Context: an optimization exercise on an open-source flow, tuned for small area and a short achievable clock period. The choices shown serve that exercise and are no tape-out recipe.
RTL that was checked went through simulation tests only; none was proved equivalent to the original.
The series may have gaps, and a smaller design here may also do less where the tests do not look.
Function not checked in runs 8 and 9: the RTL went through the layout flow alone.

**flow/run.sh**
```bash
#!/bin/bash
# synth_recipe.tcl (not shown) runs the flow's synth.tcl, then flattens the netlist and writes it again
# the make line also repeats each setting of config.mk as NAME=value (left out here)
make -C /OpenROAD-flow-scripts/flow DESIGN_CONFIG=/design/flow/config.mk WORK_HOME=/design/flow/orfs CLKGATE_MAP_FILE= SYNTH_SCRIPT=/design/flow/synth_recipe.tcl finish
```
**flow/constraint.sdc**
```tcl
create_clock -name core_clock -period 200.0 [get_ports {clk}]
set_input_delay 40.0000 -clock core_clock [delete_from_list [all_inputs] [get_ports {clk}]]
set_output_delay 40.0000 -clock core_clock [all_outputs]
set_load 0.01 [all_outputs]
```
**flow/config.mk**
```make
export PLATFORM = sky130hd
export DESIGN_NAME = cordic_top
export DESIGN_NICKNAME = cordic_top
export VERILOG_FILES = /design/flow/design.v
export SDC_FILE = /design/flow/constraint.sdc
export NUM_CORES = 4
export LEC_CHECK = 0
export ABC_CLOCK_PERIOD_IN_PS = 150000
export CAP_MARGIN = 20
export CORE_MARGIN = 2
export CORE_UTILIZATION = 40
export SLEW_MARGIN = 20
```
**flow/design.v**
```verilog
module preprocessing #(parameter WIDTH = 32)(
    input wire signed [WIDTH-1:0] angle, 
    output reg signed [WIDTH-1:0] angle_cordic,  
    output reg sine_sign ,  
    output reg cosine_sign   
) ;
localparam signed [WIDTH-1:0] PI = 32'h1921FB54 ;
localparam signed [WIDTH-1:0] TWO_PI = 32'h3243F6A8;
localparam signed [WIDTH-1:0] PI_2 = 32'h0C90FDAA;
localparam THREE_PI_2 = 32'h25B2F8FE ;
reg signed [WIDTH-1:0] angle_normalized ;  
always @(*) begin
    if (angle < 0 ) begin
        angle_normalized = angle + TWO_PI ;
    end else if (angle >= TWO_PI) begin 
        angle_normalized = angle - TWO_PI ;
    end else angle_normalized = angle ;
        if (angle_normalized <= PI_2) begin 
            angle_cordic = angle_normalized ;
            sine_sign = 0 ;
            cosine_sign = 0 ; 
        end else if (angle_normalized <= PI) begin
            angle_cordic = PI - angle_normalized ;
            sine_sign = 0 ;
            cosine_sign = 1 ;
        end else if (angle_normalized <= THREE_PI_2) begin 
            angle_cordic = angle_normalized - PI ;
            sine_sign = 1 ;
            cosine_sign = 1 ;
        end else begin 
            angle_cordic = TWO_PI - angle_normalized  ;
            sine_sign = 1 ;
            cosine_sign = 0 ;
        end
end
endmodule
module cordic_algorithm #(
parameter WIDTH = 32
)(
    input wire clk,
    input wire signed [WIDTH-1:0] angle_cordic,  
   input wire signed [WIDTH-1:0] x_start ,  
   input wire signed [WIDTH-1:0] y_start ,  
    input wire sine_sign ,  
    input wire cosine_sign ,  
    output reg signed [WIDTH-1:0] sine ,  
    output reg signed [WIDTH-1:0] cosine  
) ;
integer i ;
    reg signed [WIDTH-1:0] atan_table [0:WIDTH-1];
    initial begin
        atan_table[00] = 32'h06487ED5;
        atan_table[01] = 32'h03B58CE1;
        atan_table[02] = 32'h01F5B760;
        atan_table[03] = 32'h00FEADD5;
        atan_table[04] = 32'h007FD56F;
        atan_table[05] = 32'h003FFAAB;
        atan_table[06] = 32'h001FFF55;
        atan_table[07] = 32'h000FFFEB;
        atan_table[08] = 32'h0007FFFD;
        atan_table[09] = 32'h00040000;
        atan_table[10] = 32'h00020000;
        atan_table[11] = 32'h00010000;
        atan_table[12] = 32'h00008000;
        atan_table[13] = 32'h00004000;
        atan_table[14] = 32'h00002000;
        atan_table[15] = 32'h00001000;
        atan_table[16] = 32'h00000800;
        atan_table[17] = 32'h00000400;
        atan_table[18] = 32'h00000200;
        atan_table[19] = 32'h00000100;
        atan_table[20] = 32'h00000080;
        atan_table[21] = 32'h00000040;
        atan_table[22] = 32'h00000020;
        atan_table[23] = 32'h00000010;
        atan_table[24] = 32'h00000008;
        atan_table[25] = 32'h00000004;
        atan_table[26] = 32'h00000002;
        atan_table[27] = 32'h00000001;
        atan_table[28] = 32'h00000000;
        atan_table[29] = 32'h00000000;
        atan_table[30] = 32'h00000000;
        atan_table[31] = 32'h00000000;
    end
    reg signed [WIDTH-1:0] x_reg, y_reg, z_reg;
    reg signed [WIDTH-1:0] x_next, y_next, z_next;
        reg signed [WIDTH-1:0] x_prev, y_prev;
    integer j;
    always @(*) begin 
        x_next = x_start ;
        y_next = y_start ;
        z_next = angle_cordic ;
        for (i=0 ; i<WIDTH ; i=i+1) begin
            x_prev = x_next;
            y_prev = y_next;
            if (z_next >= 0) begin
                x_next = x_prev - (y_prev >>> i);
                y_next = y_prev + (x_prev >>> i);
                z_next = z_next - atan_table[i];
            end else begin 
                x_next = x_prev + (y_prev >>> i);
                y_next = y_prev - (x_prev >>> i);
                z_next = z_next + atan_table[i];
            end
        end
    end
    reg sine_sign_reg, cosine_sign_reg;
    always@(posedge clk) begin 
        x_reg <= x_next ;
        y_reg <= y_next ;
        z_reg <= z_next ;
        sine_sign_reg <= sine_sign ;
        cosine_sign_reg <= cosine_sign ;
    if (sine_sign_reg)begin
        sine <= -y_reg ;
    end else sine <= y_reg ;
        if (cosine_sign_reg) begin 
            cosine <= -x_reg ;
        end else cosine <= x_reg ;
    end 
endmodule
module cordic_top #(
    parameter WIDTH = 32
)(
    input  wire clk,
   input  wire signed [WIDTH-1:0] x_start,
   input  wire signed [WIDTH-1:0] y_start,
    input  wire signed [WIDTH-1:0] angle,  
    output wire signed [WIDTH-1:0] sine ,
    output wire signed [WIDTH-1:0] cosine
);
    wire signed [WIDTH-1:0] angle_cordic; 
    wire sine_sign, cosine_sign;
    preprocessing #(.WIDTH (WIDTH)) U0 (
        .angle(angle), 
        .angle_cordic(angle_cordic), 
        .sine_sign(sine_sign), 
        .cosine_sign(cosine_sign)
    );
    cordic_algorithm #(.WIDTH(WIDTH) ) U1 (
        .clk(clk),
        .angle_cordic(angle_cordic),
        .sine_sign(sine_sign), 
        .cosine_sign(cosine_sign),
        .x_start(x_start), 
        .y_start(y_start),
        .sine(sine),
        .cosine(cosine)
    );
endmodule
```
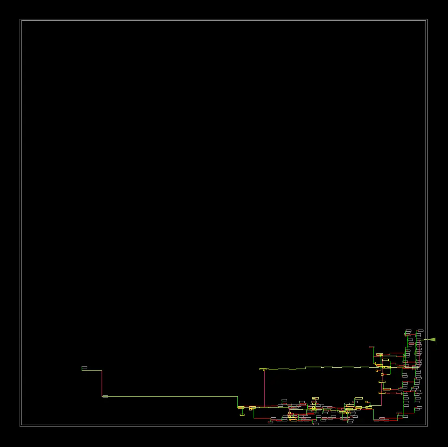
Figure 1: run 1, clock nets.
clock skew: 46.0 ps
seq_cells: 130
Sink Count: 130
CTS Buf Count: 17

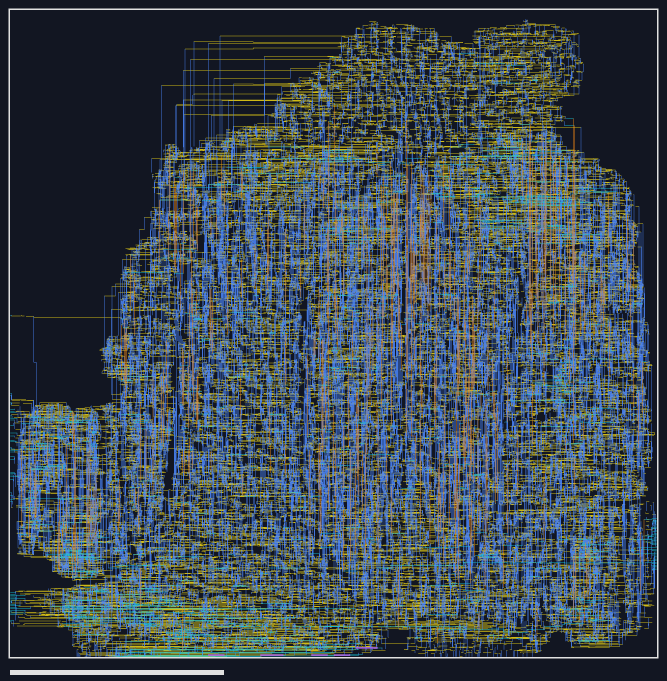
Figure 2: run 1, routed metal, one colour a layer.
Scale bar: 200 um.
metal 1: in yellow, wire length 193 mm. metal 5: in purple, wire length 81.0 um. metal 4: in orange, wire length 20.4 mm. metal 3: in cyan, wire length 13200 um. metal 2: in blue, wire length 223 mm.

==> notes.md, run 1 <==
# Taps=4794; library cells used by synthesis=133; setup violators final=0; Clock Pin Slew Worst Setup and Hold Paths=80 ps; Max Cap Violations=0; period utilization=a little over nine tenths; Req. time, crit path=200380 ps; layout cells sized above 1=5.01%; post-synthesis sequential area ratio=1.80%; met1 usage=between 20 and 30%; status=no timing/DRC/antenna violations; Antenna Cells=2; most common cell after layout, fill and taps aside=ha_1; routed length on met1=193 mm; ANT nets after route=0; cell accounting for the most synthesized area=ha_1; Hold Crit Endpoint=U1.sine[0]$_DFF_P_; busiest layer in global routing=met2; non-clock buffer count in the final layout=431; hold_buf cts=0; number of synthesized flops with an enable pin=0; root buf cell=clkbuf_16; Area contributors post-synth=ha_1, xnor2_1, a21oi_1; clock latency on the worst-skew pair=between 400 and 500 ps; maximum root-to-sink buffer count=2; Slew Limit Fails=0; wire per inst=17.8 um; fill count=~37000
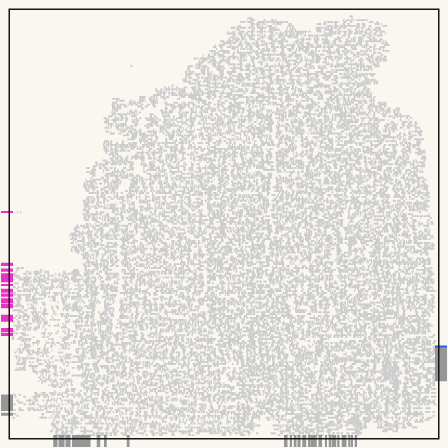
Figure 3: run 1, ports around the boundary.
Pins as bars across the die edge, other pins in grey.
clk: in blue, pins 1, direction input, edge right. angle: in magenta, pins 32, direction input, edge left.
All pins by edge: 75 bottom, 50 left, 36 right.

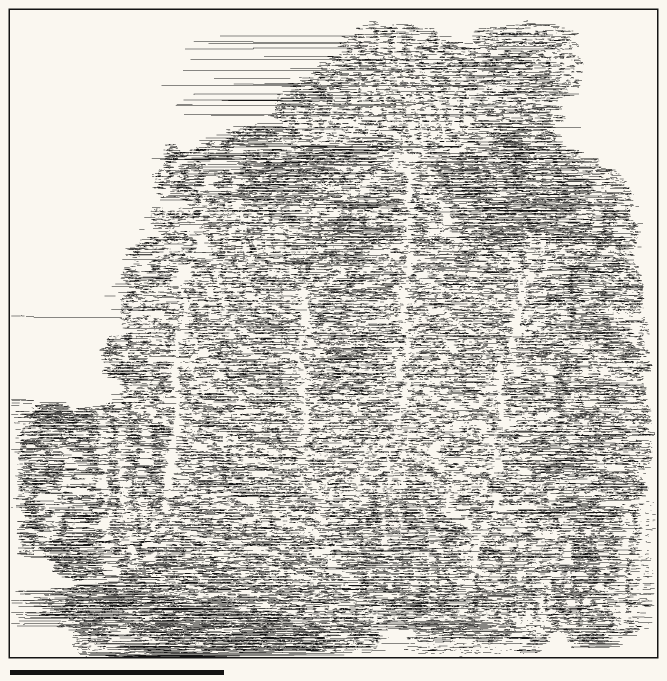
Figure 4: run 1, signal wires on met1.
Scale bar: 200 um.
The longest straight run is 252 um. The layer carries 193 mm of wire.

Figure 5. Cells coloured by class (run 1).
Scale bar: 200 um.
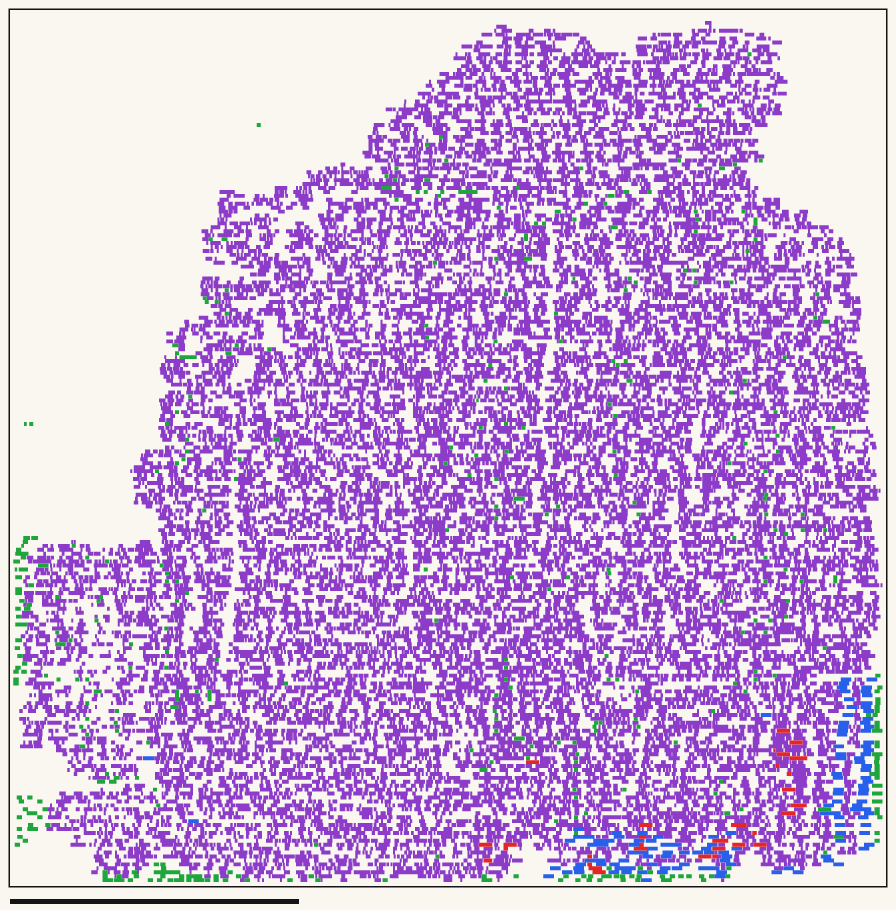

==> run 2: a larger rewrite; changed files in full <==
==> flow/design.v <==
module preprocessing (
    input  wire signed [31:0] angle,
    output wire signed [31:0] angle_cordic,
    output wire               sine_sign,
    output wire               cosine_sign
);
    localparam signed [31:0] PI         = 32'h1921FB54;
    localparam signed [31:0] TWO_PI     = 32'h3243F6A8;
    localparam signed [31:0] PI_2       = 32'h0C90FDAA;
    localparam signed [31:0] THREE_PI_2 = 32'h25B2F8FE;
    wire neg = angle[31];
    wire big = ~neg & (angle >= TWO_PI);
    wire signed [31:0] off = neg ? TWO_PI : big ? -TWO_PI : 32'sd0;
    wire signed [31:0] n = angle + off;
    wire q0 = (n <= PI_2);
    wire q1 = ~q0 & (n <= PI);
    wire q2 = ~q0 & ~q1 & (n <= THREE_PI_2);
    wire q3 = ~q0 & ~q1 & ~q2;
    wire m = q1 | q3;                                     
    wire [31:0] c = q1 ? PI + 32'sd1 : q2 ? -PI : q3 ? TWO_PI + 32'sd1 : 32'sd0;
    assign angle_cordic = (n ^ {32{m}}) + c;
    assign sine_sign   = q2 | q3;
    assign cosine_sign = q1 | q2;
endmodule
module cordic_dirs_fast (
    input  wire [31:0] z0,
    output wire [31:0] d
);
    wire signed [31:0] zg0 = z0;
    assign d[0] = ~zg0[31];
    assign d[1] = d[0] ? (zg0 >= 32'sh06487ED5) : (zg0 >= 32'shF9B7812B);
    wire c0_00 = (zg0 >= 32'shF601F44A);
    wire c0_01 = (zg0 >= 32'shFD6D0E0C);
    wire c0_10 = (zg0 >= 32'sh0292F1F4);
    wire c0_11 = (zg0 >= 32'sh09FE0BB6);
    assign d[2] = d[0] ? (d[1] ? c0_11 : c0_10) : (d[1] ? c0_01 : c0_00);
    reg signed [31:0] k0;
    always @(*) begin
        case (d[2:0])
            3'd0: k0 = 32'sh0BF3C316;
            3'd1: k0 = 32'shFF62C56C;
            3'd2: k0 = 32'sh0488A954;
            3'd3: k0 = 32'shF7F7ABAA;
            3'd4: k0 = 32'sh08085456;
            3'd5: k0 = 32'shFB7756AC;
            3'd6: k0 = 32'sh009D3A94;
            3'd7: k0 = 32'shF40C3CEA;
            default: k0 = 32'sd0;
        endcase
    end
    wire signed [31:0] zg1 = zg0 + k0;
    assign d[3] = ~zg1[31];
    assign d[4] = d[3] ? (zg1 >= 32'sh00FEADD5) : (zg1 >= 32'shFF01522B);
    wire c1_00 = (zg1 >= 32'shFE817CBC);
    wire c1_01 = (zg1 >= 32'shFF81279A);
    wire c1_10 = (zg1 >= 32'sh007ED866);
    wire c1_11 = (zg1 >= 32'sh017E8344);
    assign d[5] = d[3] ? (d[4] ? c1_11 : c1_10) : (d[4] ? c1_01 : c1_00);
    reg signed [31:0] k1;
    always @(*) begin
        case (d[5:3])
            3'd0: k1 = 32'sh01BE7DEF;
            3'd1: k1 = 32'shFFC12245;
            3'd2: k1 = 32'sh00BED311;
            3'd3: k1 = 32'shFEC17767;
            3'd4: k1 = 32'sh013E8899;
            3'd5: k1 = 32'shFF412CEF;
            3'd6: k1 = 32'sh003EDDBB;
            3'd7: k1 = 32'shFE418211;
            default: k1 = 32'sd0;
        endcase
    end
    wire signed [31:0] zg2 = zg1 + k1;
    assign d[6] = ~zg2[31];
    assign d[7] = d[6] ? (zg2 >= 32'sh001FFF55) : (zg2 >= 32'shFFE000AB);
    wire c2_00 = (zg2 >= 32'shFFD000C0);
    wire c2_01 = (zg2 >= 32'shFFF00096);
    wire c2_10 = (zg2 >= 32'sh000FFF6A);
    wire c2_11 = (zg2 >= 32'sh002FFF40);
    assign d[8] = d[6] ? (d[7] ? c2_11 : c2_10) : (d[7] ? c2_01 : c2_00);
    reg signed [31:0] k2;
    always @(*) begin
        case (d[8:6])
            3'd0: k2 = 32'sh0037FF3D;
            3'd1: k2 = 32'shFFF80093;
            3'd2: k2 = 32'sh0017FF67;
            3'd3: k2 = 32'shFFD800BD;
            3'd4: k2 = 32'sh0027FF43;
            3'd5: k2 = 32'shFFE80099;
            3'd6: k2 = 32'sh0007FF6D;
            3'd7: k2 = 32'shFFC800C3;
            default: k2 = 32'sd0;
        endcase
    end
    wire signed [31:0] zg3 = zg2 + k2;
    wire [31:9] dh;
    cordic_dirs_hi U0 (.z9(zg3), .d(dh));
    assign d[31:9] = dh;
endmodule
module cordic_dirs_front (
    input  wire [31:0] z0,
    output wire [5:0]  d,
    output wire [31:0] z6
);
    wire signed [31:0] zg0 = z0;
    assign d[0] = ~zg0[31];
    assign d[1] = d[0] ? (zg0 >= 32'sh06487ED5) : (zg0 >= 32'shF9B7812B);
    wire c0_00 = (zg0 >= 32'shF601F44A);
    wire c0_01 = (zg0 >= 32'shFD6D0E0C);
    wire c0_10 = (zg0 >= 32'sh0292F1F4);
    wire c0_11 = (zg0 >= 32'sh09FE0BB6);
    assign d[2] = d[0] ? (d[1] ? c0_11 : c0_10) : (d[1] ? c0_01 : c0_00);
    reg signed [31:0] k0;
    always @(*) begin
        case (d[2:0])
            3'd0: k0 = 32'sh0BF3C316;
            3'd1: k0 = 32'shFF62C56C;
            3'd2: k0 = 32'sh0488A954;
            3'd3: k0 = 32'shF7F7ABAA;
            3'd4: k0 = 32'sh08085456;
            3'd5: k0 = 32'shFB7756AC;
            3'd6: k0 = 32'sh009D3A94;
            3'd7: k0 = 32'shF40C3CEA;
            default: k0 = 32'sd0;
        endcase
    end
    wire signed [31:0] zg1 = zg0 + k0;
    assign d[3] = ~zg1[31];
    assign d[4] = d[3] ? (zg1 >= 32'sh00FEADD5) : (zg1 >= 32'shFF01522B);
    wire c1_00 = (zg1 >= 32'shFE817CBC);
    wire c1_01 = (zg1 >= 32'shFF81279A);
    wire c1_10 = (zg1 >= 32'sh007ED866);
    wire c1_11 = (zg1 >= 32'sh017E8344);
    assign d[5] = d[3] ? (d[4] ? c1_11 : c1_10) : (d[4] ? c1_01 : c1_00);
    reg signed [31:0] k1;
    always @(*) begin
        case (d[5:3])
            3'd0: k1 = 32'sh01BE7DEF;
            3'd1: k1 = 32'shFFC12245;
            3'd2: k1 = 32'sh00BED311;
            3'd3: k1 = 32'shFEC17767;
            3'd4: k1 = 32'sh013E8899;
            3'd5: k1 = 32'shFF412CEF;
            3'd6: k1 = 32'sh003EDDBB;
            3'd7: k1 = 32'shFE418211;
            default: k1 = 32'sd0;
        endcase
    end
    wire signed [31:0] zg2 = zg1 + k1;
    assign z6 = zg2;
endmodule
module cordic_dirs_back (
    input  wire [31:0] z6,
    output wire [31:6] d
);
    wire signed [31:0] zg2 = z6;
    assign d[6] = ~zg2[31];
    assign d[7] = d[6] ? (zg2 >= 32'sh001FFF55) : (zg2 >= 32'shFFE000AB);
    wire c2_00 = (zg2 >= 32'shFFD000C0);
    wire c2_01 = (zg2 >= 32'shFFF00096);
    wire c2_10 = (zg2 >= 32'sh000FFF6A);
    wire c2_11 = (zg2 >= 32'sh002FFF40);
    assign d[8] = d[6] ? (d[7] ? c2_11 : c2_10) : (d[7] ? c2_01 : c2_00);
    reg signed [31:0] k2;
    always @(*) begin
        case (d[8:6])
            3'd0: k2 = 32'sh0037FF3D;
            3'd1: k2 = 32'shFFF80093;
            3'd2: k2 = 32'sh0017FF67;
            3'd3: k2 = 32'shFFD800BD;
            3'd4: k2 = 32'sh0027FF43;
            3'd5: k2 = 32'shFFE80099;
            3'd6: k2 = 32'sh0007FF6D;
            3'd7: k2 = 32'shFFC800C3;
            default: k2 = 32'sd0;
        endcase
    end
    wire signed [31:0] zg3 = zg2 + k2;
    wire [31:9] dh;
    cordic_dirs_hi U0 (.z9(zg3), .d(dh));
    assign d[31:9] = dh;
endmodule
module cordic_dirs_hi (
    input  wire [31:0] z9,
    output wire [31:9] d
);
    wire hi = ~z9[31] & (|z9[30:19]);      
    wire lo =  z9[31] & ~(&z9[30:19]);     
    wire [19:0] t = hi ? 20'hFFFFF : lo ? 20'h00000 : {~z9[19], z9[18:0]};
    genvar g;
    generate for (g = 9; g <= 27; g = g + 1) begin : g_hi
        assign d[g] = t[28-g];
    end endgenerate
    assign d[31:28] = {4{t[0]}};
endmodule
module cordic_dirs #(parameter FIRST = 0) (
    input  wire [31:0] zk,
    output wire [31:0] d
);
    reg [31:0] z [0:9];
    reg [31:0] atan [0:8];
    integer i;
    always @(*) begin
        atan[0] = 32'h06487ED5;
        atan[1] = 32'h03B58CE1;
        atan[2] = 32'h01F5B760;
        atan[3] = 32'h00FEADD5;
        atan[4] = 32'h007FD56F;
        atan[5] = 32'h003FFAAB;
        atan[6] = 32'h001FFF55;
        atan[7] = 32'h000FFFEB;
        atan[8] = 32'h0007FFFD;
        for (i = 0; i <= 9; i = i + 1) z[i] = 32'd0;
        z[FIRST] = zk;
        for (i = FIRST; i < 9; i = i + 1)
            z[i+1] = z[i][31] ? z[i] + atan[i] : z[i] - atan[i];
    end
    genvar g;
    generate for (g = 0; g < 9; g = g + 1) begin : g_lo
        if (g >= FIRST) begin : g_d
            assign d[g] = ~z[g][31];
        end else begin : g_0
            assign d[g] = 1'b0;    
        end
    end endgenerate
    wire [31:9] dh;
    cordic_dirs_hi U0 (.z9(z[9]), .d(dh));
    assign d[31:9] = dh;
endmodule
module cordic_top (
    input  wire        clk,
    input  wire [31:0] x_start,
    input  wire [31:0] y_start,
    input  wire [31:0] angle,
    output wire [31:0] sine,
    output wire [31:0] cosine
);
    wire [31:0] z0;
    wire        sn0, cn0;
    preprocessing U0 (.angle(angle), .angle_cordic(z0), .sine_sign(sn0), .cosine_sign(cn0));
    wire [5:0]  dall;
    wire [31:0] z6;
    cordic_dirs_front U1 (.z0(z0), .d(dall), .z6(z6));
    wire [31:0] x0 = x_start, y0 = y_start;
    wire [31:0] x1_sh = y0;
    wire [31:0] y1_sh = x0;
    wire [31:0] x1_b = x1_sh ^ {32{dall[0]}};
    wire [31:0] y1_b = y1_sh ^ {32{~dall[0]}};
    wire [31:0] x1;
    add32_sk x1_add (.a(x0), .b(x1_b), .ci(dall[0]), .s(x1));
    wire [31:0] y1;
    add32_sk y1_add (.a(y0), .b(y1_b), .ci(~dall[0]), .s(y1));
    wire [31:0] x2_sh = {{1{y1[31]}}, y1[31:1]};
    wire [31:0] y2_sh = {{1{x1[31]}}, x1[31:1]};
    wire [31:0] x2_b = x2_sh ^ {32{dall[1]}};
    wire [31:0] y2_b = y2_sh ^ {32{~dall[1]}};
    wire [31:0] x2;
    add32_sk x2_add (.a(x1), .b(x2_b), .ci(dall[1]), .s(x2));
    wire [31:0] y2;
    add32_sk y2_add (.a(y1), .b(y2_b), .ci(~dall[1]), .s(y2));
    wire [31:0] x3_sh = {{2{y2[31]}}, y2[31:2]};
    wire [31:0] y3_sh = {{2{x2[31]}}, x2[31:2]};
    wire [31:0] x3_b = x3_sh ^ {32{dall[2]}};
    wire [31:0] y3_b = y3_sh ^ {32{~dall[2]}};
    wire [31:0] x3;
    add32_sk x3_add (.a(x2), .b(x3_b), .ci(dall[2]), .s(x3));
    wire [31:0] y3;
    add32_sk y3_add (.a(y2), .b(y3_b), .ci(~dall[2]), .s(y3));
    wire [31:0] x4_sh = {{3{y3[31]}}, y3[31:3]};
    wire [31:0] y4_sh = {{3{x3[31]}}, x3[31:3]};
    wire [31:0] x4_b = x4_sh ^ {32{dall[3]}};
    wire [31:0] y4_b = y4_sh ^ {32{~dall[3]}};
    wire [31:0] x4;
    add32_sk x4_add (.a(x3), .b(x4_b), .ci(dall[3]), .s(x4));
    wire [31:0] y4;
    add32_sk y4_add (.a(y3), .b(y4_b), .ci(~dall[3]), .s(y4));
    wire [31:0] x5_sh = {{4{y4[31]}}, y4[31:4]};
    wire [31:0] y5_sh = {{4{x4[31]}}, x4[31:4]};
    wire [31:0] x5_b = x5_sh ^ {32{dall[4]}};
    wire [31:0] y5_b = y5_sh ^ {32{~dall[4]}};
    wire [31:0] x5;
    add32_sk x5_add (.a(x4), .b(x5_b), .ci(dall[4]), .s(x5));
    wire [31:0] y5;
    add32_sk y5_add (.a(y4), .b(y5_b), .ci(~dall[4]), .s(y5));
    wire [31:0] x6_sh = {{5{y5[31]}}, y5[31:5]};
    wire [31:0] y6_sh = {{5{x5[31]}}, x5[31:5]};
    wire [31:0] x6_b = x6_sh ^ {32{dall[5]}};
    wire [31:0] y6_b = y6_sh ^ {32{~dall[5]}};
    wire [31:0] x6;
    add32_sk x6_add (.a(x5), .b(x6_b), .ci(dall[5]), .s(x6));
    wire [31:0] y6;
    add32_sk y6_add (.a(y5), .b(y6_b), .ci(~dall[5]), .s(y6));
    reg [31:0] x_r1, y_r1, z6_r1;
    reg        sn_r1, cn_r1;
    always @(posedge clk) begin
        x_r1 <= x6; y_r1 <= y6; z6_r1 <= z6;
        sn_r1 <= sn0; cn_r1 <= cn0;
    end
    wire [31:6] db;
    cordic_dirs_back U2 (.z6(z6_r1), .d(db));
    wire [31:6] d1 = {db};
    wire [31:0] x7_sh = {{6{y_r1[31]}}, y_r1[31:6]};
    wire [31:0] y7_sh = {{6{x_r1[31]}}, x_r1[31:6]};
    wire [31:0] x7_b = x7_sh ^ {32{d1[6]}};
    wire [31:0] y7_b = y7_sh ^ {32{~d1[6]}};
    wire [31:0] x7;
    add32_sk x7_add (.a(x_r1), .b(x7_b), .ci(d1[6]), .s(x7));
    wire [31:0] y7;
    add32_sk y7_add (.a(y_r1), .b(y7_b), .ci(~d1[6]), .s(y7));
    wire [31:0] x8_sh = {{7{y7[31]}}, y7[31:7]};
    wire [31:0] y8_sh = {{7{x7[31]}}, x7[31:7]};
    wire [31:0] x8_b = x8_sh ^ {32{d1[7]}};
    wire [31:0] y8_b = y8_sh ^ {32{~d1[7]}};
    wire [31:0] x8;
    add32_sk x8_add (.a(x7), .b(x8_b), .ci(d1[7]), .s(x8));
    wire [31:0] y8;
    add32_sk y8_add (.a(y7), .b(y8_b), .ci(~d1[7]), .s(y8));
    wire [31:0] x9_sh = {{8{y8[31]}}, y8[31:8]};
    wire [31:0] y9_sh = {{8{x8[31]}}, x8[31:8]};
    wire [31:0] x9_b = x9_sh ^ {32{d1[8]}};
    wire [31:0] y9_b = y9_sh ^ {32{~d1[8]}};
    wire [31:0] x9;
    add32_sk x9_add (.a(x8), .b(x9_b), .ci(d1[8]), .s(x9));
    wire [31:0] y9;
    add32_sk y9_add (.a(y8), .b(y9_b), .ci(~d1[8]), .s(y9));
    wire [31:0] x10_sh = {{9{y9[31]}}, y9[31:9]};
    wire [31:0] y10_sh = {{9{x9[31]}}, x9[31:9]};
    wire [31:0] x10_b = x10_sh ^ {32{d1[9]}};
    wire [31:0] y10_b = y10_sh ^ {32{~d1[9]}};
    wire [31:0] x10;
    add32_sk x10_add (.a(x9), .b(x10_b), .ci(d1[9]), .s(x10));
    wire [31:0] y10;
    add32_sk y10_add (.a(y9), .b(y10_b), .ci(~d1[9]), .s(y10));
    wire [31:0] x11_sh = {{10{y10[31]}}, y10[31:10]};
    wire [31:0] y11_sh = {{10{x10[31]}}, x10[31:10]};
    wire [31:0] x11_b = x11_sh ^ {32{d1[10]}};
    wire [31:0] y11_b = y11_sh ^ {32{~d1[10]}};
    wire [31:0] x11;
    add32_sk x11_add (.a(x10), .b(x11_b), .ci(d1[10]), .s(x11));
    wire [31:0] y11;
    add32_sk y11_add (.a(y10), .b(y11_b), .ci(~d1[10]), .s(y11));
    wire [31:0] x12_sh = {{11{y11[31]}}, y11[31:11]};
    wire [31:0] y12_sh = {{11{x11[31]}}, x11[31:11]};
    wire [31:0] x12_b = x12_sh ^ {32{d1[11]}};
    wire [31:0] y12_b = y12_sh ^ {32{~d1[11]}};
    wire [31:0] x12;
    add32_sk x12_add (.a(x11), .b(x12_b), .ci(d1[11]), .s(x12));
    wire [31:0] y12;
    add32_sk y12_add (.a(y11), .b(y12_b), .ci(~d1[11]), .s(y12));
    wire [31:0] x13_sh = {{12{y12[31]}}, y12[31:12]};
    wire [31:0] y13_sh = {{12{x12[31]}}, x12[31:12]};
    wire [31:0] x13_b = x13_sh ^ {32{d1[12]}};
    wire [31:0] y13_b = y13_sh ^ {32{~d1[12]}};
    wire [31:0] x13;
    add32_sk x13_add (.a(x12), .b(x13_b), .ci(d1[12]), .s(x13));
    wire [31:0] y13;
    add32_sk y13_add (.a(y12), .b(y13_b), .ci(~d1[12]), .s(y13));
    wire [31:0] x14_sh = {{13{y13[31]}}, y13[31:13]};
    wire [31:0] y14_sh = {{13{x13[31]}}, x13[31:13]};
    wire [31:0] x14_b = x14_sh ^ {32{d1[13]}};
    wire [31:0] y14_b = y14_sh ^ {32{~d1[13]}};
    wire [31:0] x14;
    add32_sk x14_add (.a(x13), .b(x14_b), .ci(d1[13]), .s(x14));
    wire [31:0] y14;
    add32_sk y14_add (.a(y13), .b(y14_b), .ci(~d1[13]), .s(y14));
    wire [31:0] x15_sh = {{14{y14[31]}}, y14[31:14]};
    wire [31:0] y15_sh = {{14{x14[31]}}, x14[31:14]};
    wire [31:0] x15_b = x15_sh ^ {32{d1[14]}};
    wire [31:0] y15_b = y15_sh ^ {32{~d1[14]}};
    wire [31:0] x15;
    add32_sk x15_add (.a(x14), .b(x15_b), .ci(d1[14]), .s(x15));
    wire [31:0] y15;
    add32_sk y15_add (.a(y14), .b(y15_b), .ci(~d1[14]), .s(y15));
    wire [31:0] x16_sh = {{15{y15[31]}}, y15[31:15]};
    wire [31:0] y16_sh = {{15{x15[31]}}, x15[31:15]};
    wire [31:0] x16_b = x16_sh ^ {32{d1[15]}};
    wire [31:0] y16_b = y16_sh ^ {32{~d1[15]}};
    wire [31:0] x16;
    add32_sk x16_add (.a(x15), .b(x16_b), .ci(d1[15]), .s(x16));
    wire [31:0] y16;
    add32_sk y16_add (.a(y15), .b(y16_b), .ci(~d1[15]), .s(y16));
    wire [31:0] x17_sh = {{16{y16[31]}}, y16[31:16]};
    wire [31:0] y17_sh = {{16{x16[31]}}, x16[31:16]};
    wire [31:0] x17_b = x17_sh ^ {32{d1[16]}};
    wire [31:0] y17_b = y17_sh ^ {32{~d1[16]}};
    wire [31:0] x17;
    add32_sk x17_add (.a(x16), .b(x17_b), .ci(d1[16]), .s(x17));
    wire [31:0] y17;
    add32_sk y17_add (.a(y16), .b(y17_b), .ci(~d1[16]), .s(y17));
    wire [31:0] x18_sh = {{17{y17[31]}}, y17[31:17]};
    wire [31:0] y18_sh = {{17{x17[31]}}, x17[31:17]};
    wire [31:0] x18_b = x18_sh ^ {32{d1[17]}};
    wire [31:0] y18_b = y18_sh ^ {32{~d1[17]}};
    wire [31:0] x18;
    add32_sk x18_add (.a(x17), .b(x18_b), .ci(d1[17]), .s(x18));
    wire [31:0] y18;
    add32_sk y18_add (.a(y17), .b(y18_b), .ci(~d1[17]), .s(y18));
    wire [31:0] x19_sh = {{18{y18[31]}}, y18[31:18]};
    wire [31:0] y19_sh = {{18{x18[31]}}, x18[31:18]};
    wire [31:0] x19_b = x19_sh ^ {32{d1[18]}};
    wire [31:0] y19_b = y19_sh ^ {32{~d1[18]}};
    wire [31:0] x19;
    add32_sk x19_add (.a(x18), .b(x19_b), .ci(d1[18]), .s(x19));
    wire [31:0] y19;
    add32_sk y19_add (.a(y18), .b(y19_b), .ci(~d1[18]), .s(y19));
    wire [31:0] x20_sh = {{19{y19[31]}}, y19[31:19]};
    wire [31:0] y20_sh = {{19{x19[31]}}, x19[31:19]};
    wire [31:0] x20_b = x20_sh ^ {32{d1[19]}};
    wire [31:0] y20_b = y20_sh ^ {32{~d1[19]}};
    wire [31:0] x20;
    add32_sk x20_add (.a(x19), .b(x20_b), .ci(d1[19]), .s(x20));
    wire [31:0] y20;
    add32_sk y20_add (.a(y19), .b(y20_b), .ci(~d1[19]), .s(y20));
    wire [31:0] x21_sh = {{20{y20[31]}}, y20[31:20]};
    wire [31:0] y21_sh = {{20{x20[31]}}, x20[31:20]};
    wire [31:0] x21_b = x21_sh ^ {32{d1[20]}};
    wire [31:0] y21_b = y21_sh ^ {32{~d1[20]}};
    wire [31:0] x21;
    add32_sk x21_add (.a(x20), .b(x21_b), .ci(d1[20]), .s(x21));
    wire [31:0] y21;
    add32_sk y21_add (.a(y20), .b(y21_b), .ci(~d1[20]), .s(y21));
    wire [31:0] x22_sh = {{21{y21[31]}}, y21[31:21]};
    wire [31:0] y22_sh = {{21{x21[31]}}, x21[31:21]};
    wire [31:0] x22_b = x22_sh ^ {32{d1[21]}};
    wire [31:0] y22_b = y22_sh ^ {32{~d1[21]}};
    wire [31:0] x22;
    add32_sk x22_add (.a(x21), .b(x22_b), .ci(d1[21]), .s(x22));
    wire [31:0] y22;
    add32_sk y22_add (.a(y21), .b(y22_b), .ci(~d1[21]), .s(y22));
    wire [31:0] x23_sh = {{22{y22[31]}}, y22[31:22]};
    wire [31:0] y23_sh = {{22{x22[31]}}, x22[31:22]};
    wire [31:0] x23_b = x23_sh ^ {32{d1[22]}};
    wire [31:0] y23_b = y23_sh ^ {32{~d1[22]}};
    wire [31:0] x23;
    add32_sk x23_add (.a(x22), .b(x23_b), .ci(d1[22]), .s(x23));
    wire [31:0] y23;
    add32_sk y23_add (.a(y22), .b(y23_b), .ci(~d1[22]), .s(y23));
    wire [31:0] x24_sh = {{23{y23[31]}}, y23[31:23]};
    wire [31:0] y24_sh = {{23{x23[31]}}, x23[31:23]};
    wire [31:0] x24_b = x24_sh ^ {32{d1[23]}};
    wire [31:0] y24_b = y24_sh ^ {32{~d1[23]}};
    wire [31:0] x24;
    add32_sk x24_add (.a(x23), .b(x24_b), .ci(d1[23]), .s(x24));
    wire [31:0] y24;
    add32_sk y24_add (.a(y23), .b(y24_b), .ci(~d1[23]), .s(y24));
    wire [31:0] x25_sh = {{24{y24[31]}}, y24[31:24]};
    wire [31:0] y25_sh = {{24{x24[31]}}, x24[31:24]};
    wire [31:0] x25_b = x25_sh ^ {32{d1[24]}};
    wire [31:0] y25_b = y25_sh ^ {32{~d1[24]}};
    wire [31:0] x25;
    add32_sk x25_add (.a(x24), .b(x25_b), .ci(d1[24]), .s(x25));
    wire [31:0] y25;
    add32_sk y25_add (.a(y24), .b(y25_b), .ci(~d1[24]), .s(y25));
    reg [31:0] x_r2, y_r2;
    reg [28:25] d_r2;
    reg        sn_r2, cn_r2;
    always @(posedge clk) begin
        x_r2 <= x25; y_r2 <= y25;
        d_r2 <= d1[28:25];
        sn_r2 <= sn_r1; cn_r2 <= cn_r1;
    end
    wire [31:25] d2 = {{3{d_r2[28]}}, d_r2};
    wire [9:0] xt_r25 = {2'b00, x_r2[7:0]};
    wire [23:0] xt_u = x_r2[31:8];
    wire [9:0] yt_r25 = {2'b00, y_r2[7:0]};
    wire [23:0] yt_u = y_r2[31:8];
    wire xt_mo = &xt_u[16:0];      
    wire xt_mz = ~|xt_u[16:0];     
    wire [6:0] xt_t  = xt_u[23:17];
    wire [6:0] xt_tp = xt_t + 1'b1;
    wire [6:0] xt_tm = xt_t - 1'b1;
    wire yt_mo = &yt_u[16:0];      
    wire yt_mz = ~|yt_u[16:0];     
    wire [6:0] yt_t  = yt_u[23:17];
    wire [6:0] yt_tp = yt_t + 1'b1;
    wire [6:0] yt_tm = yt_t - 1'b1;
    wire [6:0] rx26_tx_t = (xt_r25[9:8] == 2'b01 && xt_mo) ? xt_tp :
                       (xt_r25[9:8] == 2'b11 && xt_mz) ? xt_tm : xt_t;
    wire [9:0] rx26_tx = {{3{rx26_tx_t[6]}}, rx26_tx_t[6:0]};
    wire [6:0] ry26_ty_t = (yt_r25[9:8] == 2'b01 && yt_mo) ? yt_tp :
                       (yt_r25[9:8] == 2'b11 && yt_mz) ? yt_tm : yt_t;
    wire [9:0] ry26_ty = {{3{ry26_ty_t[6]}}, ry26_ty_t[6:0]};
    wire [9:0] rx26_b = ry26_ty ^ {10{d2[25]}};
    wire [9:0] ry26_b = rx26_tx ^ {10{~d2[25]}};
    wire [9:0] rx26;
    add10_sk rx26_add (.a(xt_r25), .b(rx26_b), .ci(d2[25]), .s(rx26));
    wire [9:0] ry26;
    add10_sk ry26_add (.a(yt_r25), .b(ry26_b), .ci(~d2[25]), .s(ry26));
    wire [6:0] rx27_tx_t = (rx26[9:8] == 2'b01 && xt_mo) ? xt_tp :
                       (rx26[9:8] == 2'b11 && xt_mz) ? xt_tm : xt_t;
    wire [9:0] rx27_tx = {{4{rx27_tx_t[6]}}, rx27_tx_t[6:1]};
    wire [6:0] ry27_ty_t = (ry26[9:8] == 2'b01 && yt_mo) ? yt_tp :
                       (ry26[9:8] == 2'b11 && yt_mz) ? yt_tm : yt_t;
    wire [9:0] ry27_ty = {{4{ry27_ty_t[6]}}, ry27_ty_t[6:1]};
    wire [9:0] rx27_b = ry27_ty ^ {10{d2[26]}};
    wire [9:0] ry27_b = rx27_tx ^ {10{~d2[26]}};
    wire [9:0] rx27;
    add10_sk rx27_add (.a(rx26), .b(rx27_b), .ci(d2[26]), .s(rx27));
    wire [9:0] ry27;
    add10_sk ry27_add (.a(ry26), .b(ry27_b), .ci(~d2[26]), .s(ry27));
    wire [6:0] rx28_tx_t = (rx27[9:8] == 2'b01 && xt_mo) ? xt_tp :
                       (rx27[9:8] == 2'b11 && xt_mz) ? xt_tm : xt_t;
    wire [9:0] rx28_tx = {{5{rx28_tx_t[6]}}, rx28_tx_t[6:2]};
    wire [6:0] ry28_ty_t = (ry27[9:8] == 2'b01 && yt_mo) ? yt_tp :
                       (ry27[9:8] == 2'b11 && yt_mz) ? yt_tm : yt_t;
    wire [9:0] ry28_ty = {{5{ry28_ty_t[6]}}, ry28_ty_t[6:2]};
    wire [9:0] rx28_b = ry28_ty ^ {10{d2[27]}};
    wire [9:0] ry28_b = rx28_tx ^ {10{~d2[27]}};
    wire [9:0] rx28;
    add10_sk rx28_add (.a(rx27), .b(rx28_b), .ci(d2[27]), .s(rx28));
    wire [9:0] ry28;
    add10_sk ry28_add (.a(ry27), .b(ry28_b), .ci(~d2[27]), .s(ry28));
    wire [6:0] rx29_tx_t = (rx28[9:8] == 2'b01 && xt_mo) ? xt_tp :
                       (rx28[9:8] == 2'b11 && xt_mz) ? xt_tm : xt_t;
    wire [9:0] rx29_tx = {{6{rx29_tx_t[6]}}, rx29_tx_t[6:3]};
    wire [6:0] ry29_ty_t = (ry28[9:8] == 2'b01 && yt_mo) ? yt_tp :
                       (ry28[9:8] == 2'b11 && yt_mz) ? yt_tm : yt_t;
    wire [9:0] ry29_ty = {{6{ry29_ty_t[6]}}, ry29_ty_t[6:3]};
    wire [9:0] rx29_b = ry29_ty ^ {10{d2[28]}};
    wire [9:0] ry29_b = rx29_tx ^ {10{~d2[28]}};
    wire [9:0] rx29;
    add10_sk rx29_add (.a(rx28), .b(rx29_b), .ci(d2[28]), .s(rx29));
    wire [9:0] ry29;
    add10_sk ry29_add (.a(ry28), .b(ry29_b), .ci(~d2[28]), .s(ry29));
    wire [6:0] rx30_tx_t = (rx29[9:8] == 2'b01 && xt_mo) ? xt_tp :
                       (rx29[9:8] == 2'b11 && xt_mz) ? xt_tm : xt_t;
    wire [9:0] rx30_tx = {{7{rx30_tx_t[6]}}, rx30_tx_t[6:4]};
    wire [6:0] ry30_ty_t = (ry29[9:8] == 2'b01 && yt_mo) ? yt_tp :
                       (ry29[9:8] == 2'b11 && yt_mz) ? yt_tm : yt_t;
    wire [9:0] ry30_ty = {{7{ry30_ty_t[6]}}, ry30_ty_t[6:4]};
    wire [9:0] rx30_b = ry30_ty ^ {10{d2[29]}};
    wire [9:0] ry30_b = rx30_tx ^ {10{~d2[29]}};
    wire [9:0] rx30;
    add10_sk rx30_add (.a(rx29), .b(rx30_b), .ci(d2[29]), .s(rx30));
    wire [9:0] ry30;
    add10_sk ry30_add (.a(ry29), .b(ry30_b), .ci(~d2[29]), .s(ry30));
    wire [6:0] rx31_tx_t = (rx30[9:8] == 2'b01 && xt_mo) ? xt_tp :
                       (rx30[9:8] == 2'b11 && xt_mz) ? xt_tm : xt_t;
    wire [9:0] rx31_tx = {{8{rx31_tx_t[6]}}, rx31_tx_t[6:5]};
    wire [6:0] ry31_ty_t = (ry30[9:8] == 2'b01 && yt_mo) ? yt_tp :
                       (ry30[9:8] == 2'b11 && yt_mz) ? yt_tm : yt_t;
    wire [9:0] ry31_ty = {{8{ry31_ty_t[6]}}, ry31_ty_t[6:5]};
    wire [9:0] rx31_b = ry31_ty ^ {10{d2[30]}};
    wire [9:0] ry31_b = rx31_tx ^ {10{~d2[30]}};
    wire [9:0] rx31;
    add10_sk rx31_add (.a(rx30), .b(rx31_b), .ci(d2[30]), .s(rx31));
    wire [9:0] ry31;
    add10_sk ry31_add (.a(ry30), .b(ry31_b), .ci(~d2[30]), .s(ry31));
    wire [6:0] rx32_tx_t = (rx31[9:8] == 2'b01 && xt_mo) ? xt_tp :
                       (rx31[9:8] == 2'b11 && xt_mz) ? xt_tm : xt_t;
    wire [9:0] rx32_tx = {{9{rx32_tx_t[6]}}, rx32_tx_t[6:6]};
    wire [6:0] ry32_ty_t = (ry31[9:8] == 2'b01 && yt_mo) ? yt_tp :
                       (ry31[9:8] == 2'b11 && yt_mz) ? yt_tm : yt_t;
    wire [9:0] ry32_ty = {{9{ry32_ty_t[6]}}, ry32_ty_t[6:6]};
    wire [9:0] rx32_b = ry32_ty ^ {10{d2[31]}};
    wire [9:0] ry32_b = rx32_tx ^ {10{~d2[31]}};
    wire [9:0] rx32;
    add10_sk rx32_add (.a(rx31), .b(rx32_b), .ci(d2[31]), .s(rx32));
    wire [9:0] ry32;
    add10_sk ry32_add (.a(ry31), .b(ry32_b), .ci(~d2[31]), .s(ry32));
    wire [23:0] cos_v_hi = xt_u + {{22{rx32[9]}}, rx32[9:8]};
    wire [31:0] cos_v_v = {cos_v_hi, rx32[7:0]};
    wire [31:0] cos_v = (cos_v_v ^ {32{cn_r2}}) + {31'd0, cn_r2};
    wire [23:0] sin_v_hi = yt_u + {{22{ry32[9]}}, ry32[9:8]};
    wire [31:0] sin_v_v = {sin_v_hi, ry32[7:0]};
    wire [31:0] sin_v = (sin_v_v ^ {32{sn_r2}}) + {31'd0, sn_r2};
    assign cosine = cos_v;
    assign sine   = sin_v;
endmodule
module add32_sk (
    input  wire [31:0] a,
    input  wire [31:0] b,
    input  wire        ci,
    output wire [31:0] s
);
    wire [31:0] p = a ^ b;
    wire [31:0] g0 = (a & b) | {31'd0, p[0] & ci};
    wire [31:0] g1 = g0 | (p & {g0[30], 1'b0, g0[28], 1'b0, g0[26], 1'b0, g0[24], 1'b0, g0[22], 1'b0, g0[20], 1'b0, g0[18], 1'b0, g0[16], 1'b0, g0[14], 1'b0, g0[12], 1'b0, g0[10], 1'b0, g0[8], 1'b0, g0[6], 1'b0, g0[4], 1'b0, g0[2], 1'b0, g0[0], 1'b0});
    wire [31:0] p1 = p & {p[30], 1'b1, p[28], 1'b1, p[26], 1'b1, p[24], 1'b1, p[22], 1'b1, p[20], 1'b1, p[18], 1'b1, p[16], 1'b1, p[14], 1'b1, p[12], 1'b1, p[10], 1'b1, p[8], 1'b1, p[6], 1'b1, p[4], 1'b1, p[2], 1'b1, p[0], 1'b1};
    wire [31:0] g2 = g1 | (p1 & {g1[29], g1[29], 1'b0, 1'b0, g1[25], g1[25], 1'b0, 1'b0, g1[21], g1[21], 1'b0, 1'b0, g1[17], g1[17], 1'b0, 1'b0, g1[13], g1[13], 1'b0, 1'b0, g1[9], g1[9], 1'b0, 1'b0, g1[5], g1[5], 1'b0, 1'b0, g1[1], g1[1], 1'b0, 1'b0});
    wire [31:0] p2 = p1 & {p1[29], p1[29], 1'b1, 1'b1, p1[25], p1[25], 1'b1, 1'b1, p1[21], p1[21], 1'b1, 1'b1, p1[17], p1[17], 1'b1, 1'b1, p1[13], p1[13], 1'b1, 1'b1, p1[9], p1[9], 1'b1, 1'b1, p1[5], p1[5], 1'b1, 1'b1, p1[1], p1[1], 1'b1, 1'b1};
    wire [31:0] g3 = g2 | (p2 & {g2[27], g2[27], g2[27], g2[27], 1'b0, 1'b0, 1'b0, 1'b0, g2[19], g2[19], g2[19], g2[19], 1'b0, 1'b0, 1'b0, 1'b0, g2[11], g2[11], g2[11], g2[11], 1'b0, 1'b0, 1'b0, 1'b0, g2[3], g2[3], g2[3], g2[3], 1'b0, 1'b0, 1'b0, 1'b0});
    wire [31:0] p3 = p2 & {p2[27], p2[27], p2[27], p2[27], 1'b1, 1'b1, 1'b1, 1'b1, p2[19], p2[19], p2[19], p2[19], 1'b1, 1'b1, 1'b1, 1'b1, p2[11], p2[11], p2[11], p2[11], 1'b1, 1'b1, 1'b1, 1'b1, p2[3], p2[3], p2[3], p2[3], 1'b1, 1'b1, 1'b1, 1'b1};
    wire [31:0] g4 = g3 | (p3 & {g3[23], g3[23], g3[23], g3[23], g3[23], g3[23], g3[23], g3[23], 1'b0, 1'b0, 1'b0, 1'b0, 1'b0, 1'b0, 1'b0, 1'b0, g3[7], g3[7], g3[7], g3[7], g3[7], g3[7], g3[7], g3[7], 1'b0, 1'b0, 1'b0, 1'b0, 1'b0, 1'b0, 1'b0, 1'b0});
    wire [31:0] p4 = p3 & {p3[23], p3[23], p3[23], p3[23], p3[23], p3[23], p3[23], p3[23], 1'b1, 1'b1, 1'b1, 1'b1, 1'b1, 1'b1, 1'b1, 1'b1, p3[7], p3[7], p3[7], p3[7], p3[7], p3[7], p3[7], p3[7], 1'b1, 1'b1, 1'b1, 1'b1, 1'b1, 1'b1, 1'b1, 1'b1};
    wire [31:0] g5 = g4 | (p4 & {g4[15], g4[15], g4[15], g4[15], g4[15], g4[15], g4[15], g4[15], g4[15], g4[15], g4[15], g4[15], g4[15], g4[15], g4[15], g4[15], 1'b0, 1'b0, 1'b0, 1'b0, 1'b0, 1'b0, 1'b0, 1'b0, 1'b0, 1'b0, 1'b0, 1'b0, 1'b0, 1'b0, 1'b0, 1'b0});
    wire [31:0] p5 = p4 & {p4[15], p4[15], p4[15], p4[15], p4[15], p4[15], p4[15], p4[15], p4[15], p4[15], p4[15], p4[15], p4[15], p4[15], p4[15], p4[15], 1'b1, 1'b1, 1'b1, 1'b1, 1'b1, 1'b1, 1'b1, 1'b1, 1'b1, 1'b1, 1'b1, 1'b1, 1'b1, 1'b1, 1'b1, 1'b1};
    assign s = p ^ {g5[30:0], ci};
endmodule
module add10_sk (
    input  wire [9:0] a,
    input  wire [9:0] b,
    input  wire        ci,
    output wire [9:0] s
);
    wire [9:0] p = a ^ b;
    wire [9:0] g0 = (a & b) | {9'd0, p[0] & ci};
    wire [9:0] g1 = g0 | (p & {g0[8], 1'b0, g0[6], 1'b0, g0[4], 1'b0, g0[2], 1'b0, g0[0], 1'b0});
    wire [9:0] p1 = p & {p[8], 1'b1, p[6], 1'b1, p[4], 1'b1, p[2], 1'b1, p[0], 1'b1};
    wire [9:0] g2 = g1 | (p1 & {1'b0, 1'b0, g1[5], g1[5], 1'b0, 1'b0, g1[1], g1[1], 1'b0, 1'b0});
    wire [9:0] p2 = p1 & {1'b1, 1'b1, p1[5], p1[5], 1'b1, 1'b1, p1[1], p1[1], 1'b1, 1'b1};
    wire [9:0] g3 = g2 | (p2 & {1'b0, 1'b0, g2[3], g2[3], g2[3], g2[3], 1'b0, 1'b0, 1'b0, 1'b0});
    wire [9:0] p3 = p2 & {1'b1, 1'b1, p2[3], p2[3], p2[3], p2[3], 1'b1, 1'b1, 1'b1, 1'b1};
    wire [9:0] g4 = g3 | (p3 & {g3[7], g3[7], 1'b0, 1'b0, 1'b0, 1'b0, 1'b0, 1'b0, 1'b0, 1'b0});
    wire [9:0] p4 = p3 & {p3[7], p3[7], 1'b1, 1'b1, 1'b1, 1'b1, 1'b1, 1'b1, 1'b1, 1'b1};
    assign s = p ^ {g4[8:0], ci};
endmodule
==> flow/config.mk <==
export PLATFORM = sky130hd
export DESIGN_NAME = cordic_top
export DESIGN_NICKNAME = cordic_top
export VERILOG_FILES = /design/flow/design.v
export SDC_FILE = /design/flow/constraint.sdc
export NUM_CORES = 4
export LEC_CHECK = 0
export ABC_AREA = 1
export CAP_MARGIN = 20
export CORE_MARGIN = 2
export CORE_UTILIZATION = 40
export SLEW_MARGIN = 20
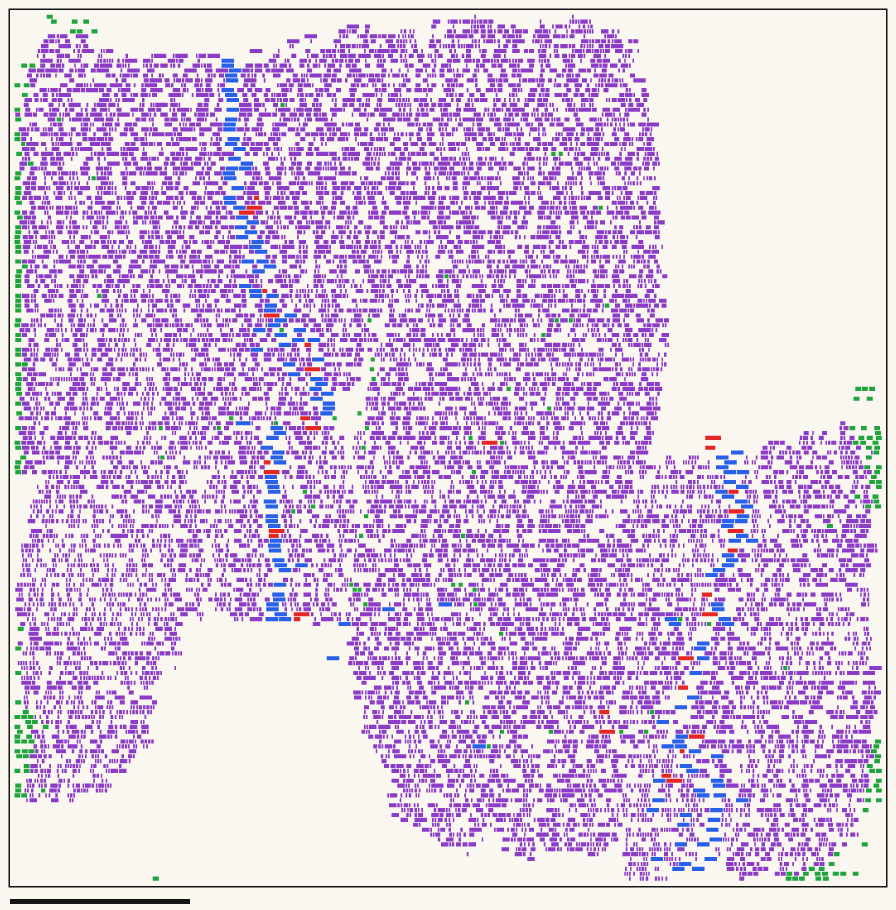
Figure 6: run 2, cells coloured by class.
Scale bar: 100 um.
clock drivers and dummy loads: in red, cells 32. other buffers and delay cells: in green, cells 218. flops: in blue, cells 168. combinational and other logic: in purple, cells 13504.

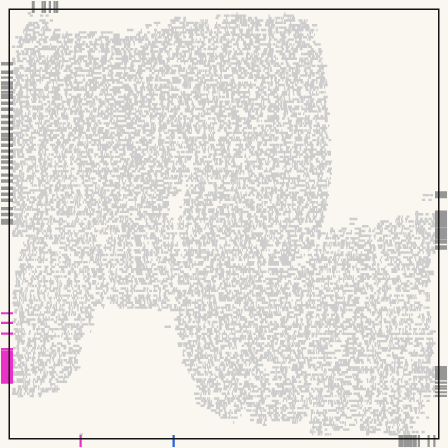
Figure 7: run 2, ports around the boundary.
Pins as bars across the die edge, other pins in grey.
Port Buffer Count: 160
Die Y-Extent: 487 um
die width: 487 um

==> run 2 against run 1 <==
Worst setup slack improved by 120000 ps. Synthesized cell count shrank 32%. Critical path depth fell by 999. Synthesized area is 36% lower. First-iteration DRC count down 57%. Design area decreased by 37%. Final cell count is 33% lower. Die area shrank 36%. Utilization fell by 0.55 points. Non-clock buffer count shrank 213. Largest cell class unchanged.
==> notes.md, run 2 <==
root buf cell=clkbuf_16; clock latency on the worst-skew pair=530 ps; Sink Count=between 150 and 200; met1 usage=24.8%; non-clock buffer count in the final layout=roughly 220; via count=81694; busiest layer in global routing=met2; library cells used by synthesis=74; layout cells sized above 1=2.97%; CTS Buf Count=17; # DRC=0; Req. time, crit path=160000 ps; post-synthesis sequential area ratio=3.61%; clock skew=approximately 36 ps; number of synthesized flops with an enable pin=0; Area contributors post-synth=ha_1, xor2_1, nand2_1; Mapped Area=93100 um^2; # Taps=3043; most common cell after layout, fill and taps aside=nand2_1; Cells after Synth=around 14000; wire per inst=13.7 um; largest family of logic cells by synthesized area=adder cells; ANT nets after route=0; fill count=between 20000 and 25000; Max Cap Violations=0; status=no timing/DRC/antenna violations; Hold Crit Endpoint=sn_r2$_DFF_P_; comb_multi_in=10860; Antenna Cells=2; mux cell area share after synthesis=0.0336%; Rows=177; seq_cells=168; R2R cell count=378; gp weighted congestion=0.915; setup violators final=0; routed length on met1=109 mm; cell accounting for the most synthesized area=ha_1; Clock Pin Slew Worst Setup and Hold Paths=110 ps
Figure 8. Signal wires on met1 (run 2).
Scale bar: 100 um.
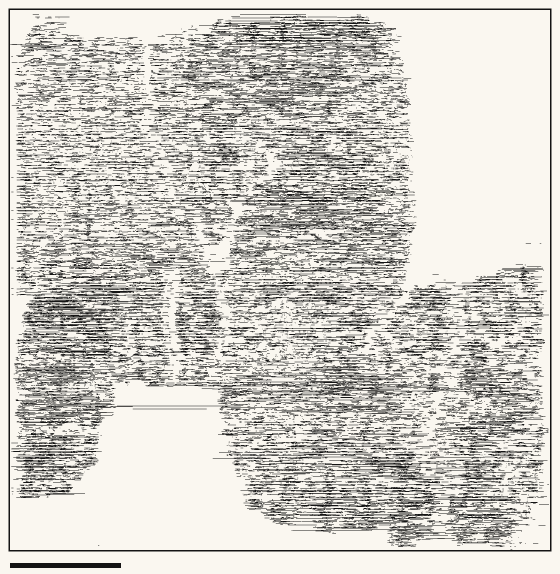

--- run 3 (diff from run 2) ---
--- a/flow/design.v
+++ b/flow/design.v
@@ -443,126 +443,130 @@
     add32_sk x24_add (.a(x23), .b(x24_b), .ci(d1[23]), .s(x24));
     wire [31:0] y24;
     add32_sk y24_add (.a(y23), .b(y24_b), .ci(~d1[23]), .s(y24));
-    wire [31:0] x25_sh = {{24{y24[31]}}, y24[31:24]};
-    wire [31:0] y25_sh = {{24{x24[31]}}, x24[31:24]};
-    wire [31:0] x25_b = x25_sh ^ {32{d1[24]}};
-    wire [31:0] y25_b = y25_sh ^ {32{~d1[24]}};
-    wire [31:0] x25;
-    add32_sk x25_add (.a(x24), .b(x25_b), .ci(d1[24]), .s(x25));
-    wire [31:0] y25;
-    add32_sk y25_add (.a(y24), .b(y25_b), .ci(~d1[24]), .s(y25));
     reg [31:0] x_r2, y_r2;
-    reg [28:25] d_r2;
+    reg [28:24] d_r2;
     reg        sn_r2, cn_r2;
     always @(posedge clk) begin
-        x_r2 <= x25; y_r2 <= y25;
-        d_r2 <= d1[28:25];
+        x_r2 <= x24; y_r2 <= y24;
+        d_r2 <= d1[28:24];
         sn_r2 <= sn_r1; cn_r2 <= cn_r1;
     end
-    wire [31:25] d2 = {{3{d_r2[28]}}, d_r2};
-    wire [9:0] xt_r25 = {2'b00, x_r2[7:0]};
-    wire [23:0] xt_u = x_r2[31:8];
-    wire [9:0] yt_r25 = {2'b00, y_r2[7:0]};
-    wire [23:0] yt_u = y_r2[31:8];
-    wire xt_mo = &xt_u[16:0];      
-    wire xt_mz = ~|xt_u[16:0];     
-    wire [6:0] xt_t  = xt_u[23:17];
-    wire [6:0] xt_tp = xt_t + 1'b1;
-    wire [6:0] xt_tm = xt_t - 1'b1;
-    wire yt_mo = &yt_u[16:0];      
-    wire yt_mz = ~|yt_u[16:0];     
-    wire [6:0] yt_t  = yt_u[23:17];
-    wire [6:0] yt_tp = yt_t + 1'b1;
-    wire [6:0] yt_tm = yt_t - 1'b1;
-    wire [6:0] rx26_tx_t = (xt_r25[9:8] == 2'b01 && xt_mo) ? xt_tp :
-                       (xt_r25[9:8] == 2'b11 && xt_mz) ? xt_tm : xt_t;
-    wire [9:0] rx26_tx = {{3{rx26_tx_t[6]}}, rx26_tx_t[6:0]};
-    wire [6:0] ry26_ty_t = (yt_r25[9:8] == 2'b01 && yt_mo) ? yt_tp :
-                       (yt_r25[9:8] == 2'b11 && yt_mz) ? yt_tm : yt_t;
-    wire [9:0] ry26_ty = {{3{ry26_ty_t[6]}}, ry26_ty_t[6:0]};
-    wire [9:0] rx26_b = ry26_ty ^ {10{d2[25]}};
-    wire [9:0] ry26_b = rx26_tx ^ {10{~d2[25]}};
-    wire [9:0] rx26;
-    add10_sk rx26_add (.a(xt_r25), .b(rx26_b), .ci(d2[25]), .s(rx26));
-    wire [9:0] ry26;
-    add10_sk ry26_add (.a(yt_r25), .b(ry26_b), .ci(~d2[25]), .s(ry26));
-    wire [6:0] rx27_tx_t = (rx26[9:8] == 2'b01 && xt_mo) ? xt_tp :
-                       (rx26[9:8] == 2'b11 && xt_mz) ? xt_tm : xt_t;
-    wire [9:0] rx27_tx = {{4{rx27_tx_t[6]}}, rx27_tx_t[6:1]};
-    wire [6:0] ry27_ty_t = (ry26[9:8] == 2'b01 && yt_mo) ? yt_tp :
-                       (ry26[9:8] == 2'b11 && yt_mz) ? yt_tm : yt_t;
-    wire [9:0] ry27_ty = {{4{ry27_ty_t[6]}}, ry27_ty_t[6:1]};
-    wire [9:0] rx27_b = ry27_ty ^ {10{d2[26]}};
-    wire [9:0] ry27_b = rx27_tx ^ {10{~d2[26]}};
-    wire [9:0] rx27;
-    add10_sk rx27_add (.a(rx26), .b(rx27_b), .ci(d2[26]), .s(rx27));
-    wire [9:0] ry27;
-    add10_sk ry27_add (.a(ry26), .b(ry27_b), .ci(~d2[26]), .s(ry27));
-    wire [6:0] rx28_tx_t = (rx27[9:8] == 2'b01 && xt_mo) ? xt_tp :
-                       (rx27[9:8] == 2'b11 && xt_mz) ? xt_tm : xt_t;
-    wire [9:0] rx28_tx = {{5{rx28_tx_t[6]}}, rx28_tx_t[6:2]};
-    wire [6:0] ry28_ty_t = (ry27[9:8] == 2'b01 && yt_mo) ? yt_tp :
-                       (ry27[9:8] == 2'b11 && yt_mz) ? yt_tm : yt_t;
-    wire [9:0] ry28_ty = {{5{ry28_ty_t[6]}}, ry28_ty_t[6:2]};
-    wire [9:0] rx28_b = ry28_ty ^ {10{d2[27]}};
-    wire [9:0] ry28_b = rx28_tx ^ {10{~d2[27]}};
-    wire [9:0] rx28;
-    add10_sk rx28_add (.a(rx27), .b(rx28_b), .ci(d2[27]), .s(rx28));
-    wire [9:0] ry28;
-    add10_sk ry28_add (.a(ry27), .b(ry28_b), .ci(~d2[27]), .s(ry28));
-    wire [6:0] rx29_tx_t = (rx28[9:8] == 2'b01 && xt_mo) ? xt_tp :
-                       (rx28[9:8] == 2'b11 && xt_mz) ? xt_tm : xt_t;
-    wire [9:0] rx29_tx = {{6{rx29_tx_t[6]}}, rx29_tx_t[6:3]};
-    wire [6:0] ry29_ty_t = (ry28[9:8] == 2'b01 && yt_mo) ? yt_tp :
-                       (ry28[9:8] == 2'b11 && yt_mz) ? yt_tm : yt_t;
-    wire [9:0] ry29_ty = {{6{ry29_ty_t[6]}}, ry29_ty_t[6:3]};
-    wire [9:0] rx29_b = ry29_ty ^ {10{d2[28]}};
-    wire [9:0] ry29_b = rx29_tx ^ {10{~d2[28]}};
-    wire [9:0] rx29;
-    add10_sk rx29_add (.a(rx28), .b(rx29_b), .ci(d2[28]), .s(rx29));
-    wire [9:0] ry29;
-    add10_sk ry29_add (.a(ry28), .b(ry29_b), .ci(~d2[28]), .s(ry29));
-    wire [6:0] rx30_tx_t = (rx29[9:8] == 2'b01 && xt_mo) ? xt_tp :
-                       (rx29[9:8] == 2'b11 && xt_mz) ? xt_tm : xt_t;
-    wire [9:0] rx30_tx = {{7{rx30_tx_t[6]}}, rx30_tx_t[6:4]};
-    wire [6:0] ry30_ty_t = (ry29[9:8] == 2'b01 && yt_mo) ? yt_tp :
-                       (ry29[9:8] == 2'b11 && yt_mz) ? yt_tm : yt_t;
-    wire [9:0] ry30_ty = {{7{ry30_ty_t[6]}}, ry30_ty_t[6:4]};
-    wire [9:0] rx30_b = ry30_ty ^ {10{d2[29]}};
-    wire [9:0] ry30_b = rx30_tx ^ {10{~d2[29]}};
-    wire [9:0] rx30;
-    add10_sk rx30_add (.a(rx29), .b(rx30_b), .ci(d2[29]), .s(rx30));
-    wire [9:0] ry30;
-    add10_sk ry30_add (.a(ry29), .b(ry30_b), .ci(~d2[29]), .s(ry30));
-    wire [6:0] rx31_tx_t = (rx30[9:8] == 2'b01 && xt_mo) ? xt_tp :
-                       (rx30[9:8] == 2'b11 && xt_mz) ? xt_tm : xt_t;
-    wire [9:0] rx31_tx = {{8{rx31_tx_t[6]}}, rx31_tx_t[6:5]};
-    wire [6:0] ry31_ty_t = (ry30[9:8] == 2'b01 && yt_mo) ? yt_tp :
-                       (ry30[9:8] == 2'b11 && yt_mz) ? yt_tm : yt_t;
-    wire [9:0] ry31_ty = {{8{ry31_ty_t[6]}}, ry31_ty_t[6:5]};
-    wire [9:0] rx31_b = ry31_ty ^ {10{d2[30]}};
-    wire [9:0] ry31_b = rx31_tx ^ {10{~d2[30]}};
-    wire [9:0] rx31;
-    add10_sk rx31_add (.a(rx30), .b(rx31_b), .ci(d2[30]), .s(rx31));
-    wire [9:0] ry31;
-    add10_sk ry31_add (.a(ry30), .b(ry31_b), .ci(~d2[30]), .s(ry31));
-    wire [6:0] rx32_tx_t = (rx31[9:8] == 2'b01 && xt_mo) ? xt_tp :
-                       (rx31[9:8] == 2'b11 && xt_mz) ? xt_tm : xt_t;
-    wire [9:0] rx32_tx = {{9{rx32_tx_t[6]}}, rx32_tx_t[6:6]};
-    wire [6:0] ry32_ty_t = (ry31[9:8] == 2'b01 && yt_mo) ? yt_tp :
-                       (ry31[9:8] == 2'b11 && yt_mz) ? yt_tm : yt_t;
-    wire [9:0] ry32_ty = {{9{ry32_ty_t[6]}}, ry32_ty_t[6:6]};
-    wire [9:0] rx32_b = ry32_ty ^ {10{d2[31]}};
-    wire [9:0] ry32_b = rx32_tx ^ {10{~d2[31]}};
-    wire [9:0] rx32;
-    add10_sk rx32_add (.a(rx31), .b(rx32_b), .ci(d2[31]), .s(rx32));
-    wire [9:0] ry32;
-    add10_sk ry32_add (.a(ry31), .b(ry32_b), .ci(~d2[31]), .s(ry32));
-    wire [23:0] cos_v_hi = xt_u + {{22{rx32[9]}}, rx32[9:8]};
-    wire [31:0] cos_v_v = {cos_v_hi, rx32[7:0]};
+    wire [31:24] d2 = {{3{d_r2[28]}}, d_r2};
+    wire [10:0] xt_r24 = {2'b00, x_r2[8:0]};
+    wire [22:0] xt_u = x_r2[31:9];
+    wire [10:0] yt_r24 = {2'b00, y_r2[8:0]};
+    wire [22:0] yt_u = y_r2[31:9];
+    wire xt_mo = &xt_u[14:0];      
+    wire xt_mz = ~|xt_u[14:0];     
+    wire [7:0] xt_t  = xt_u[22:15];
+    wire [7:0] xt_tp = xt_t + 1'b1;
+    wire [7:0] xt_tm = xt_t - 1'b1;
+    wire yt_mo = &yt_u[14:0];      
+    wire yt_mz = ~|yt_u[14:0];     
+    wire [7:0] yt_t  = yt_u[22:15];
+    wire [7:0] yt_tp = yt_t + 1'b1;
+    wire [7:0] yt_tm = yt_t - 1'b1;
+    wire [7:0] rx25_tx_t = (xt_r24[10:9] == 2'b01 && xt_mo) ? xt_tp :
+                       (xt_r24[10:9] == 2'b11 && xt_mz) ? xt_tm : xt_t;
+    wire [10:0] rx25_tx = {{3{rx25_tx_t[7]}}, rx25_tx_t[7:0]};
+    wire [7:0] ry25_ty_t = (yt_r24[10:9] == 2'b01 && yt_mo) ? yt_tp :
+                       (yt_r24[10:9] == 2'b11 && yt_mz) ? yt_tm : yt_t;
+    wire [10:0] ry25_ty = {{3{ry25_ty_t[7]}}, ry25_ty_t[7:0]};
+    wire [10:0] rx25_b = ry25_ty ^ {11{d2[24]}};
+    wire [10:0] ry25_b = rx25_tx ^ {11{~d2[24]}};
+    wire [10:0] rx25;
+    add11_sk rx25_add (.a(xt_r24), .b(rx25_b), .ci(d2[24]), .s(rx25));
+    wire [10:0] ry25;
+    add11_sk ry25_add (.a(yt_r24), .b(ry25_b), .ci(~d2[24]), .s(ry25));
+    wire [7:0] rx26_tx_t = (rx25[10:9] == 2'b01 && xt_mo) ? xt_tp :
+                       (rx25[10:9] == 2'b11 && xt_mz) ? xt_tm : xt_t;
+    wire [10:0] rx26_tx = {{4{rx26_tx_t[7]}}, rx26_tx_t[7:1]};
+    wire [7:0] ry26_ty_t = (ry25[10:9] == 2'b01 && yt_mo) ? yt_tp :
+                       (ry25[10:9] == 2'b11 && yt_mz) ? yt_tm : yt_t;
+    wire [10:0] ry26_ty = {{4{ry26_ty_t[7]}}, ry26_ty_t[7:1]};
+    wire [10:0] rx26_b = ry26_ty ^ {11{d2[25]}};
+    wire [10:0] ry26_b = rx26_tx ^ {11{~d2[25]}};
+    wire [10:0] rx26;
+    add11_sk rx26_add (.a(rx25), .b(rx26_b), .ci(d2[25]), .s(rx26));
+    wire [10:0] ry26;
+    add11_sk ry26_add (.a(ry25), .b(ry26_b), .ci(~d2[25]), .s(ry26));
+    wire [7:0] rx27_tx_t = (rx26[10:9] == 2'b01 && xt_mo) ? xt_tp :
+                       (rx26[10:9] == 2'b11 && xt_mz) ? xt_tm : xt_t;
+    wire [10:0] rx27_tx = {{5{rx27_tx_t[7]}}, rx27_tx_t[7:2]};
+    wire [7:0] ry27_ty_t = (ry26[10:9] == 2'b01 && yt_mo) ? yt_tp :
+                       (ry26[10:9] == 2'b11 && yt_mz) ? yt_tm : yt_t;
+    wire [10:0] ry27_ty = {{5{ry27_ty_t[7]}}, ry27_ty_t[7:2]};
+    wire [10:0] rx27_b = ry27_ty ^ {11{d2[26]}};
+    wire [10:0] ry27_b = rx27_tx ^ {11{~d2[26]}};
+    wire [10:0] rx27;
+    add11_sk rx27_add (.a(rx26), .b(rx27_b), .ci(d2[26]), .s(rx27));
+    wire [10:0] ry27;
+    add11_sk ry27_add (.a(ry26), .b(ry27_b), .ci(~d2[26]), .s(ry27));
+    wire [7:0] rx28_tx_t = (rx27[10:9] == 2'b01 && xt_mo) ? xt_tp :
+                       (rx27[10:9] == 2'b11 && xt_mz) ? xt_tm : xt_t;
+    wire [10:0] rx28_tx = {{6{rx28_tx_t[7]}}, rx28_tx_t[7:3]};
+    wire [7:0] ry28_ty_t = (ry27[10:9] == 2'b01 && yt_mo) ? yt_tp :
+                       (ry27[10:9] == 2'b11 && yt_mz) ? yt_tm : yt_t;
+    wire [10:0] ry28_ty = {{6{ry28_ty_t[7]}}, ry28_ty_t[7:3]};
+    wire [10:0] rx28_b = ry28_ty ^ {11{d2[27]}};
+    wire [10:0] ry28_b = rx28_tx ^ {11{~d2[27]}};
+    wire [10:0] rx28;
+    add11_sk rx28_add (.a(rx27), .b(rx28_b), .ci(d2[27]), .s(rx28));
+    wire [10:0] ry28;
+    add11_sk ry28_add (.a(ry27), .b(ry28_b), .ci(~d2[27]), .s(ry28));
+    wire [7:0] rx29_tx_t = (rx28[10:9] == 2'b01 && xt_mo) ? xt_tp :
+                       (rx28[10:9] == 2'b11 && xt_mz) ? xt_tm : xt_t;
+    wire [10:0] rx29_tx = {{7{rx29_tx_t[7]}}, rx29_tx_t[7:4]};
+    wire [7:0] ry29_ty_t = (ry28[10:9] == 2'b01 && yt_mo) ? yt_tp :
+                       (ry28[10:9] == 2'b11 && yt_mz) ? yt_tm : yt_t;
+    wire [10:0] ry29_ty = {{7{ry29_ty_t[7]}}, ry29_ty_t[7:4]};
+    wire [10:0] rx29_b = ry29_ty ^ {11{d2[28]}};
+    wire [10:0] ry29_b = rx29_tx ^ {11{~d2[28]}};
+    wire [10:0] rx29;
+    add11_sk rx29_add (.a(rx28), .b(rx29_b), .ci(d2[28]), .s(rx29));
+    wire [10:0] ry29;
+    add11_sk ry29_add (.a(ry28), .b(ry29_b), .ci(~d2[28]), .s(ry29));
+    wire [7:0] rx30_tx_t = (rx29[10:9] == 2'b01 && xt_mo) ? xt_tp :
+                       (rx29[10:9] == 2'b11 && xt_mz) ? xt_tm : xt_t;
+    wire [10:0] rx30_tx = {{8{rx30_tx_t[7]}}, rx30_tx_t[7:5]};
+    wire [7:0] ry30_ty_t = (ry29[10:9] == 2'b01 && yt_mo) ? yt_tp :
+                       (ry29[10:9] == 2'b11 && yt_mz) ? yt_tm : yt_t;
+    wire [10:0] ry30_ty = {{8{ry30_ty_t[7]}}, ry30_ty_t[7:5]};
+    wire [10:0] rx30_b = ry30_ty ^ {11{d2[29]}};
+    wire [10:0] ry30_b = rx30_tx ^ {11{~d2[29]}};
+    wire [10:0] rx30;
+    add11_sk rx30_add (.a(rx29), .b(rx30_b), .ci(d2[29]), .s(rx30));
+    wire [10:0] ry30;
+    add11_sk ry30_add (.a(ry29), .b(ry30_b), .ci(~d2[29]), .s(ry30));
+    wire [7:0] rx31_tx_t = (rx30[10:9] == 2'b01 && xt_mo) ? xt_tp :
+                       (rx30[10:9] == 2'b11 && xt_mz) ? xt_tm : xt_t;
+    wire [10:0] rx31_tx = {{9{rx31_tx_t[7]}}, rx31_tx_t[7:6]};
+    wire [7:0] ry31_ty_t = (ry30[10:9] == 2'b01 && yt_mo) ? yt_tp :
+                       (ry30[10:9] == 2'b11 && yt_mz) ? yt_tm : yt_t;
+    wire [10:0] ry31_ty = {{9{ry31_ty_t[7]}}, ry31_ty_t[7:6]};
+    wire [10:0] rx31_b = ry31_ty ^ {11{d2[30]}};
+    wire [10:0] ry31_b = rx31_tx ^ {11{~d2[30]}};
+    wire [10:0] rx31;
+    add11_sk rx31_add (.a(rx30), .b(rx31_b), .ci(d2[30]), .s(rx31));
+    wire [10:0] ry31;
+    add11_sk ry31_add (.a(ry30), .b(ry31_b), .ci(~d2[30]), .s(ry31));
+    wire [7:0] rx32_tx_t = (rx31[10:9] == 2'b01 && xt_mo) ? xt_tp :
+                       (rx31[10:9] == 2'b11 && xt_mz) ? xt_tm : xt_t;
+    wire [10:0] rx32_tx = {{10{rx32_tx_t[7]}}, rx32_tx_t[7:7]};
+    wire [7:0] ry32_ty_t = (ry31[10:9] == 2'b01 && yt_mo) ? yt_tp :
+                       (ry31[10:9] == 2'b11 && yt_mz) ? yt_tm : yt_t;
+    wire [10:0] ry32_ty = {{10{ry32_ty_t[7]}}, ry32_ty_t[7:7]};
+    wire [10:0] rx32_b = ry32_ty ^ {11{d2[31]}};
+    wire [10:0] ry32_b = rx32_tx ^ {11{~d2[31]}};
+    wire [10:0] rx32;
+    add11_sk rx32_add (.a(rx31), .b(rx32_b), .ci(d2[31]), .s(rx32));
+    wire [10:0] ry32;
+    add11_sk ry32_add (.a(ry31), .b(ry32_b), .ci(~d2[31]), .s(ry32));
+    wire [22:0] cos_v_hi = xt_u + {{21{rx32[10]}}, rx32[10:9]};
+    wire [31:0] cos_v_v = {cos_v_hi, rx32[8:0]};
     wire [31:0] cos_v = (cos_v_v ^ {32{cn_r2}}) + {31'd0, cn_r2};
-    wire [23:0] sin_v_hi = yt_u + {{22{ry32[9]}}, ry32[9:8]};
-    wire [31:0] sin_v_v = {sin_v_hi, ry32[7:0]};
+    wire [22:0] sin_v_hi = yt_u + {{21{ry32[10]}}, ry32[10:9]};
+    wire [31:0] sin_v_v = {sin_v_hi, ry32[8:0]};
     wire [31:0] sin_v = (sin_v_v ^ {32{sn_r2}}) + {31'd0, sn_r2};
     assign cosine = cos_v;
     assign sine   = sin_v;
@@ -587,21 +591,21 @@
     wire [31:0] p5 = p4 & {p4[15], p4[15], p4[15], p4[15], p4[15], p4[15], p4[15], p4[15], p4[15], p4[15], p4[15], p4[15], p4[15], p4[15], p4[15], p4[15], 1'b1, 1'b1, 1'b1, 1'b1, 1'b1, 1'b1, 1'b1, 1'b1, 1'b1, 1'b1, 1'b1, 1'b1, 1'b1, 1'b1, 1'b1, 1'b1};
     assign s = p ^ {g5[30:0], ci};
 endmodule
-module add10_sk (
-    input  wire [9:0] a,
-    input  wire [9:0] b,
+module add11_sk (
+    input  wire [10:0] a,
+    input  wire [10:0] b,
     input  wire        ci,
-    output wire [9:0] s
+    output wire [10:0] s
 );
-    wire [9:0] p = a ^ b;
-    wire [9:0] g0 = (a & b) | {9'd0, p[0] & ci};
-    wire [9:0] g1 = g0 | (p & {g0[8], 1'b0, g0[6], 1'b0, g0[4], 1'b0, g0[2], 1'b0, g0[0], 1'b0});
-    wire [9:0] p1 = p & {p[8], 1'b1, p[6], 1'b1, p[4], 1'b1, p[2], 1'b1, p[0], 1'b1};
-    wire [9:0] g2 = g1 | (p1 & {1'b0, 1'b0, g1[5], g1[5], 1'b0, 1'b0, g1[1], g1[1], 1'b0, 1'b0});
-    wire [9:0] p2 = p1 & {1'b1, 1'b1, p1[5], p1[5], 1'b1, 1'b1, p1[1], p1[1], 1'b1, 1'b1};
-    wire [9:0] g3 = g2 | (p2 & {1'b0, 1'b0, g2[3], g2[3], g2[3], g2[3], 1'b0, 1'b0, 1'b0, 1'b0});
-    wire [9:0] p3 = p2 & {1'b1, 1'b1, p2[3], p2[3], p2[3], p2[3], 1'b1, 1'b1, 1'b1, 1'b1};
-    wire [9:0] g4 = g3 | (p3 & {g3[7], g3[7], 1'b0, 1'b0, 1'b0, 1'b0, 1'b0, 1'b0, 1'b0, 1'b0});
-    wire [9:0] p4 = p3 & {p3[7], p3[7], 1'b1, 1'b1, 1'b1, 1'b1, 1'b1, 1'b1, 1'b1, 1'b1};
-    assign s = p ^ {g4[8:0], ci};
+    wire [10:0] p = a ^ b;
+    wire [10:0] g0 = (a & b) | {10'd0, p[0] & ci};
+    wire [10:0] g1 = g0 | (p & {1'b0, g0[8], 1'b0, g0[6], 1'b0, g0[4], 1'b0, g0[2], 1'b0, g0[0], 1'b0});
+    wire [10:0] p1 = p & {1'b1, p[8], 1'b1, p[6], 1'b1, p[4], 1'b1, p[2], 1'b1, p[0], 1'b1};
+    wire [10:0] g2 = g1 | (p1 & {g1[9], 1'b0, 1'b0, g1[5], g1[5], 1'b0, 1'b0, g1[1], g1[1], 1'b0, 1'b0});
+    wire [10:0] p2 = p1 & {p1[9], 1'b1, 1'b1, p1[5], p1[5], 1'b1, 1'b1, p1[1], p1[1], 1'b1, 1'b1};
+    wire [10:0] g3 = g2 | (p2 & {1'b0, 1'b0, 1'b0, g2[3], g2[3], g2[3], g2[3], 1'b0, 1'b0, 1'b0, 1'b0});
+    wire [10:0] p3 = p2 & {1'b1, 1'b1, 1'b1, p2[3], p2[3], p2[3], p2[3], 1'b1, 1'b1, 1'b1, 1'b1};
+    wire [10:0] g4 = g3 | (p3 & {g3[7], g3[7], g3[7], 1'b0, 1'b0, 1'b0, 1'b0, 1'b0, 1'b0, 1'b0, 1'b0});
+    wire [10:0] p4 = p3 & {p3[7], p3[7], p3[7], 1'b1, 1'b1, 1'b1, 1'b1, 1'b1, 1'b1, 1'b1, 1'b1};
+    assign s = p ^ {g4[9:0], ci};
 endmodule
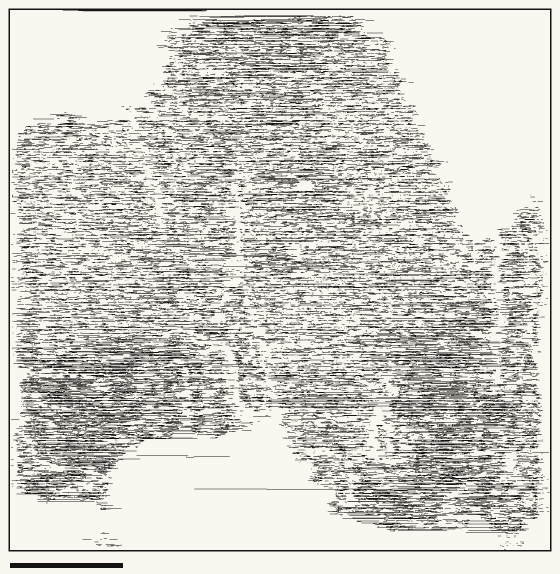
Figure 9: run 3, signal wires on met1.
Scale bar: 100 um.
The layer carries 103 mm of wire. 14294 nets have wire on it.

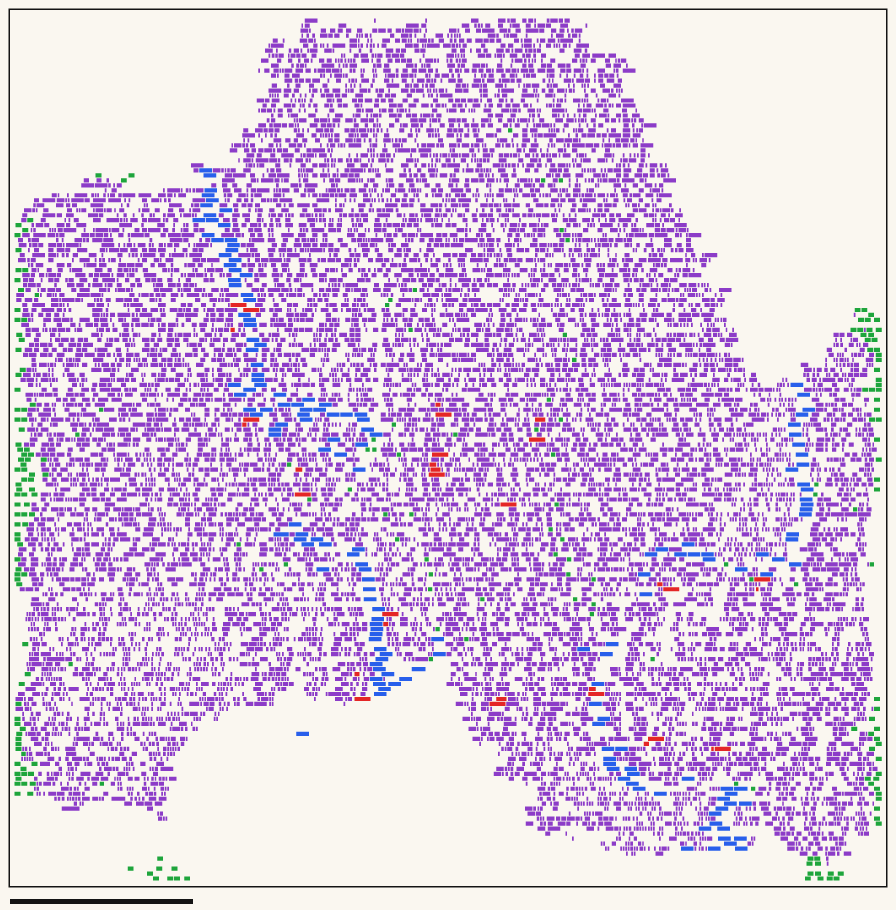
Figure 10: run 3, cells coloured by class.
Scale bar: 100 um.
other buffers and delay cells: in green, cells 223. clock drivers and dummy loads: in red, cells 32. flops: in blue, cells 169. combinational and other logic: in purple, cells 12430.

==> run 3 against run 2 <==
Die area is 3.6% lower. Via count fell by 7.2%. Non-clock buffer count rose by 5. Still clean on timing, DRC and antenna. Sequential share of layout area grew 0.15 points.
==> notes.md, run 3 <==
Rows=173; Max Cap Violations=0; ANT nets after route=0; via count=between 70000 and 80000; comb_multi_in=between 10000 and 15000; Antenna Cells=13; mux cell area share after synthesis=less than 1%; fill count=23425; status=no timing/DRC/antenna violations; clock skew=roughly 27 ps; wire per inst=14.1 um; Port Buffer Count=160; Req. time, crit path=160000 ps; Mapped Area=roughly 90000 um^2; Area contributors post-synth=ha_1, xor2_1, inv_1; routed length on met1=between 100 and 150 mm; non-clock buffer count in the final layout=223; met1 usage=around 25%; most common cell after layout, fill and taps aside=inv_1; Cells after Synth=12736; largest family of logic cells by synthesized area=adder cells
Figure 11. Clock nets (run 3).
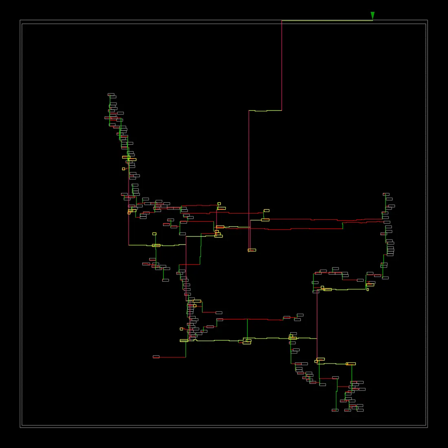

--- run 4 (diff from run 3) ---
--- a/flow/design.v
+++ b/flow/design.v
@@ -562,12 +562,16 @@
     add11_sk rx32_add (.a(rx31), .b(rx32_b), .ci(d2[31]), .s(rx32));
     wire [10:0] ry32;
     add11_sk ry32_add (.a(ry31), .b(ry32_b), .ci(~d2[31]), .s(ry32));
-    wire [22:0] cos_v_hi = xt_u + {{21{rx32[10]}}, rx32[10:9]};
-    wire [31:0] cos_v_v = {cos_v_hi, rx32[8:0]};
-    wire [31:0] cos_v = (cos_v_v ^ {32{cn_r2}}) + {31'd0, cn_r2};
-    wire [22:0] sin_v_hi = yt_u + {{21{ry32[10]}}, ry32[10:9]};
-    wire [31:0] sin_v_v = {sin_v_hi, ry32[8:0]};
-    wire [31:0] sin_v = (sin_v_v ^ {32{sn_r2}}) + {31'd0, sn_r2};
+    wire cos_v_z = ~|rx32[8:0];
+    wire [2:0] cos_v_e = {rx32[10], rx32[10:9]} - {2'b00, cn_r2 & cos_v_z};
+    wire [22:0] cos_v_hi = (xt_u + {{20{cos_v_e[2]}}, cos_v_e}) ^ {23{cn_r2}};
+    wire [8:0] cos_v_lo = (rx32[8:0] ^ {9{cn_r2}}) + {8'd0, cn_r2};
+    wire [31:0] cos_v = {cos_v_hi, cos_v_lo};
+    wire sin_v_z = ~|ry32[8:0];
+    wire [2:0] sin_v_e = {ry32[10], ry32[10:9]} - {2'b00, sn_r2 & sin_v_z};
+    wire [22:0] sin_v_hi = (yt_u + {{20{sin_v_e[2]}}, sin_v_e}) ^ {23{sn_r2}};
+    wire [8:0] sin_v_lo = (ry32[8:0] ^ {9{sn_r2}}) + {8'd0, sn_r2};
+    wire [31:0] sin_v = {sin_v_hi, sin_v_lo};
     assign cosine = cos_v;
     assign sine   = sin_v;
 endmodule
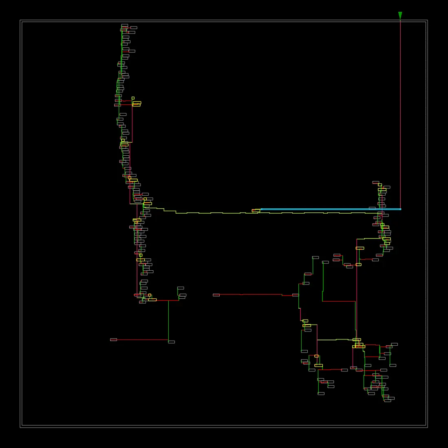
Figure 12: run 4, clock nets.
clock buffer count in the final layout: 17
clock skew: 40.8 ps
seq_cells: 169

==> run 4 against run 3 <==
Still clean on timing, DRC and antenna. Clock-buffer cell count did not move. Synthesized area fell by 2.1%. Register-to-register slack improved by 200 ps. Utilization fell by 0.19 points. Highest routed layer is now met5.
==> notes.md, run 4 <==
status=no timing/DRC/antenna violations; setup bufs post-CTS=0; Clock Pin Slew Worst Setup and Hold Paths=80 ps; root buf cell=clkbuf_16; hold_buf cts=0; Max Cap Violations=0; layout cells sized above 1=4.27%; gp weighted congestion=between 0.8 and 0.9; cell accounting for the most synthesized area=ha_1; Slew Limit Fails=0; Clock buf/inv share=0.645%; mux cell area share after synthesis=0.0356%; die area=approximately 220000 um^2; vias in the first global route=70435; post-synthesis sequential area ratio=3.85%; largest family of logic cells by synthesized area=adder cells; Mapped Area=87900 um^2; maximum root-to-sink buffer count=2; via count=approximately 73000; R2R cell count=354; most frequent CP cell=nand2_1; CTS Buf Count=17; Hold Crit Endpoint=d_r2[28]$_SDFF_PP1_; routed length on met1=slightly below 100 mm; Area contributors post-synth=ha_1, xor2_1, nand2_1; number of synthesized flops with an enable pin=0; Req. time, crit path=160000 ps; Die Y-Extent=roughly 470 um; Cells after Synth=12453; non-clock buffer count in the final layout=222; fill count=23029; met1 usage=between 20% and 30%; comb_multi_in=9848; most common cell after layout, fill and taps aside=inv_1; Antenna Cells=1; busiest layer in global routing=met2; Rows=between 150 and 200; Worst setup endpoint=sine[30]; clock latency on the worst-skew pair=550 ps; Port Buffer Count=160; ANT nets after route=0; period utilization=approximately a third; library cells used by synthesis=81; buffer share of cell area=2.21%; # Taps=2871; setup violators final=0; Sink Count=169; die width=473 um; wire per inst=13.6 um
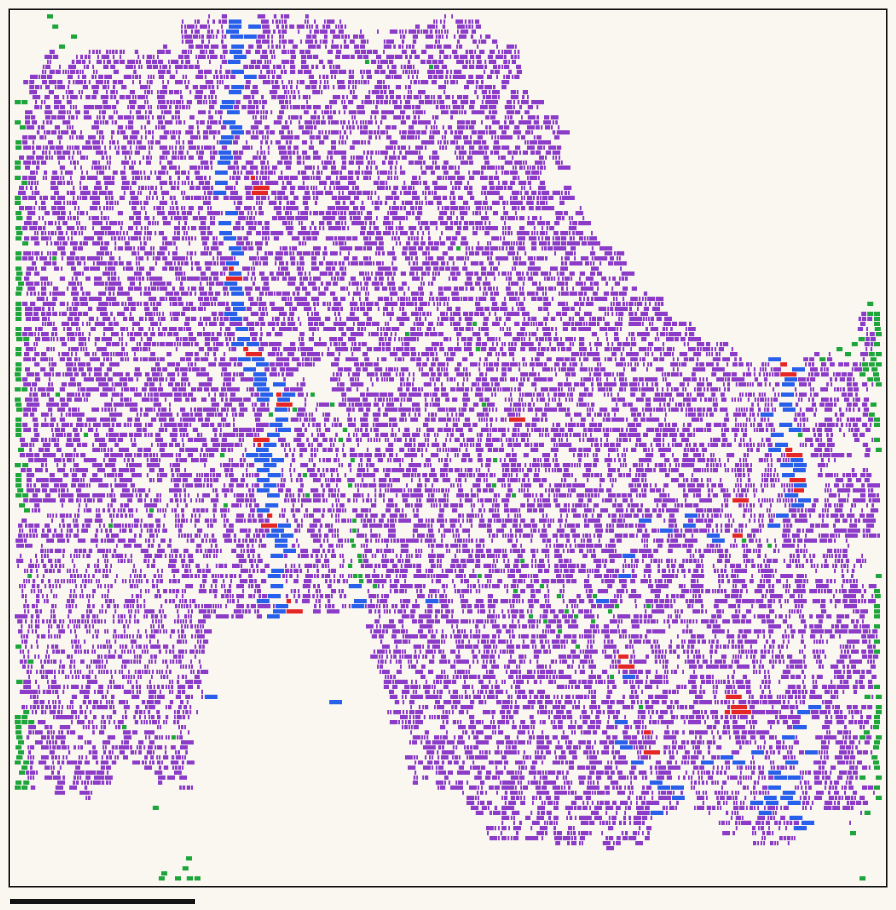
Figure 13: run 4, cells coloured by class.
Scale bar: 100 um.
core area: 219000 um^2
Design Area, Final: 93500 um^2
fin util: 42.7%

Figure 14. Signal wires on met1 (run 4).
Scale bar: 100 um.
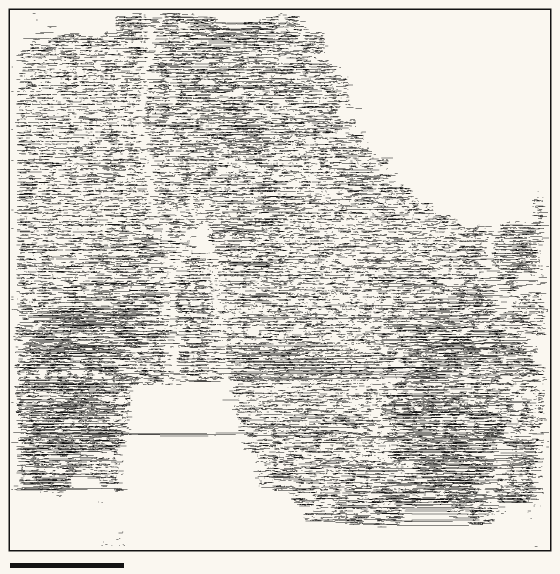

--- run 5 (diff from run 4) ---
--- a/flow/config.mk
+++ b/flow/config.mk
@@ -8,5 +8,6 @@
 export ABC_AREA = 1
 export CAP_MARGIN = 20
 export CORE_MARGIN = 2
-export CORE_UTILIZATION = 40
+export CORE_UTILIZATION = 55
+export PLACE_DENSITY = 0.8
 export SLEW_MARGIN = 20
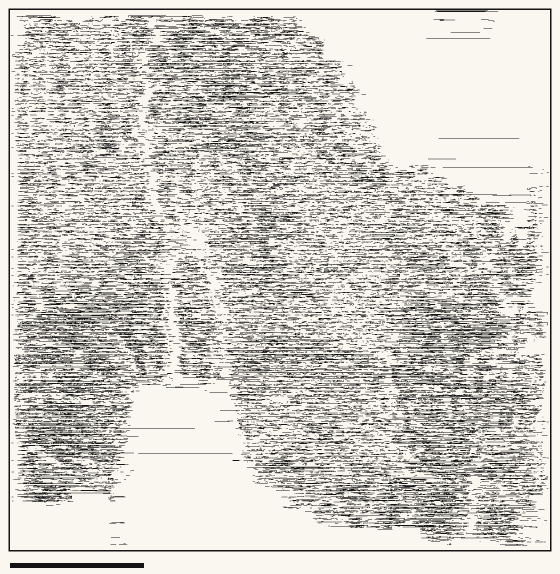
Figure 15: run 5, signal wires on met1.
Scale bar: 100 um.
13969 nets have wire on it. The layer holds 42% of the routed length. The layer carries 85.2 mm of wire.

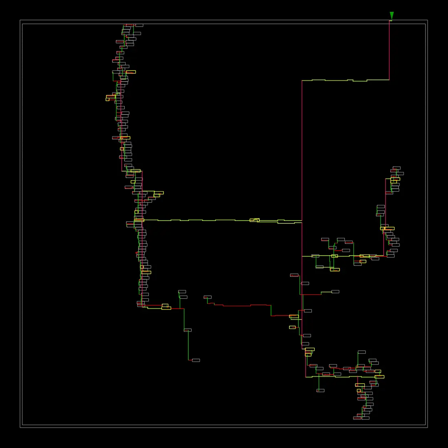
Figure 16: run 5, clock nets.
Sink Count: 169
clock skew: 22.4 ps
clock latency on the worst-skew pair: 540 ps

==> run 5 against run 4 <==
Critical endpoint is now cosine[31]. Largest cell class unchanged. Worst setup slack gained 120 ps. Still clean. Flip-flop and latch count did not move.
==> notes.md, run 5 <==
status=no timing/DRC/antenna violations; R2R cell count=approximately 340; GR met3 Demand/Resource=1.59%; Hold Crit Endpoint=sn_r2$_DFF_P_; Clock buf/inv share=0.672%; post-synthesis sequential area ratio=around 3.9%; most frequent CP cell=nand2_1; die area=163000 um^2; met1 usage=28.2%; mux cell area share after synthesis=0.0356%; count leader, synth=nand2_1; wire per inst=13.8 um; Max Cap Violations=0; cell accounting for the most synthesized area=ha_1; non-clock buffer count in the final layout=about 220; Cells after Synth=12453; WL met2=103 mm; gp weighted congestion=0.957; most common cell after layout, fill and taps aside=inv_1; layout cells sized above 1=~4.2%; fin util=between 50% and 60%; setup violators final=0; ANT nets after route=0; Slew Limit Fails=0; Die Y-Extent=about 400 um; seq_cells=169; max incr delay on CP=between 600 and 700 ps; clock buffer count in the final layout=17; setup bufs post-CTS=0; Port Buffer Count=160; # Taps=2072; maximum root-to-sink buffer count=2; core area=159000 um^2; Worst setup endpoint=cosine[31]; comb_multi_in=9848; Mapped Area=a little under 90000 um^2; period utilization=34.3%; via count=about 76000; largest family of logic cells by synthesized area=adder cells; Rows=approximately 150; CTS Buf Count=17; Clock Pin Slew Worst Setup and Hold Paths=90 ps
Figure 17. Ports around the boundary (run 5).
Pins as bars across the die edge, other pins in grey.
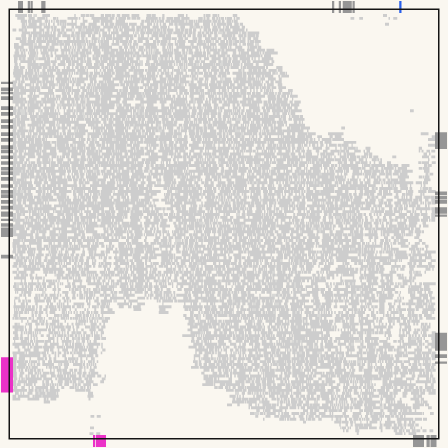

--- run 6 (diff from run 5) ---
--- a/flow/config.mk
+++ b/flow/config.mk
@@ -8,6 +8,6 @@
 export ABC_AREA = 1
 export CAP_MARGIN = 20
 export CORE_MARGIN = 2
-export CORE_UTILIZATION = 55
-export PLACE_DENSITY = 0.8
+export CORE_UTILIZATION = 50
+export PLACE_DENSITY = 0.7
 export SLEW_MARGIN = 20
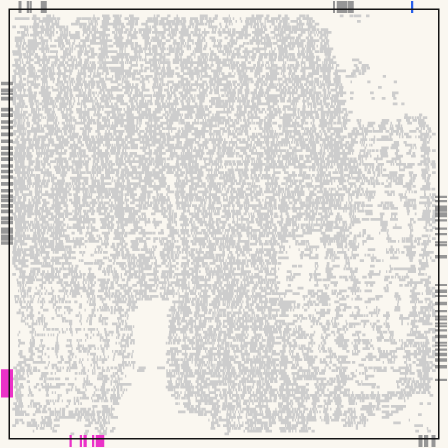
Figure 18: run 6, ports around the boundary.
Pins as bars across the die edge, other pins in grey.
clk: in blue, pins 1, direction input, edge top. angle: in magenta, pins 32, direction input, edge 20 left, 12 bottom.
All pins by edge: 77 left, 40 right, 24 top, 20 bottom.

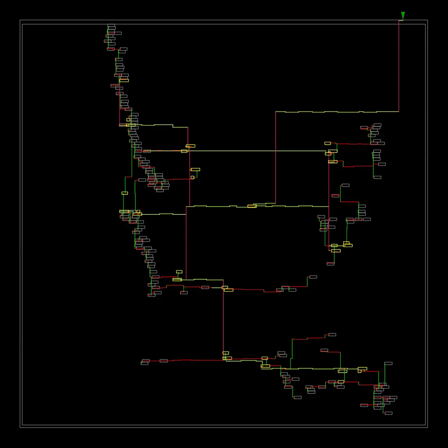
Figure 19: run 6, clock nets.
clock skew: 30.6 ps
clock latency on the worst-skew pair: 560 ps

==> run 6 against run 5 <==
Hold slack got worse by 98 ps. Global-route usage grew 1.4 points. Final cell count rose by 1.8%. Highest routed layer is now met4. Largest cell class unchanged. Still clean. Clock skew increased by 8.2 ps. Clock-buffer cell count unchanged. Worst setup slack got worse by 930 ps. Critical path type unchanged.
==> notes.md, run 6 <==
status=no timing/DRC/antenna violations; die area=179000 um^2; Clock buf/inv share=0.688%; count leader, synth=nand2_1; GR met3 Demand/Resource=1.91%; hold_buf cts=0; Slew Limit Fails=0; # Taps=2325; layout cells sized above 1=roughly 4.3%; Antenna Cells=0; Die Y-Extent=approximately 420 um; routed length on met1=103 mm; Port Buffer Count=160; Max Cap Violations=0; most common cell after layout, fill and taps aside=inv_1; non-clock buffer count in the final layout=224; max incr delay on CP=1010 ps; Rows=153; gp weighted congestion=~0.9; clock buffer count in the final layout=17; largest family of logic cells by synthesized area=adder cells; Sink Count=~170; Mapped Area=87900 um^2; die width=about 420 um; seq_cells=about 170; Worst setup endpoint=cosine[31]; cell accounting for the most synthesized area=ha_1; ANT nets after route=0; period utilization=a little over a third; fin util=53.3%
Figure 20. Signal wires on met1 (run 6).
Scale bar: 100 um.
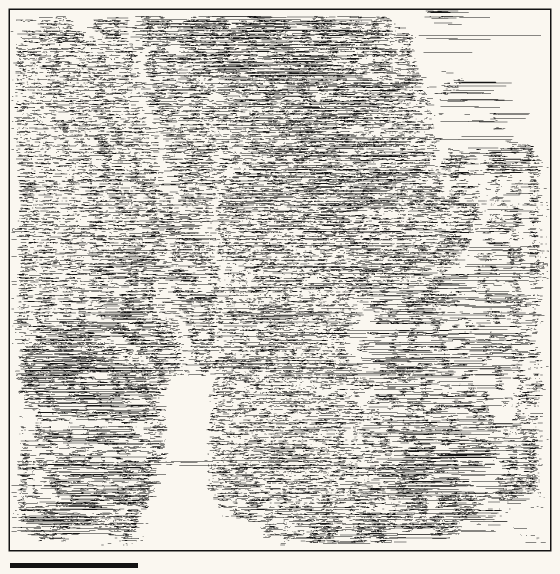

==> run 7: too many edits to list; what changed since run 6 <==
flow/design.v: 615 -> 619 lines; modules unchanged: 7
  cordic_top: edited, 348 -> 352 lines
  add12_sk: new, 18 lines
  removed: add11_sk
==> module add12_sk as of run 7 <==
module add12_sk (
    input  wire [11:0] a,
    input  wire [11:0] b,
    input  wire        ci,
    output wire [11:0] s
);
    wire [11:0] p = a ^ b;
    wire [11:0] g0 = (a & b) | {11'd0, p[0] & ci};
    wire [11:0] g1 = g0 | (p & {g0[10], 1'b0, g0[8], 1'b0, g0[6], 1'b0, g0[4], 1'b0, g0[2], 1'b0, g0[0], 1'b0});
    wire [11:0] p1 = p & {p[10], 1'b1, p[8], 1'b1, p[6], 1'b1, p[4], 1'b1, p[2], 1'b1, p[0], 1'b1};
    wire [11:0] g2 = g1 | (p1 & {g1[9], g1[9], 1'b0, 1'b0, g1[5], g1[5], 1'b0, 1'b0, g1[1], g1[1], 1'b0, 1'b0});
    wire [11:0] p2 = p1 & {p1[9], p1[9], 1'b1, 1'b1, p1[5], p1[5], 1'b1, 1'b1, p1[1], p1[1], 1'b1, 1'b1};
    wire [11:0] g3 = g2 | (p2 & {1'b0, 1'b0, 1'b0, 1'b0, g2[3], g2[3], g2[3], g2[3], 1'b0, 1'b0, 1'b0, 1'b0});
    wire [11:0] p3 = p2 & {1'b1, 1'b1, 1'b1, 1'b1, p2[3], p2[3], p2[3], p2[3], 1'b1, 1'b1, 1'b1, 1'b1};
    wire [11:0] g4 = g3 | (p3 & {g3[7], g3[7], g3[7], g3[7], 1'b0, 1'b0, 1'b0, 1'b0, 1'b0, 1'b0, 1'b0, 1'b0});
    wire [11:0] p4 = p3 & {p3[7], p3[7], p3[7], p3[7], 1'b1, 1'b1, 1'b1, 1'b1, 1'b1, 1'b1, 1'b1, 1'b1};
    assign s = p ^ {g4[10:0], ci};
endmodule
--- a/flow/config.mk
+++ b/flow/config.mk
@@ -9,5 +9,4 @@
 export CAP_MARGIN = 20
 export CORE_MARGIN = 2
-export CORE_UTILIZATION = 50
-export PLACE_DENSITY = 0.7
+export CORE_UTILIZATION = 40
 export SLEW_MARGIN = 20
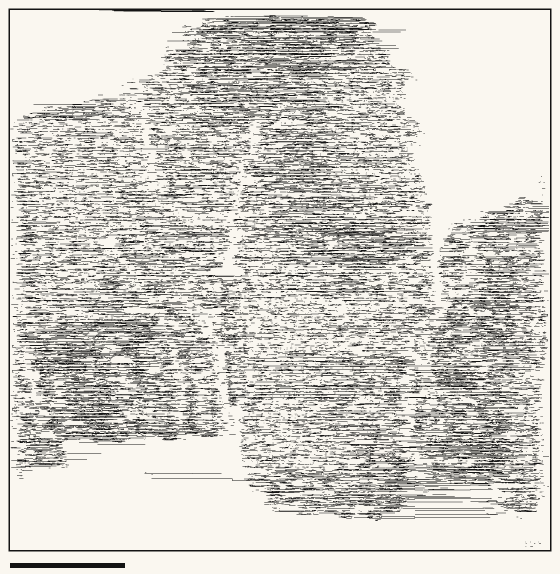
Figure 21: run 7, signal wires on met1.
Scale bar: 100 um.
The longest straight run is 98.9 um. 13587 nets have wire on it. The wires run mostly horizontal. The layer holds 46% of the routed length. The layer carries 99.8 mm of wire.

==> run 7 against run 6 <==
Flip-flop and latch count grew 1. Non-clock buffer count shrank 5. Hold slack lost 14 ps. Register-to-register slack gained 6800 ps. Design area shrank 0.58%. Die area grew 23%. Utilization shrank 10 points.
==> notes.md, run 7 <==
status=no timing/DRC/antenna violations; routed length on met1=99.8 mm; via count=72265; # Taps=2838; Max Cap Violations=0; CTS Buf Count=17; fill count=22586; ANT nets after route=0; cell accounting for the most synthesized area=ha_1; most frequent CP cell=nand2_1; clock latency on the worst-skew pair=520 ps; comb_multi_in=9541; library cells used by synthesis=79; root buf cell=clkbuf_16; Clock Pin Slew Worst Setup and Hold Paths=80 ps; setup violators final=0; count leader, synth=inv_1; Slew Limit Fails=0; hold_buf cts=0; seq_cells=170; Mapped Area=86700 um^2; Design Area, Final=92300 um^2; # DRC=0; non-clock buffer count in the final layout=between 200 and 250; Req. time, crit path=160000 ps; largest family of logic cells by synthesized area=adder cells; Cells after Synth=12071; Hold Crit Endpoint=sn_r2$_DFF_P_; die area=220000 um^2; GR met3 Demand/Resource=less than 1%; layout cells sized above 1=4.34%; busiest layer in global routing=met2; clock skew=27.9 ps; Area contributors post-synth=ha_1, xor2_1, inv_1; number of synthesized flops with an enable pin=0; mux cell area share after synthesis=0.0491%; vias in the first global route=70094; Sink Count=170; wire per inst=14.3 um; met1 usage=24.4%; post-synthesis sequential area ratio=3.93%
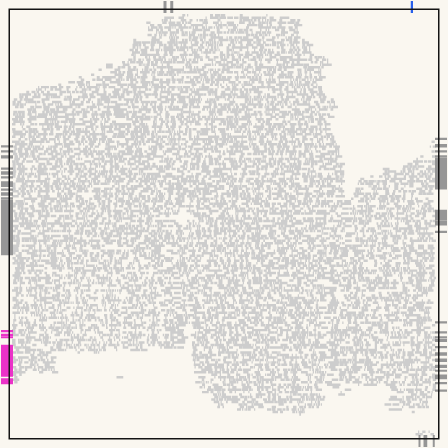
Figure 22: run 7, ports around the boundary.
Pins as bars across the die edge, other pins in grey.
die width: 469 um
Die Y-Extent: 469 um

Figure 23. Clock nets (run 7).
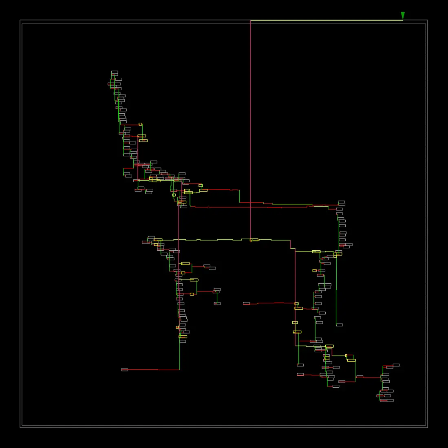

## Run 8: large edit since run 7, in outline
flow/design.v: 619 -> 10725 lines; modules unchanged: 0
  preprocessing: edited, 24 -> 21 lines
  cordic_dirs: edited, 34 -> 39 lines
  cordic_top: edited, 352 -> 10665 lines
  removed: cordic_dirs_fast, cordic_dirs_front, cordic_dirs_back, cordic_dirs_hi, add32_sk, add12_sk
==> module cordic_dirs as of run 8 <==
module cordic_dirs #(parameter FIRST = 0) (
    input  wire [31:0] zk,
    output wire [31:0] d
);
    reg [31:0] z [0:9];
    reg [31:0] atan [0:8];
    integer i;
    always @(*) begin
        atan[0] = 32'h06487ED5;
        atan[1] = 32'h03B58CE1;
        atan[2] = 32'h01F5B760;
        atan[3] = 32'h00FEADD5;
        atan[4] = 32'h007FD56F;
        atan[5] = 32'h003FFAAB;
        atan[6] = 32'h001FFF55;
        atan[7] = 32'h000FFFEB;
        atan[8] = 32'h0007FFFD;
        for (i = 0; i <= 9; i = i + 1) z[i] = 32'd0;
        z[FIRST] = zk;
        for (i = FIRST; i < 9; i = i + 1)
            z[i+1] = z[i][31] ? z[i] + atan[i] : z[i] - atan[i];
    end
    genvar g;
    generate for (g = 0; g < 9; g = g + 1) begin : g_lo
        if (g >= FIRST) begin : g_d
            assign d[g] = ~z[g][31];
        end else begin : g_0
            assign d[g] = 1'b0;    
        end
    end endgenerate
    wire [31:0] z9 = z[9];
    wire hi = ~z9[31] & (|z9[30:19]);      
    wire lo =  z9[31] & ~(&z9[30:19]);     
    wire [19:0] t = hi ? 20'hFFFFF : lo ? 20'h00000 : {~z9[19], z9[18:0]};
    generate for (g = 9; g <= 27; g = g + 1) begin : g_hi
        assign d[g] = t[28-g];
    end endgenerate
    assign d[31:28] = {4{t[0]}};
endmodule
==> module preprocessing as of run 8 <==
module preprocessing (
    input  wire signed [31:0] angle,
    output reg  signed [31:0] angle_cordic,
    output reg                sine_sign,
    output reg                cosine_sign
);
    localparam signed [31:0] PI         = 32'h1921FB54;
    localparam signed [31:0] TWO_PI     = 32'h3243F6A8;
    localparam signed [31:0] PI_2       = 32'h0C90FDAA;
    localparam signed [31:0] THREE_PI_2 = 32'h25B2F8FE;
    reg signed [31:0] n;
    always @(*) begin
        if (angle < 0)              n = angle + TWO_PI;
        else if (angle >= TWO_PI)   n = angle - TWO_PI;
        else                        n = angle;
        if (n <= PI_2)            begin angle_cordic = n;          sine_sign = 0; cosine_sign = 0; end
        else if (n <= PI)         begin angle_cordic = PI - n;     sine_sign = 0; cosine_sign = 1; end
        else if (n <= THREE_PI_2) begin angle_cordic = n - PI;     sine_sign = 1; cosine_sign = 1; end
        else                      begin angle_cordic = TWO_PI - n; sine_sign = 1; cosine_sign = 0; end
    end
endmodule
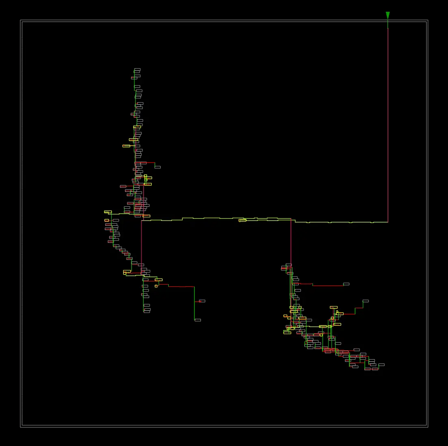
Figure 24: run 8, clock nets.
clock latency on the worst-skew pair: 520 ps
clock skew: 25.8 ps
clock buffer count in the final layout: 19

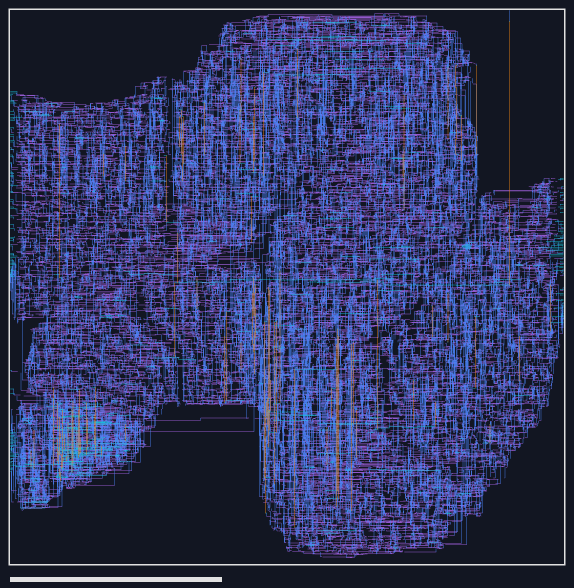
Figure 25: run 8, routed metal, one colour a layer.
Scale bar: 200 um.
overall routing resource usage: 19.5%
Routed Wire Length: 269 mm
wire per inst: 13.6 um
via count: 94837

==> run 8 against run 7 <==
Critical path type unchanged. Sequential share of layout area fell by 0.74 points. Critical path depth is 20 higher. Highest routed layer unchanged. Largest cell class unchanged. Flip-flop and latch count down 2. Die area rose by 24%.
==> notes.md, run 8 <==
Max Cap Violations=0; fin util=roughly 43%; Cells after Synth=16056; largest family of logic cells by synthesized area=adder cells; die area=272000 um^2; library cells used by synthesis=73; Slew Limit Fails=0; cell accounting for the most synthesized area=ha_1; gp weighted congestion=0.955; most frequent CP cell=nand2_1; buffer share of cell area=1.90%; Clock Pin Slew Worst Setup and Hold Paths=90 ps; setup bufs post-CTS=0; vias in the first global route=90193; number of synthesized flops with an enable pin=0; Port Buffer Count=160; layout cells sized above 1=2.52%; count leader, synth=nand2_1; Req. time, crit path=160000 ps; maximum root-to-sink buffer count=2; period utilization=34.6%; comb_multi_in=12574; # Taps=3552; GR met3 Demand/Resource=less than 1%; ANT nets after route=0; status=no timing/DRC/antenna violations; Die Y-Extent=522 um; core area=267000 um^2; R2R cell count=410; Mapped Area=between 100000 and 150000 um^2; seq_cells=~170; Sink Count=168; Worst setup endpoint=cosine[31]; root buf cell=clkbuf_16; busiest layer in global routing=met2; die width=522 um; Clock buf/inv share=0.507%; # DRC=0; mux cell area share after synthesis=less than 1%; post-cts sizing count=0; met1 usage=between 20 and 30%; most common cell after layout, fill and taps aside=nand2_1; fill count=28577; hold_buf cts=0; non-clock buffer count in the final layout=233; routed length on met1=129 mm; CTS Buf Count=17; Hold Crit Endpoint=cn_r2$_DFF_P_; Rows=190
Figure 26. Signal wires on met1 (run 8).
Scale bar: 200 um.
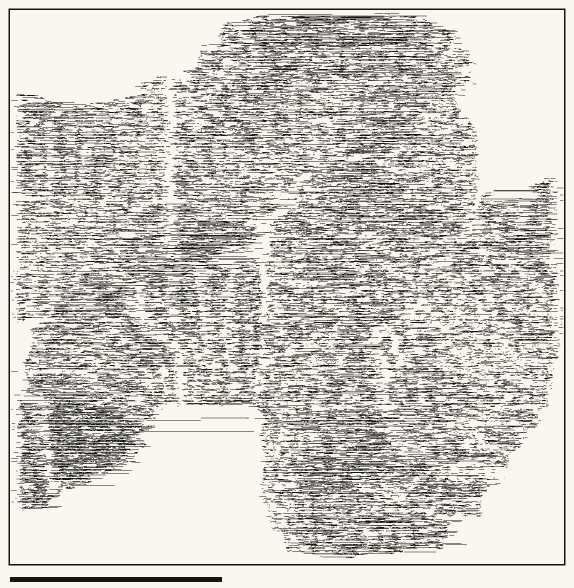

--- run 9 (diff from run 8) ---
--- a/flow/config.mk
+++ b/flow/config.mk
@@ -9,4 +9,4 @@
 export CAP_MARGIN = 20
 export CORE_MARGIN = 2
 export CORE_UTILIZATION = 40
-export SLEW_MARGIN = 20
+export SLEW_MARGIN = 60
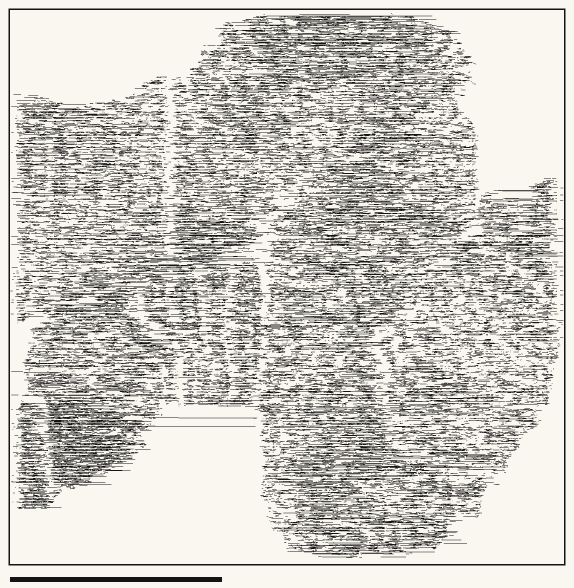
Figure 27: run 9, signal wires on met1.
Scale bar: 200 um.
The layer carries 129 mm of wire. The longest straight run is 111 um. The wires run mostly horizontal.

==> run 9 against run 8 <==
Register-to-register slack gained 1400 ps. Clock skew is 1.6 ps higher. Synthesized area is the same. Worst setup slack gained 370 ps. Design area rose by 0.60%. Utilization rose by 0.26 points. Critical path depth did not move.
==> notes.md, run 9 <==
status=no timing/DRC/antenna violations; wire per inst=around 14 um; CTS Buf Count=17; routed length on met1=129 mm; die width=~520 um; gp weighted congestion=0.955; comb_multi_in=12574; Hold Crit Endpoint=cn_r2$_DFF_P_; Slew Limit Fails=0; number of synthesized flops with an enable pin=0; clock buffer count in the final layout=19; buffer share of cell area=2.06%; Antenna Cells=2; library cells used by synthesis=73; largest family of logic cells by synthesized area=adder cells; Worst setup endpoint=cosine[31]; vias in the first global route=90376; Max Cap Violations=0; Clock Pin Slew Worst Setup and Hold Paths=around 90 ps; met1 usage=25.2%; post-synthesis sequential area ratio=under 10%; Req. time, crit path=around 160000 ps; count leader, synth=nand2_1; Clock buf/inv share=0.532%; setup violators final=0; GR met3 Demand/Resource=0.857%; core area=roughly 270000 um^2; post-cts sizing count=0; Mapped Area=around 110000 um^2; # DRC=0; Port Buffer Count=160; most frequent CP cell=nand2_1; # Taps=3552; setup bufs post-CTS=0; Design Area, Final=roughly 110000 um^2; Rows=190; cell accounting for the most synthesized area=ha_1; Die Y-Extent=about 520 um; R2R cell count=412; ANT nets after route=0; period utilization=around 34%; Sink Count=168; layout cells sized above 1=3.04%; max incr delay on CP=roughly 530 ps; die area=272000 um^2; maximum root-to-sink buffer count=2; Routed Wire Length=269 mm; non-clock buffer count in the final layout=246
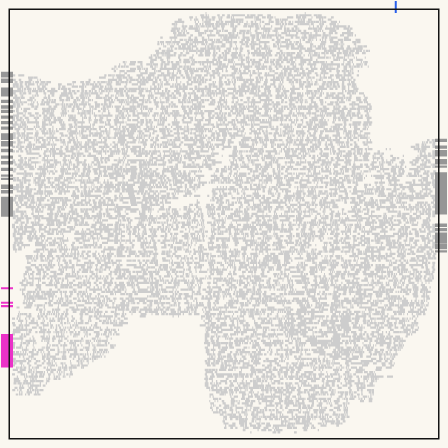
Figure 28: run 9, ports around the boundary.
Pins as bars across the die edge, other pins in grey.
angle: in magenta, pins 32, direction input, edge left. clk: in blue, pins 1, direction input, edge top.

Figure 29. Clock nets (run 9).
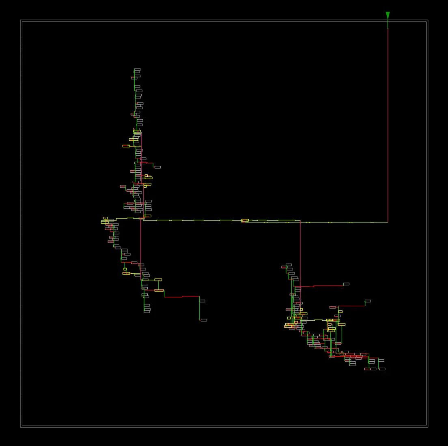

## Run 10: large edit since run 9, in outline
flow/design.v: 10725 -> 10725 lines; modules unchanged: 2
  cordic_top: edited, 10665 -> 10665 lines
--- a/flow/config.mk
+++ b/flow/config.mk
@@ -9,4 +9,4 @@
 export CAP_MARGIN = 20
 export CORE_MARGIN = 2
-export CORE_UTILIZATION = 40
-export SLEW_MARGIN = 60
+export CORE_UTILIZATION = 65
+export SLEW_MARGIN = 20
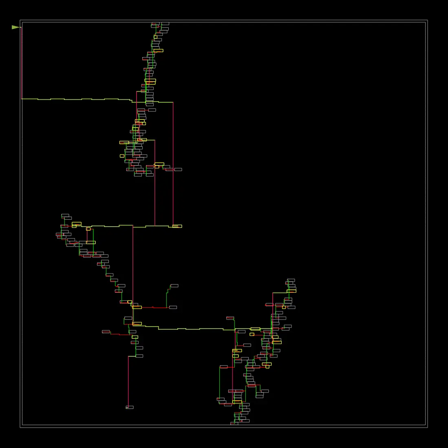
Figure 30: run 10, clock nets.
seq_cells: 168
Sink Count: 168
clock skew: 16.8 ps

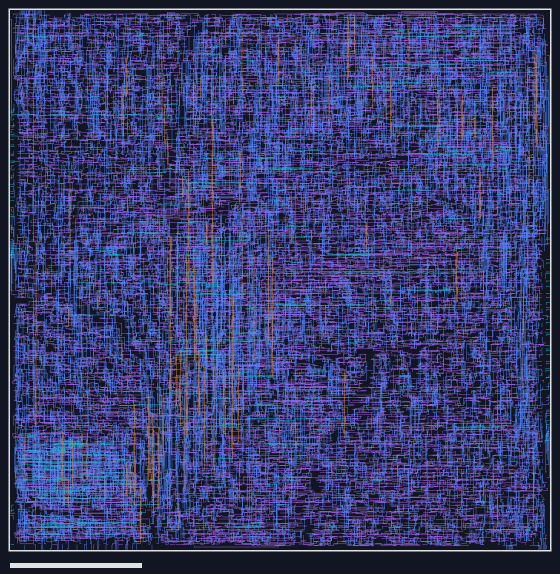
Figure 31: run 10, routed metal, one colour a layer.
Scale bar: 100 um.
metal 3: in cyan, wire length 7380 um. metal 4: in orange, wire length 5870 um. metal 1: in purple, wire length 125 mm. metal 2: in blue, wire length 115 mm.

==> run 10 against run 9 <==
Still clean on timing, DRC and antenna. Flip-flop and latch count did not move. Critical path depth fell by 2. Synthesized area did not move. Global-route usage rose by 10 points. Utilization rose by 25 points. Register-to-register slack got worse by 1100 ps. Worst setup slack got worse by 370 ps. Die area fell by 38%. Highest routed layer unchanged. Clock-buffer cell count fell by 2.
==> notes.md, run 10 <==
status=no timing/DRC/antenna violations; buffer share of cell area=about 1.9%; most common cell after layout, fill and taps aside=nand2_1; post-cts sizing count=0; fin util=68.2%; most frequent CP cell=nand2_1; clock latency on the worst-skew pair=520 ps; R2R cell count=394; Cells after Synth=approximately 16000; root buf cell=clkbuf_16; maximum root-to-sink buffer count=2; WL met2=between 100 and 150 mm; period utilization=34.6%; CTS Buf Count=17; via count=95904; fill count=15683; hold_buf cts=0; Routed Wire Length=253 mm; post-synthesis sequential area ratio=3.14%; cell accounting for the most synthesized area=ha_1; Clock Pin Slew Worst Setup and Hold Paths=roughly 90 ps; ANT nets after route=0; count leader, synth=nand2_1; gp weighted congestion=0.975; # DRC=0; Port Buffer Count=160; layout cells sized above 1=2.48%; non-clock buffer count in the final layout=228; max incr delay on CP=roughly 860 ps; comb_multi_in=12574; setup violators final=0; GR met3 Demand/Resource=1.46%
Figure 32. Signal wires on met1 (run 10).
Scale bar: 100 um.
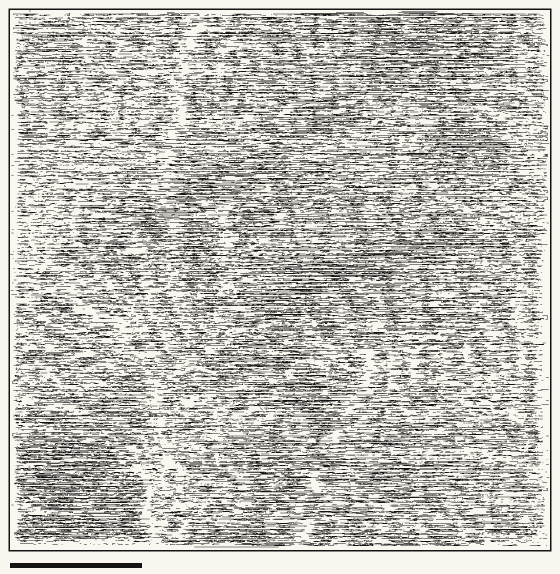

--- run 11 (diff from run 10) ---
--- a/flow/config.mk
+++ b/flow/config.mk
@@ -8,5 +8,5 @@
 export ABC_AREA = 1
 export CAP_MARGIN = 20
 export CORE_MARGIN = 2
-export CORE_UTILIZATION = 65
+export CORE_UTILIZATION = 40
 export SLEW_MARGIN = 20
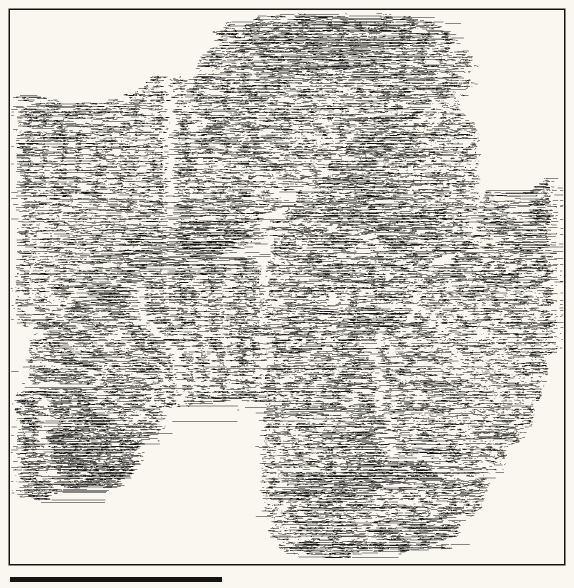
Figure 33: run 11, signal wires on met1.
Scale bar: 200 um.
met1 usage: 25.6%
via count: 94936
Routed Wire Length: 271 mm

==> run 11 against run 10 <==
Still clean. Clock skew is 6.0 ps higher. Sequential share of layout area about the same. Hold slack better by 170 ps.
==> notes.md, run 11 <==
clock skew=approximately 23 ps; core area=around 270000 um^2; cell accounting for the most synthesized area=ha_1; hold_buf cts=0; root buf cell=clkbuf_16; seq_cells=about 170; fill count=about 29000; Antenna Cells=2; Worst setup endpoint=cosine[31]; setup bufs post-CTS=0; number of synthesized flops with an enable pin=0; CTS Buf Count=17; comb_multi_in=12574; ANT nets after route=0; buffer share of cell area=under 10%; library cells used by synthesis=73; Slew Limit Fails=0; Port Buffer Count=160; most common cell after layout, fill and taps aside=nand2_1; Area contributors post-synth=ha_1, xor2_1, nand2_1; R2R cell count=404; status=no timing/DRC/antenna violations; vias in the first global route=91007; wire per inst=13.7 um; clock buffer count in the final layout=19; Cells after Synth=16056; busiest layer in global routing=met2; fin util=a little over two fifths; Sink Count=roughly 170; max incr delay on CP=870 ps; post-synthesis sequential area ratio=3.14%; clock latency on the worst-skew pair=520 ps; largest family of logic cells by synthesized area=adder cells; count leader, synth=nand2_1; most frequent CP cell=nand2_1
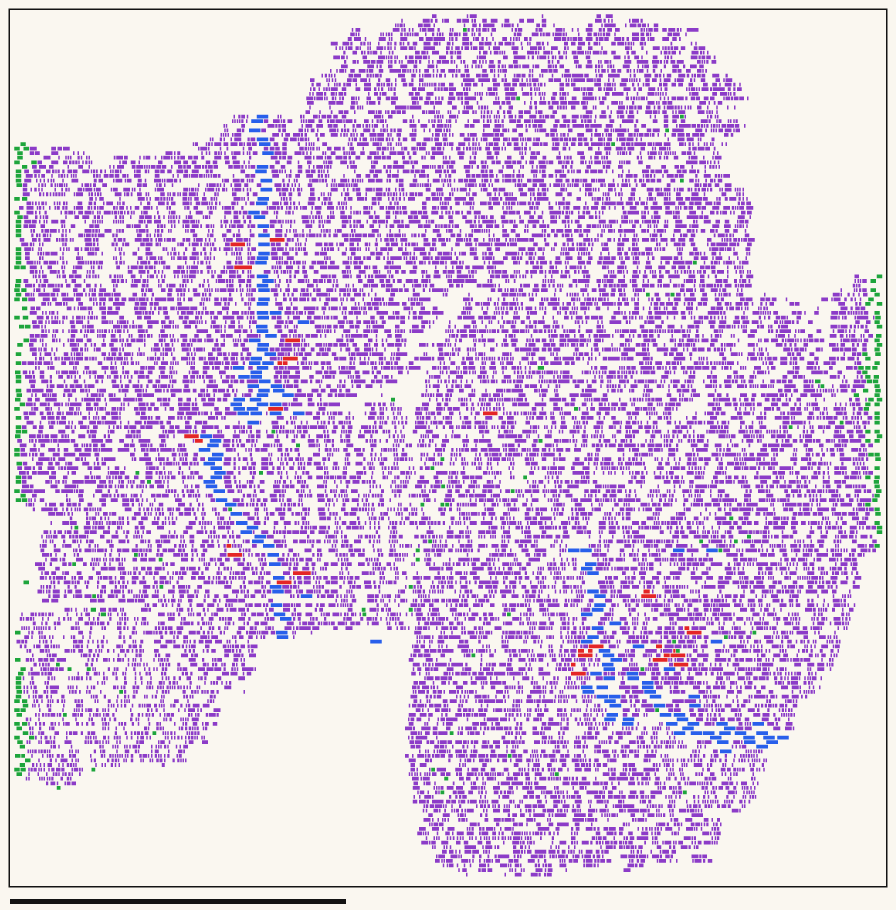
Figure 34: run 11, cells coloured by class.
Scale bar: 200 um.
other buffers and delay cells: in green, cells 232. combinational and other logic: in purple, cells 15749. flops: in blue, cells 168. clock drivers and dummy loads: in red, cells 31.

## separate check: timing with driven ports
No port has a modelled driver above. Below, the same layouts with a new extraction and two added sets of constraints.
Step 1 assumes that a clkbuf_16 drives the clock port and a buf_2 every other input.
Step 2 times the ports against the registers' clock, not the clock port: input delays grow and output delays shrink by t, the midpoint of the rising clock arrivals with the driver on.
Slacks: ideal / step 1 / step 2; pairs: ideal / step 1.
run	shift t [ns]	slack for setup (ns)	slew at the worst register clock pin (ns)
run 1	0.533	10.268 / 10.318 / 9.785	0.11 / 0.11
run 2	0.586	133.015 / 132.945 / 133.531	0.11 / 0.11
run 3	0.610	130.975 / 130.886 / 131.496	0.11 / 0.11
run 4	0.607	131.295 / 131.217 / 131.824	0.10 / 0.10
run 5	0.608	131.410 / 131.335 / 131.943	0.09 / 0.09
run 6	0.626	130.482 / 130.403 / 131.029	0.11 / 0.11
run 7	0.590	128.996 / 128.909 / 129.499	0.09 / 0.09
run 8	0.597	130.870 / 130.778 / 131.374	0.09 / 0.09
run 9	0.595	131.238 / 131.146 / 131.741	0.09 / 0.09
run 10	0.595	130.865 / 130.779 / 131.374	0.09 / 0.09
run 11	0.597	130.945 / 130.857 / 131.454	0.09 / 0.09
After both steps every run listed still meets setup and hold. For run 1, which loses most, drivers alone change the setup slack by +0.050 ns; drivers and shift together by -0.483 ns.
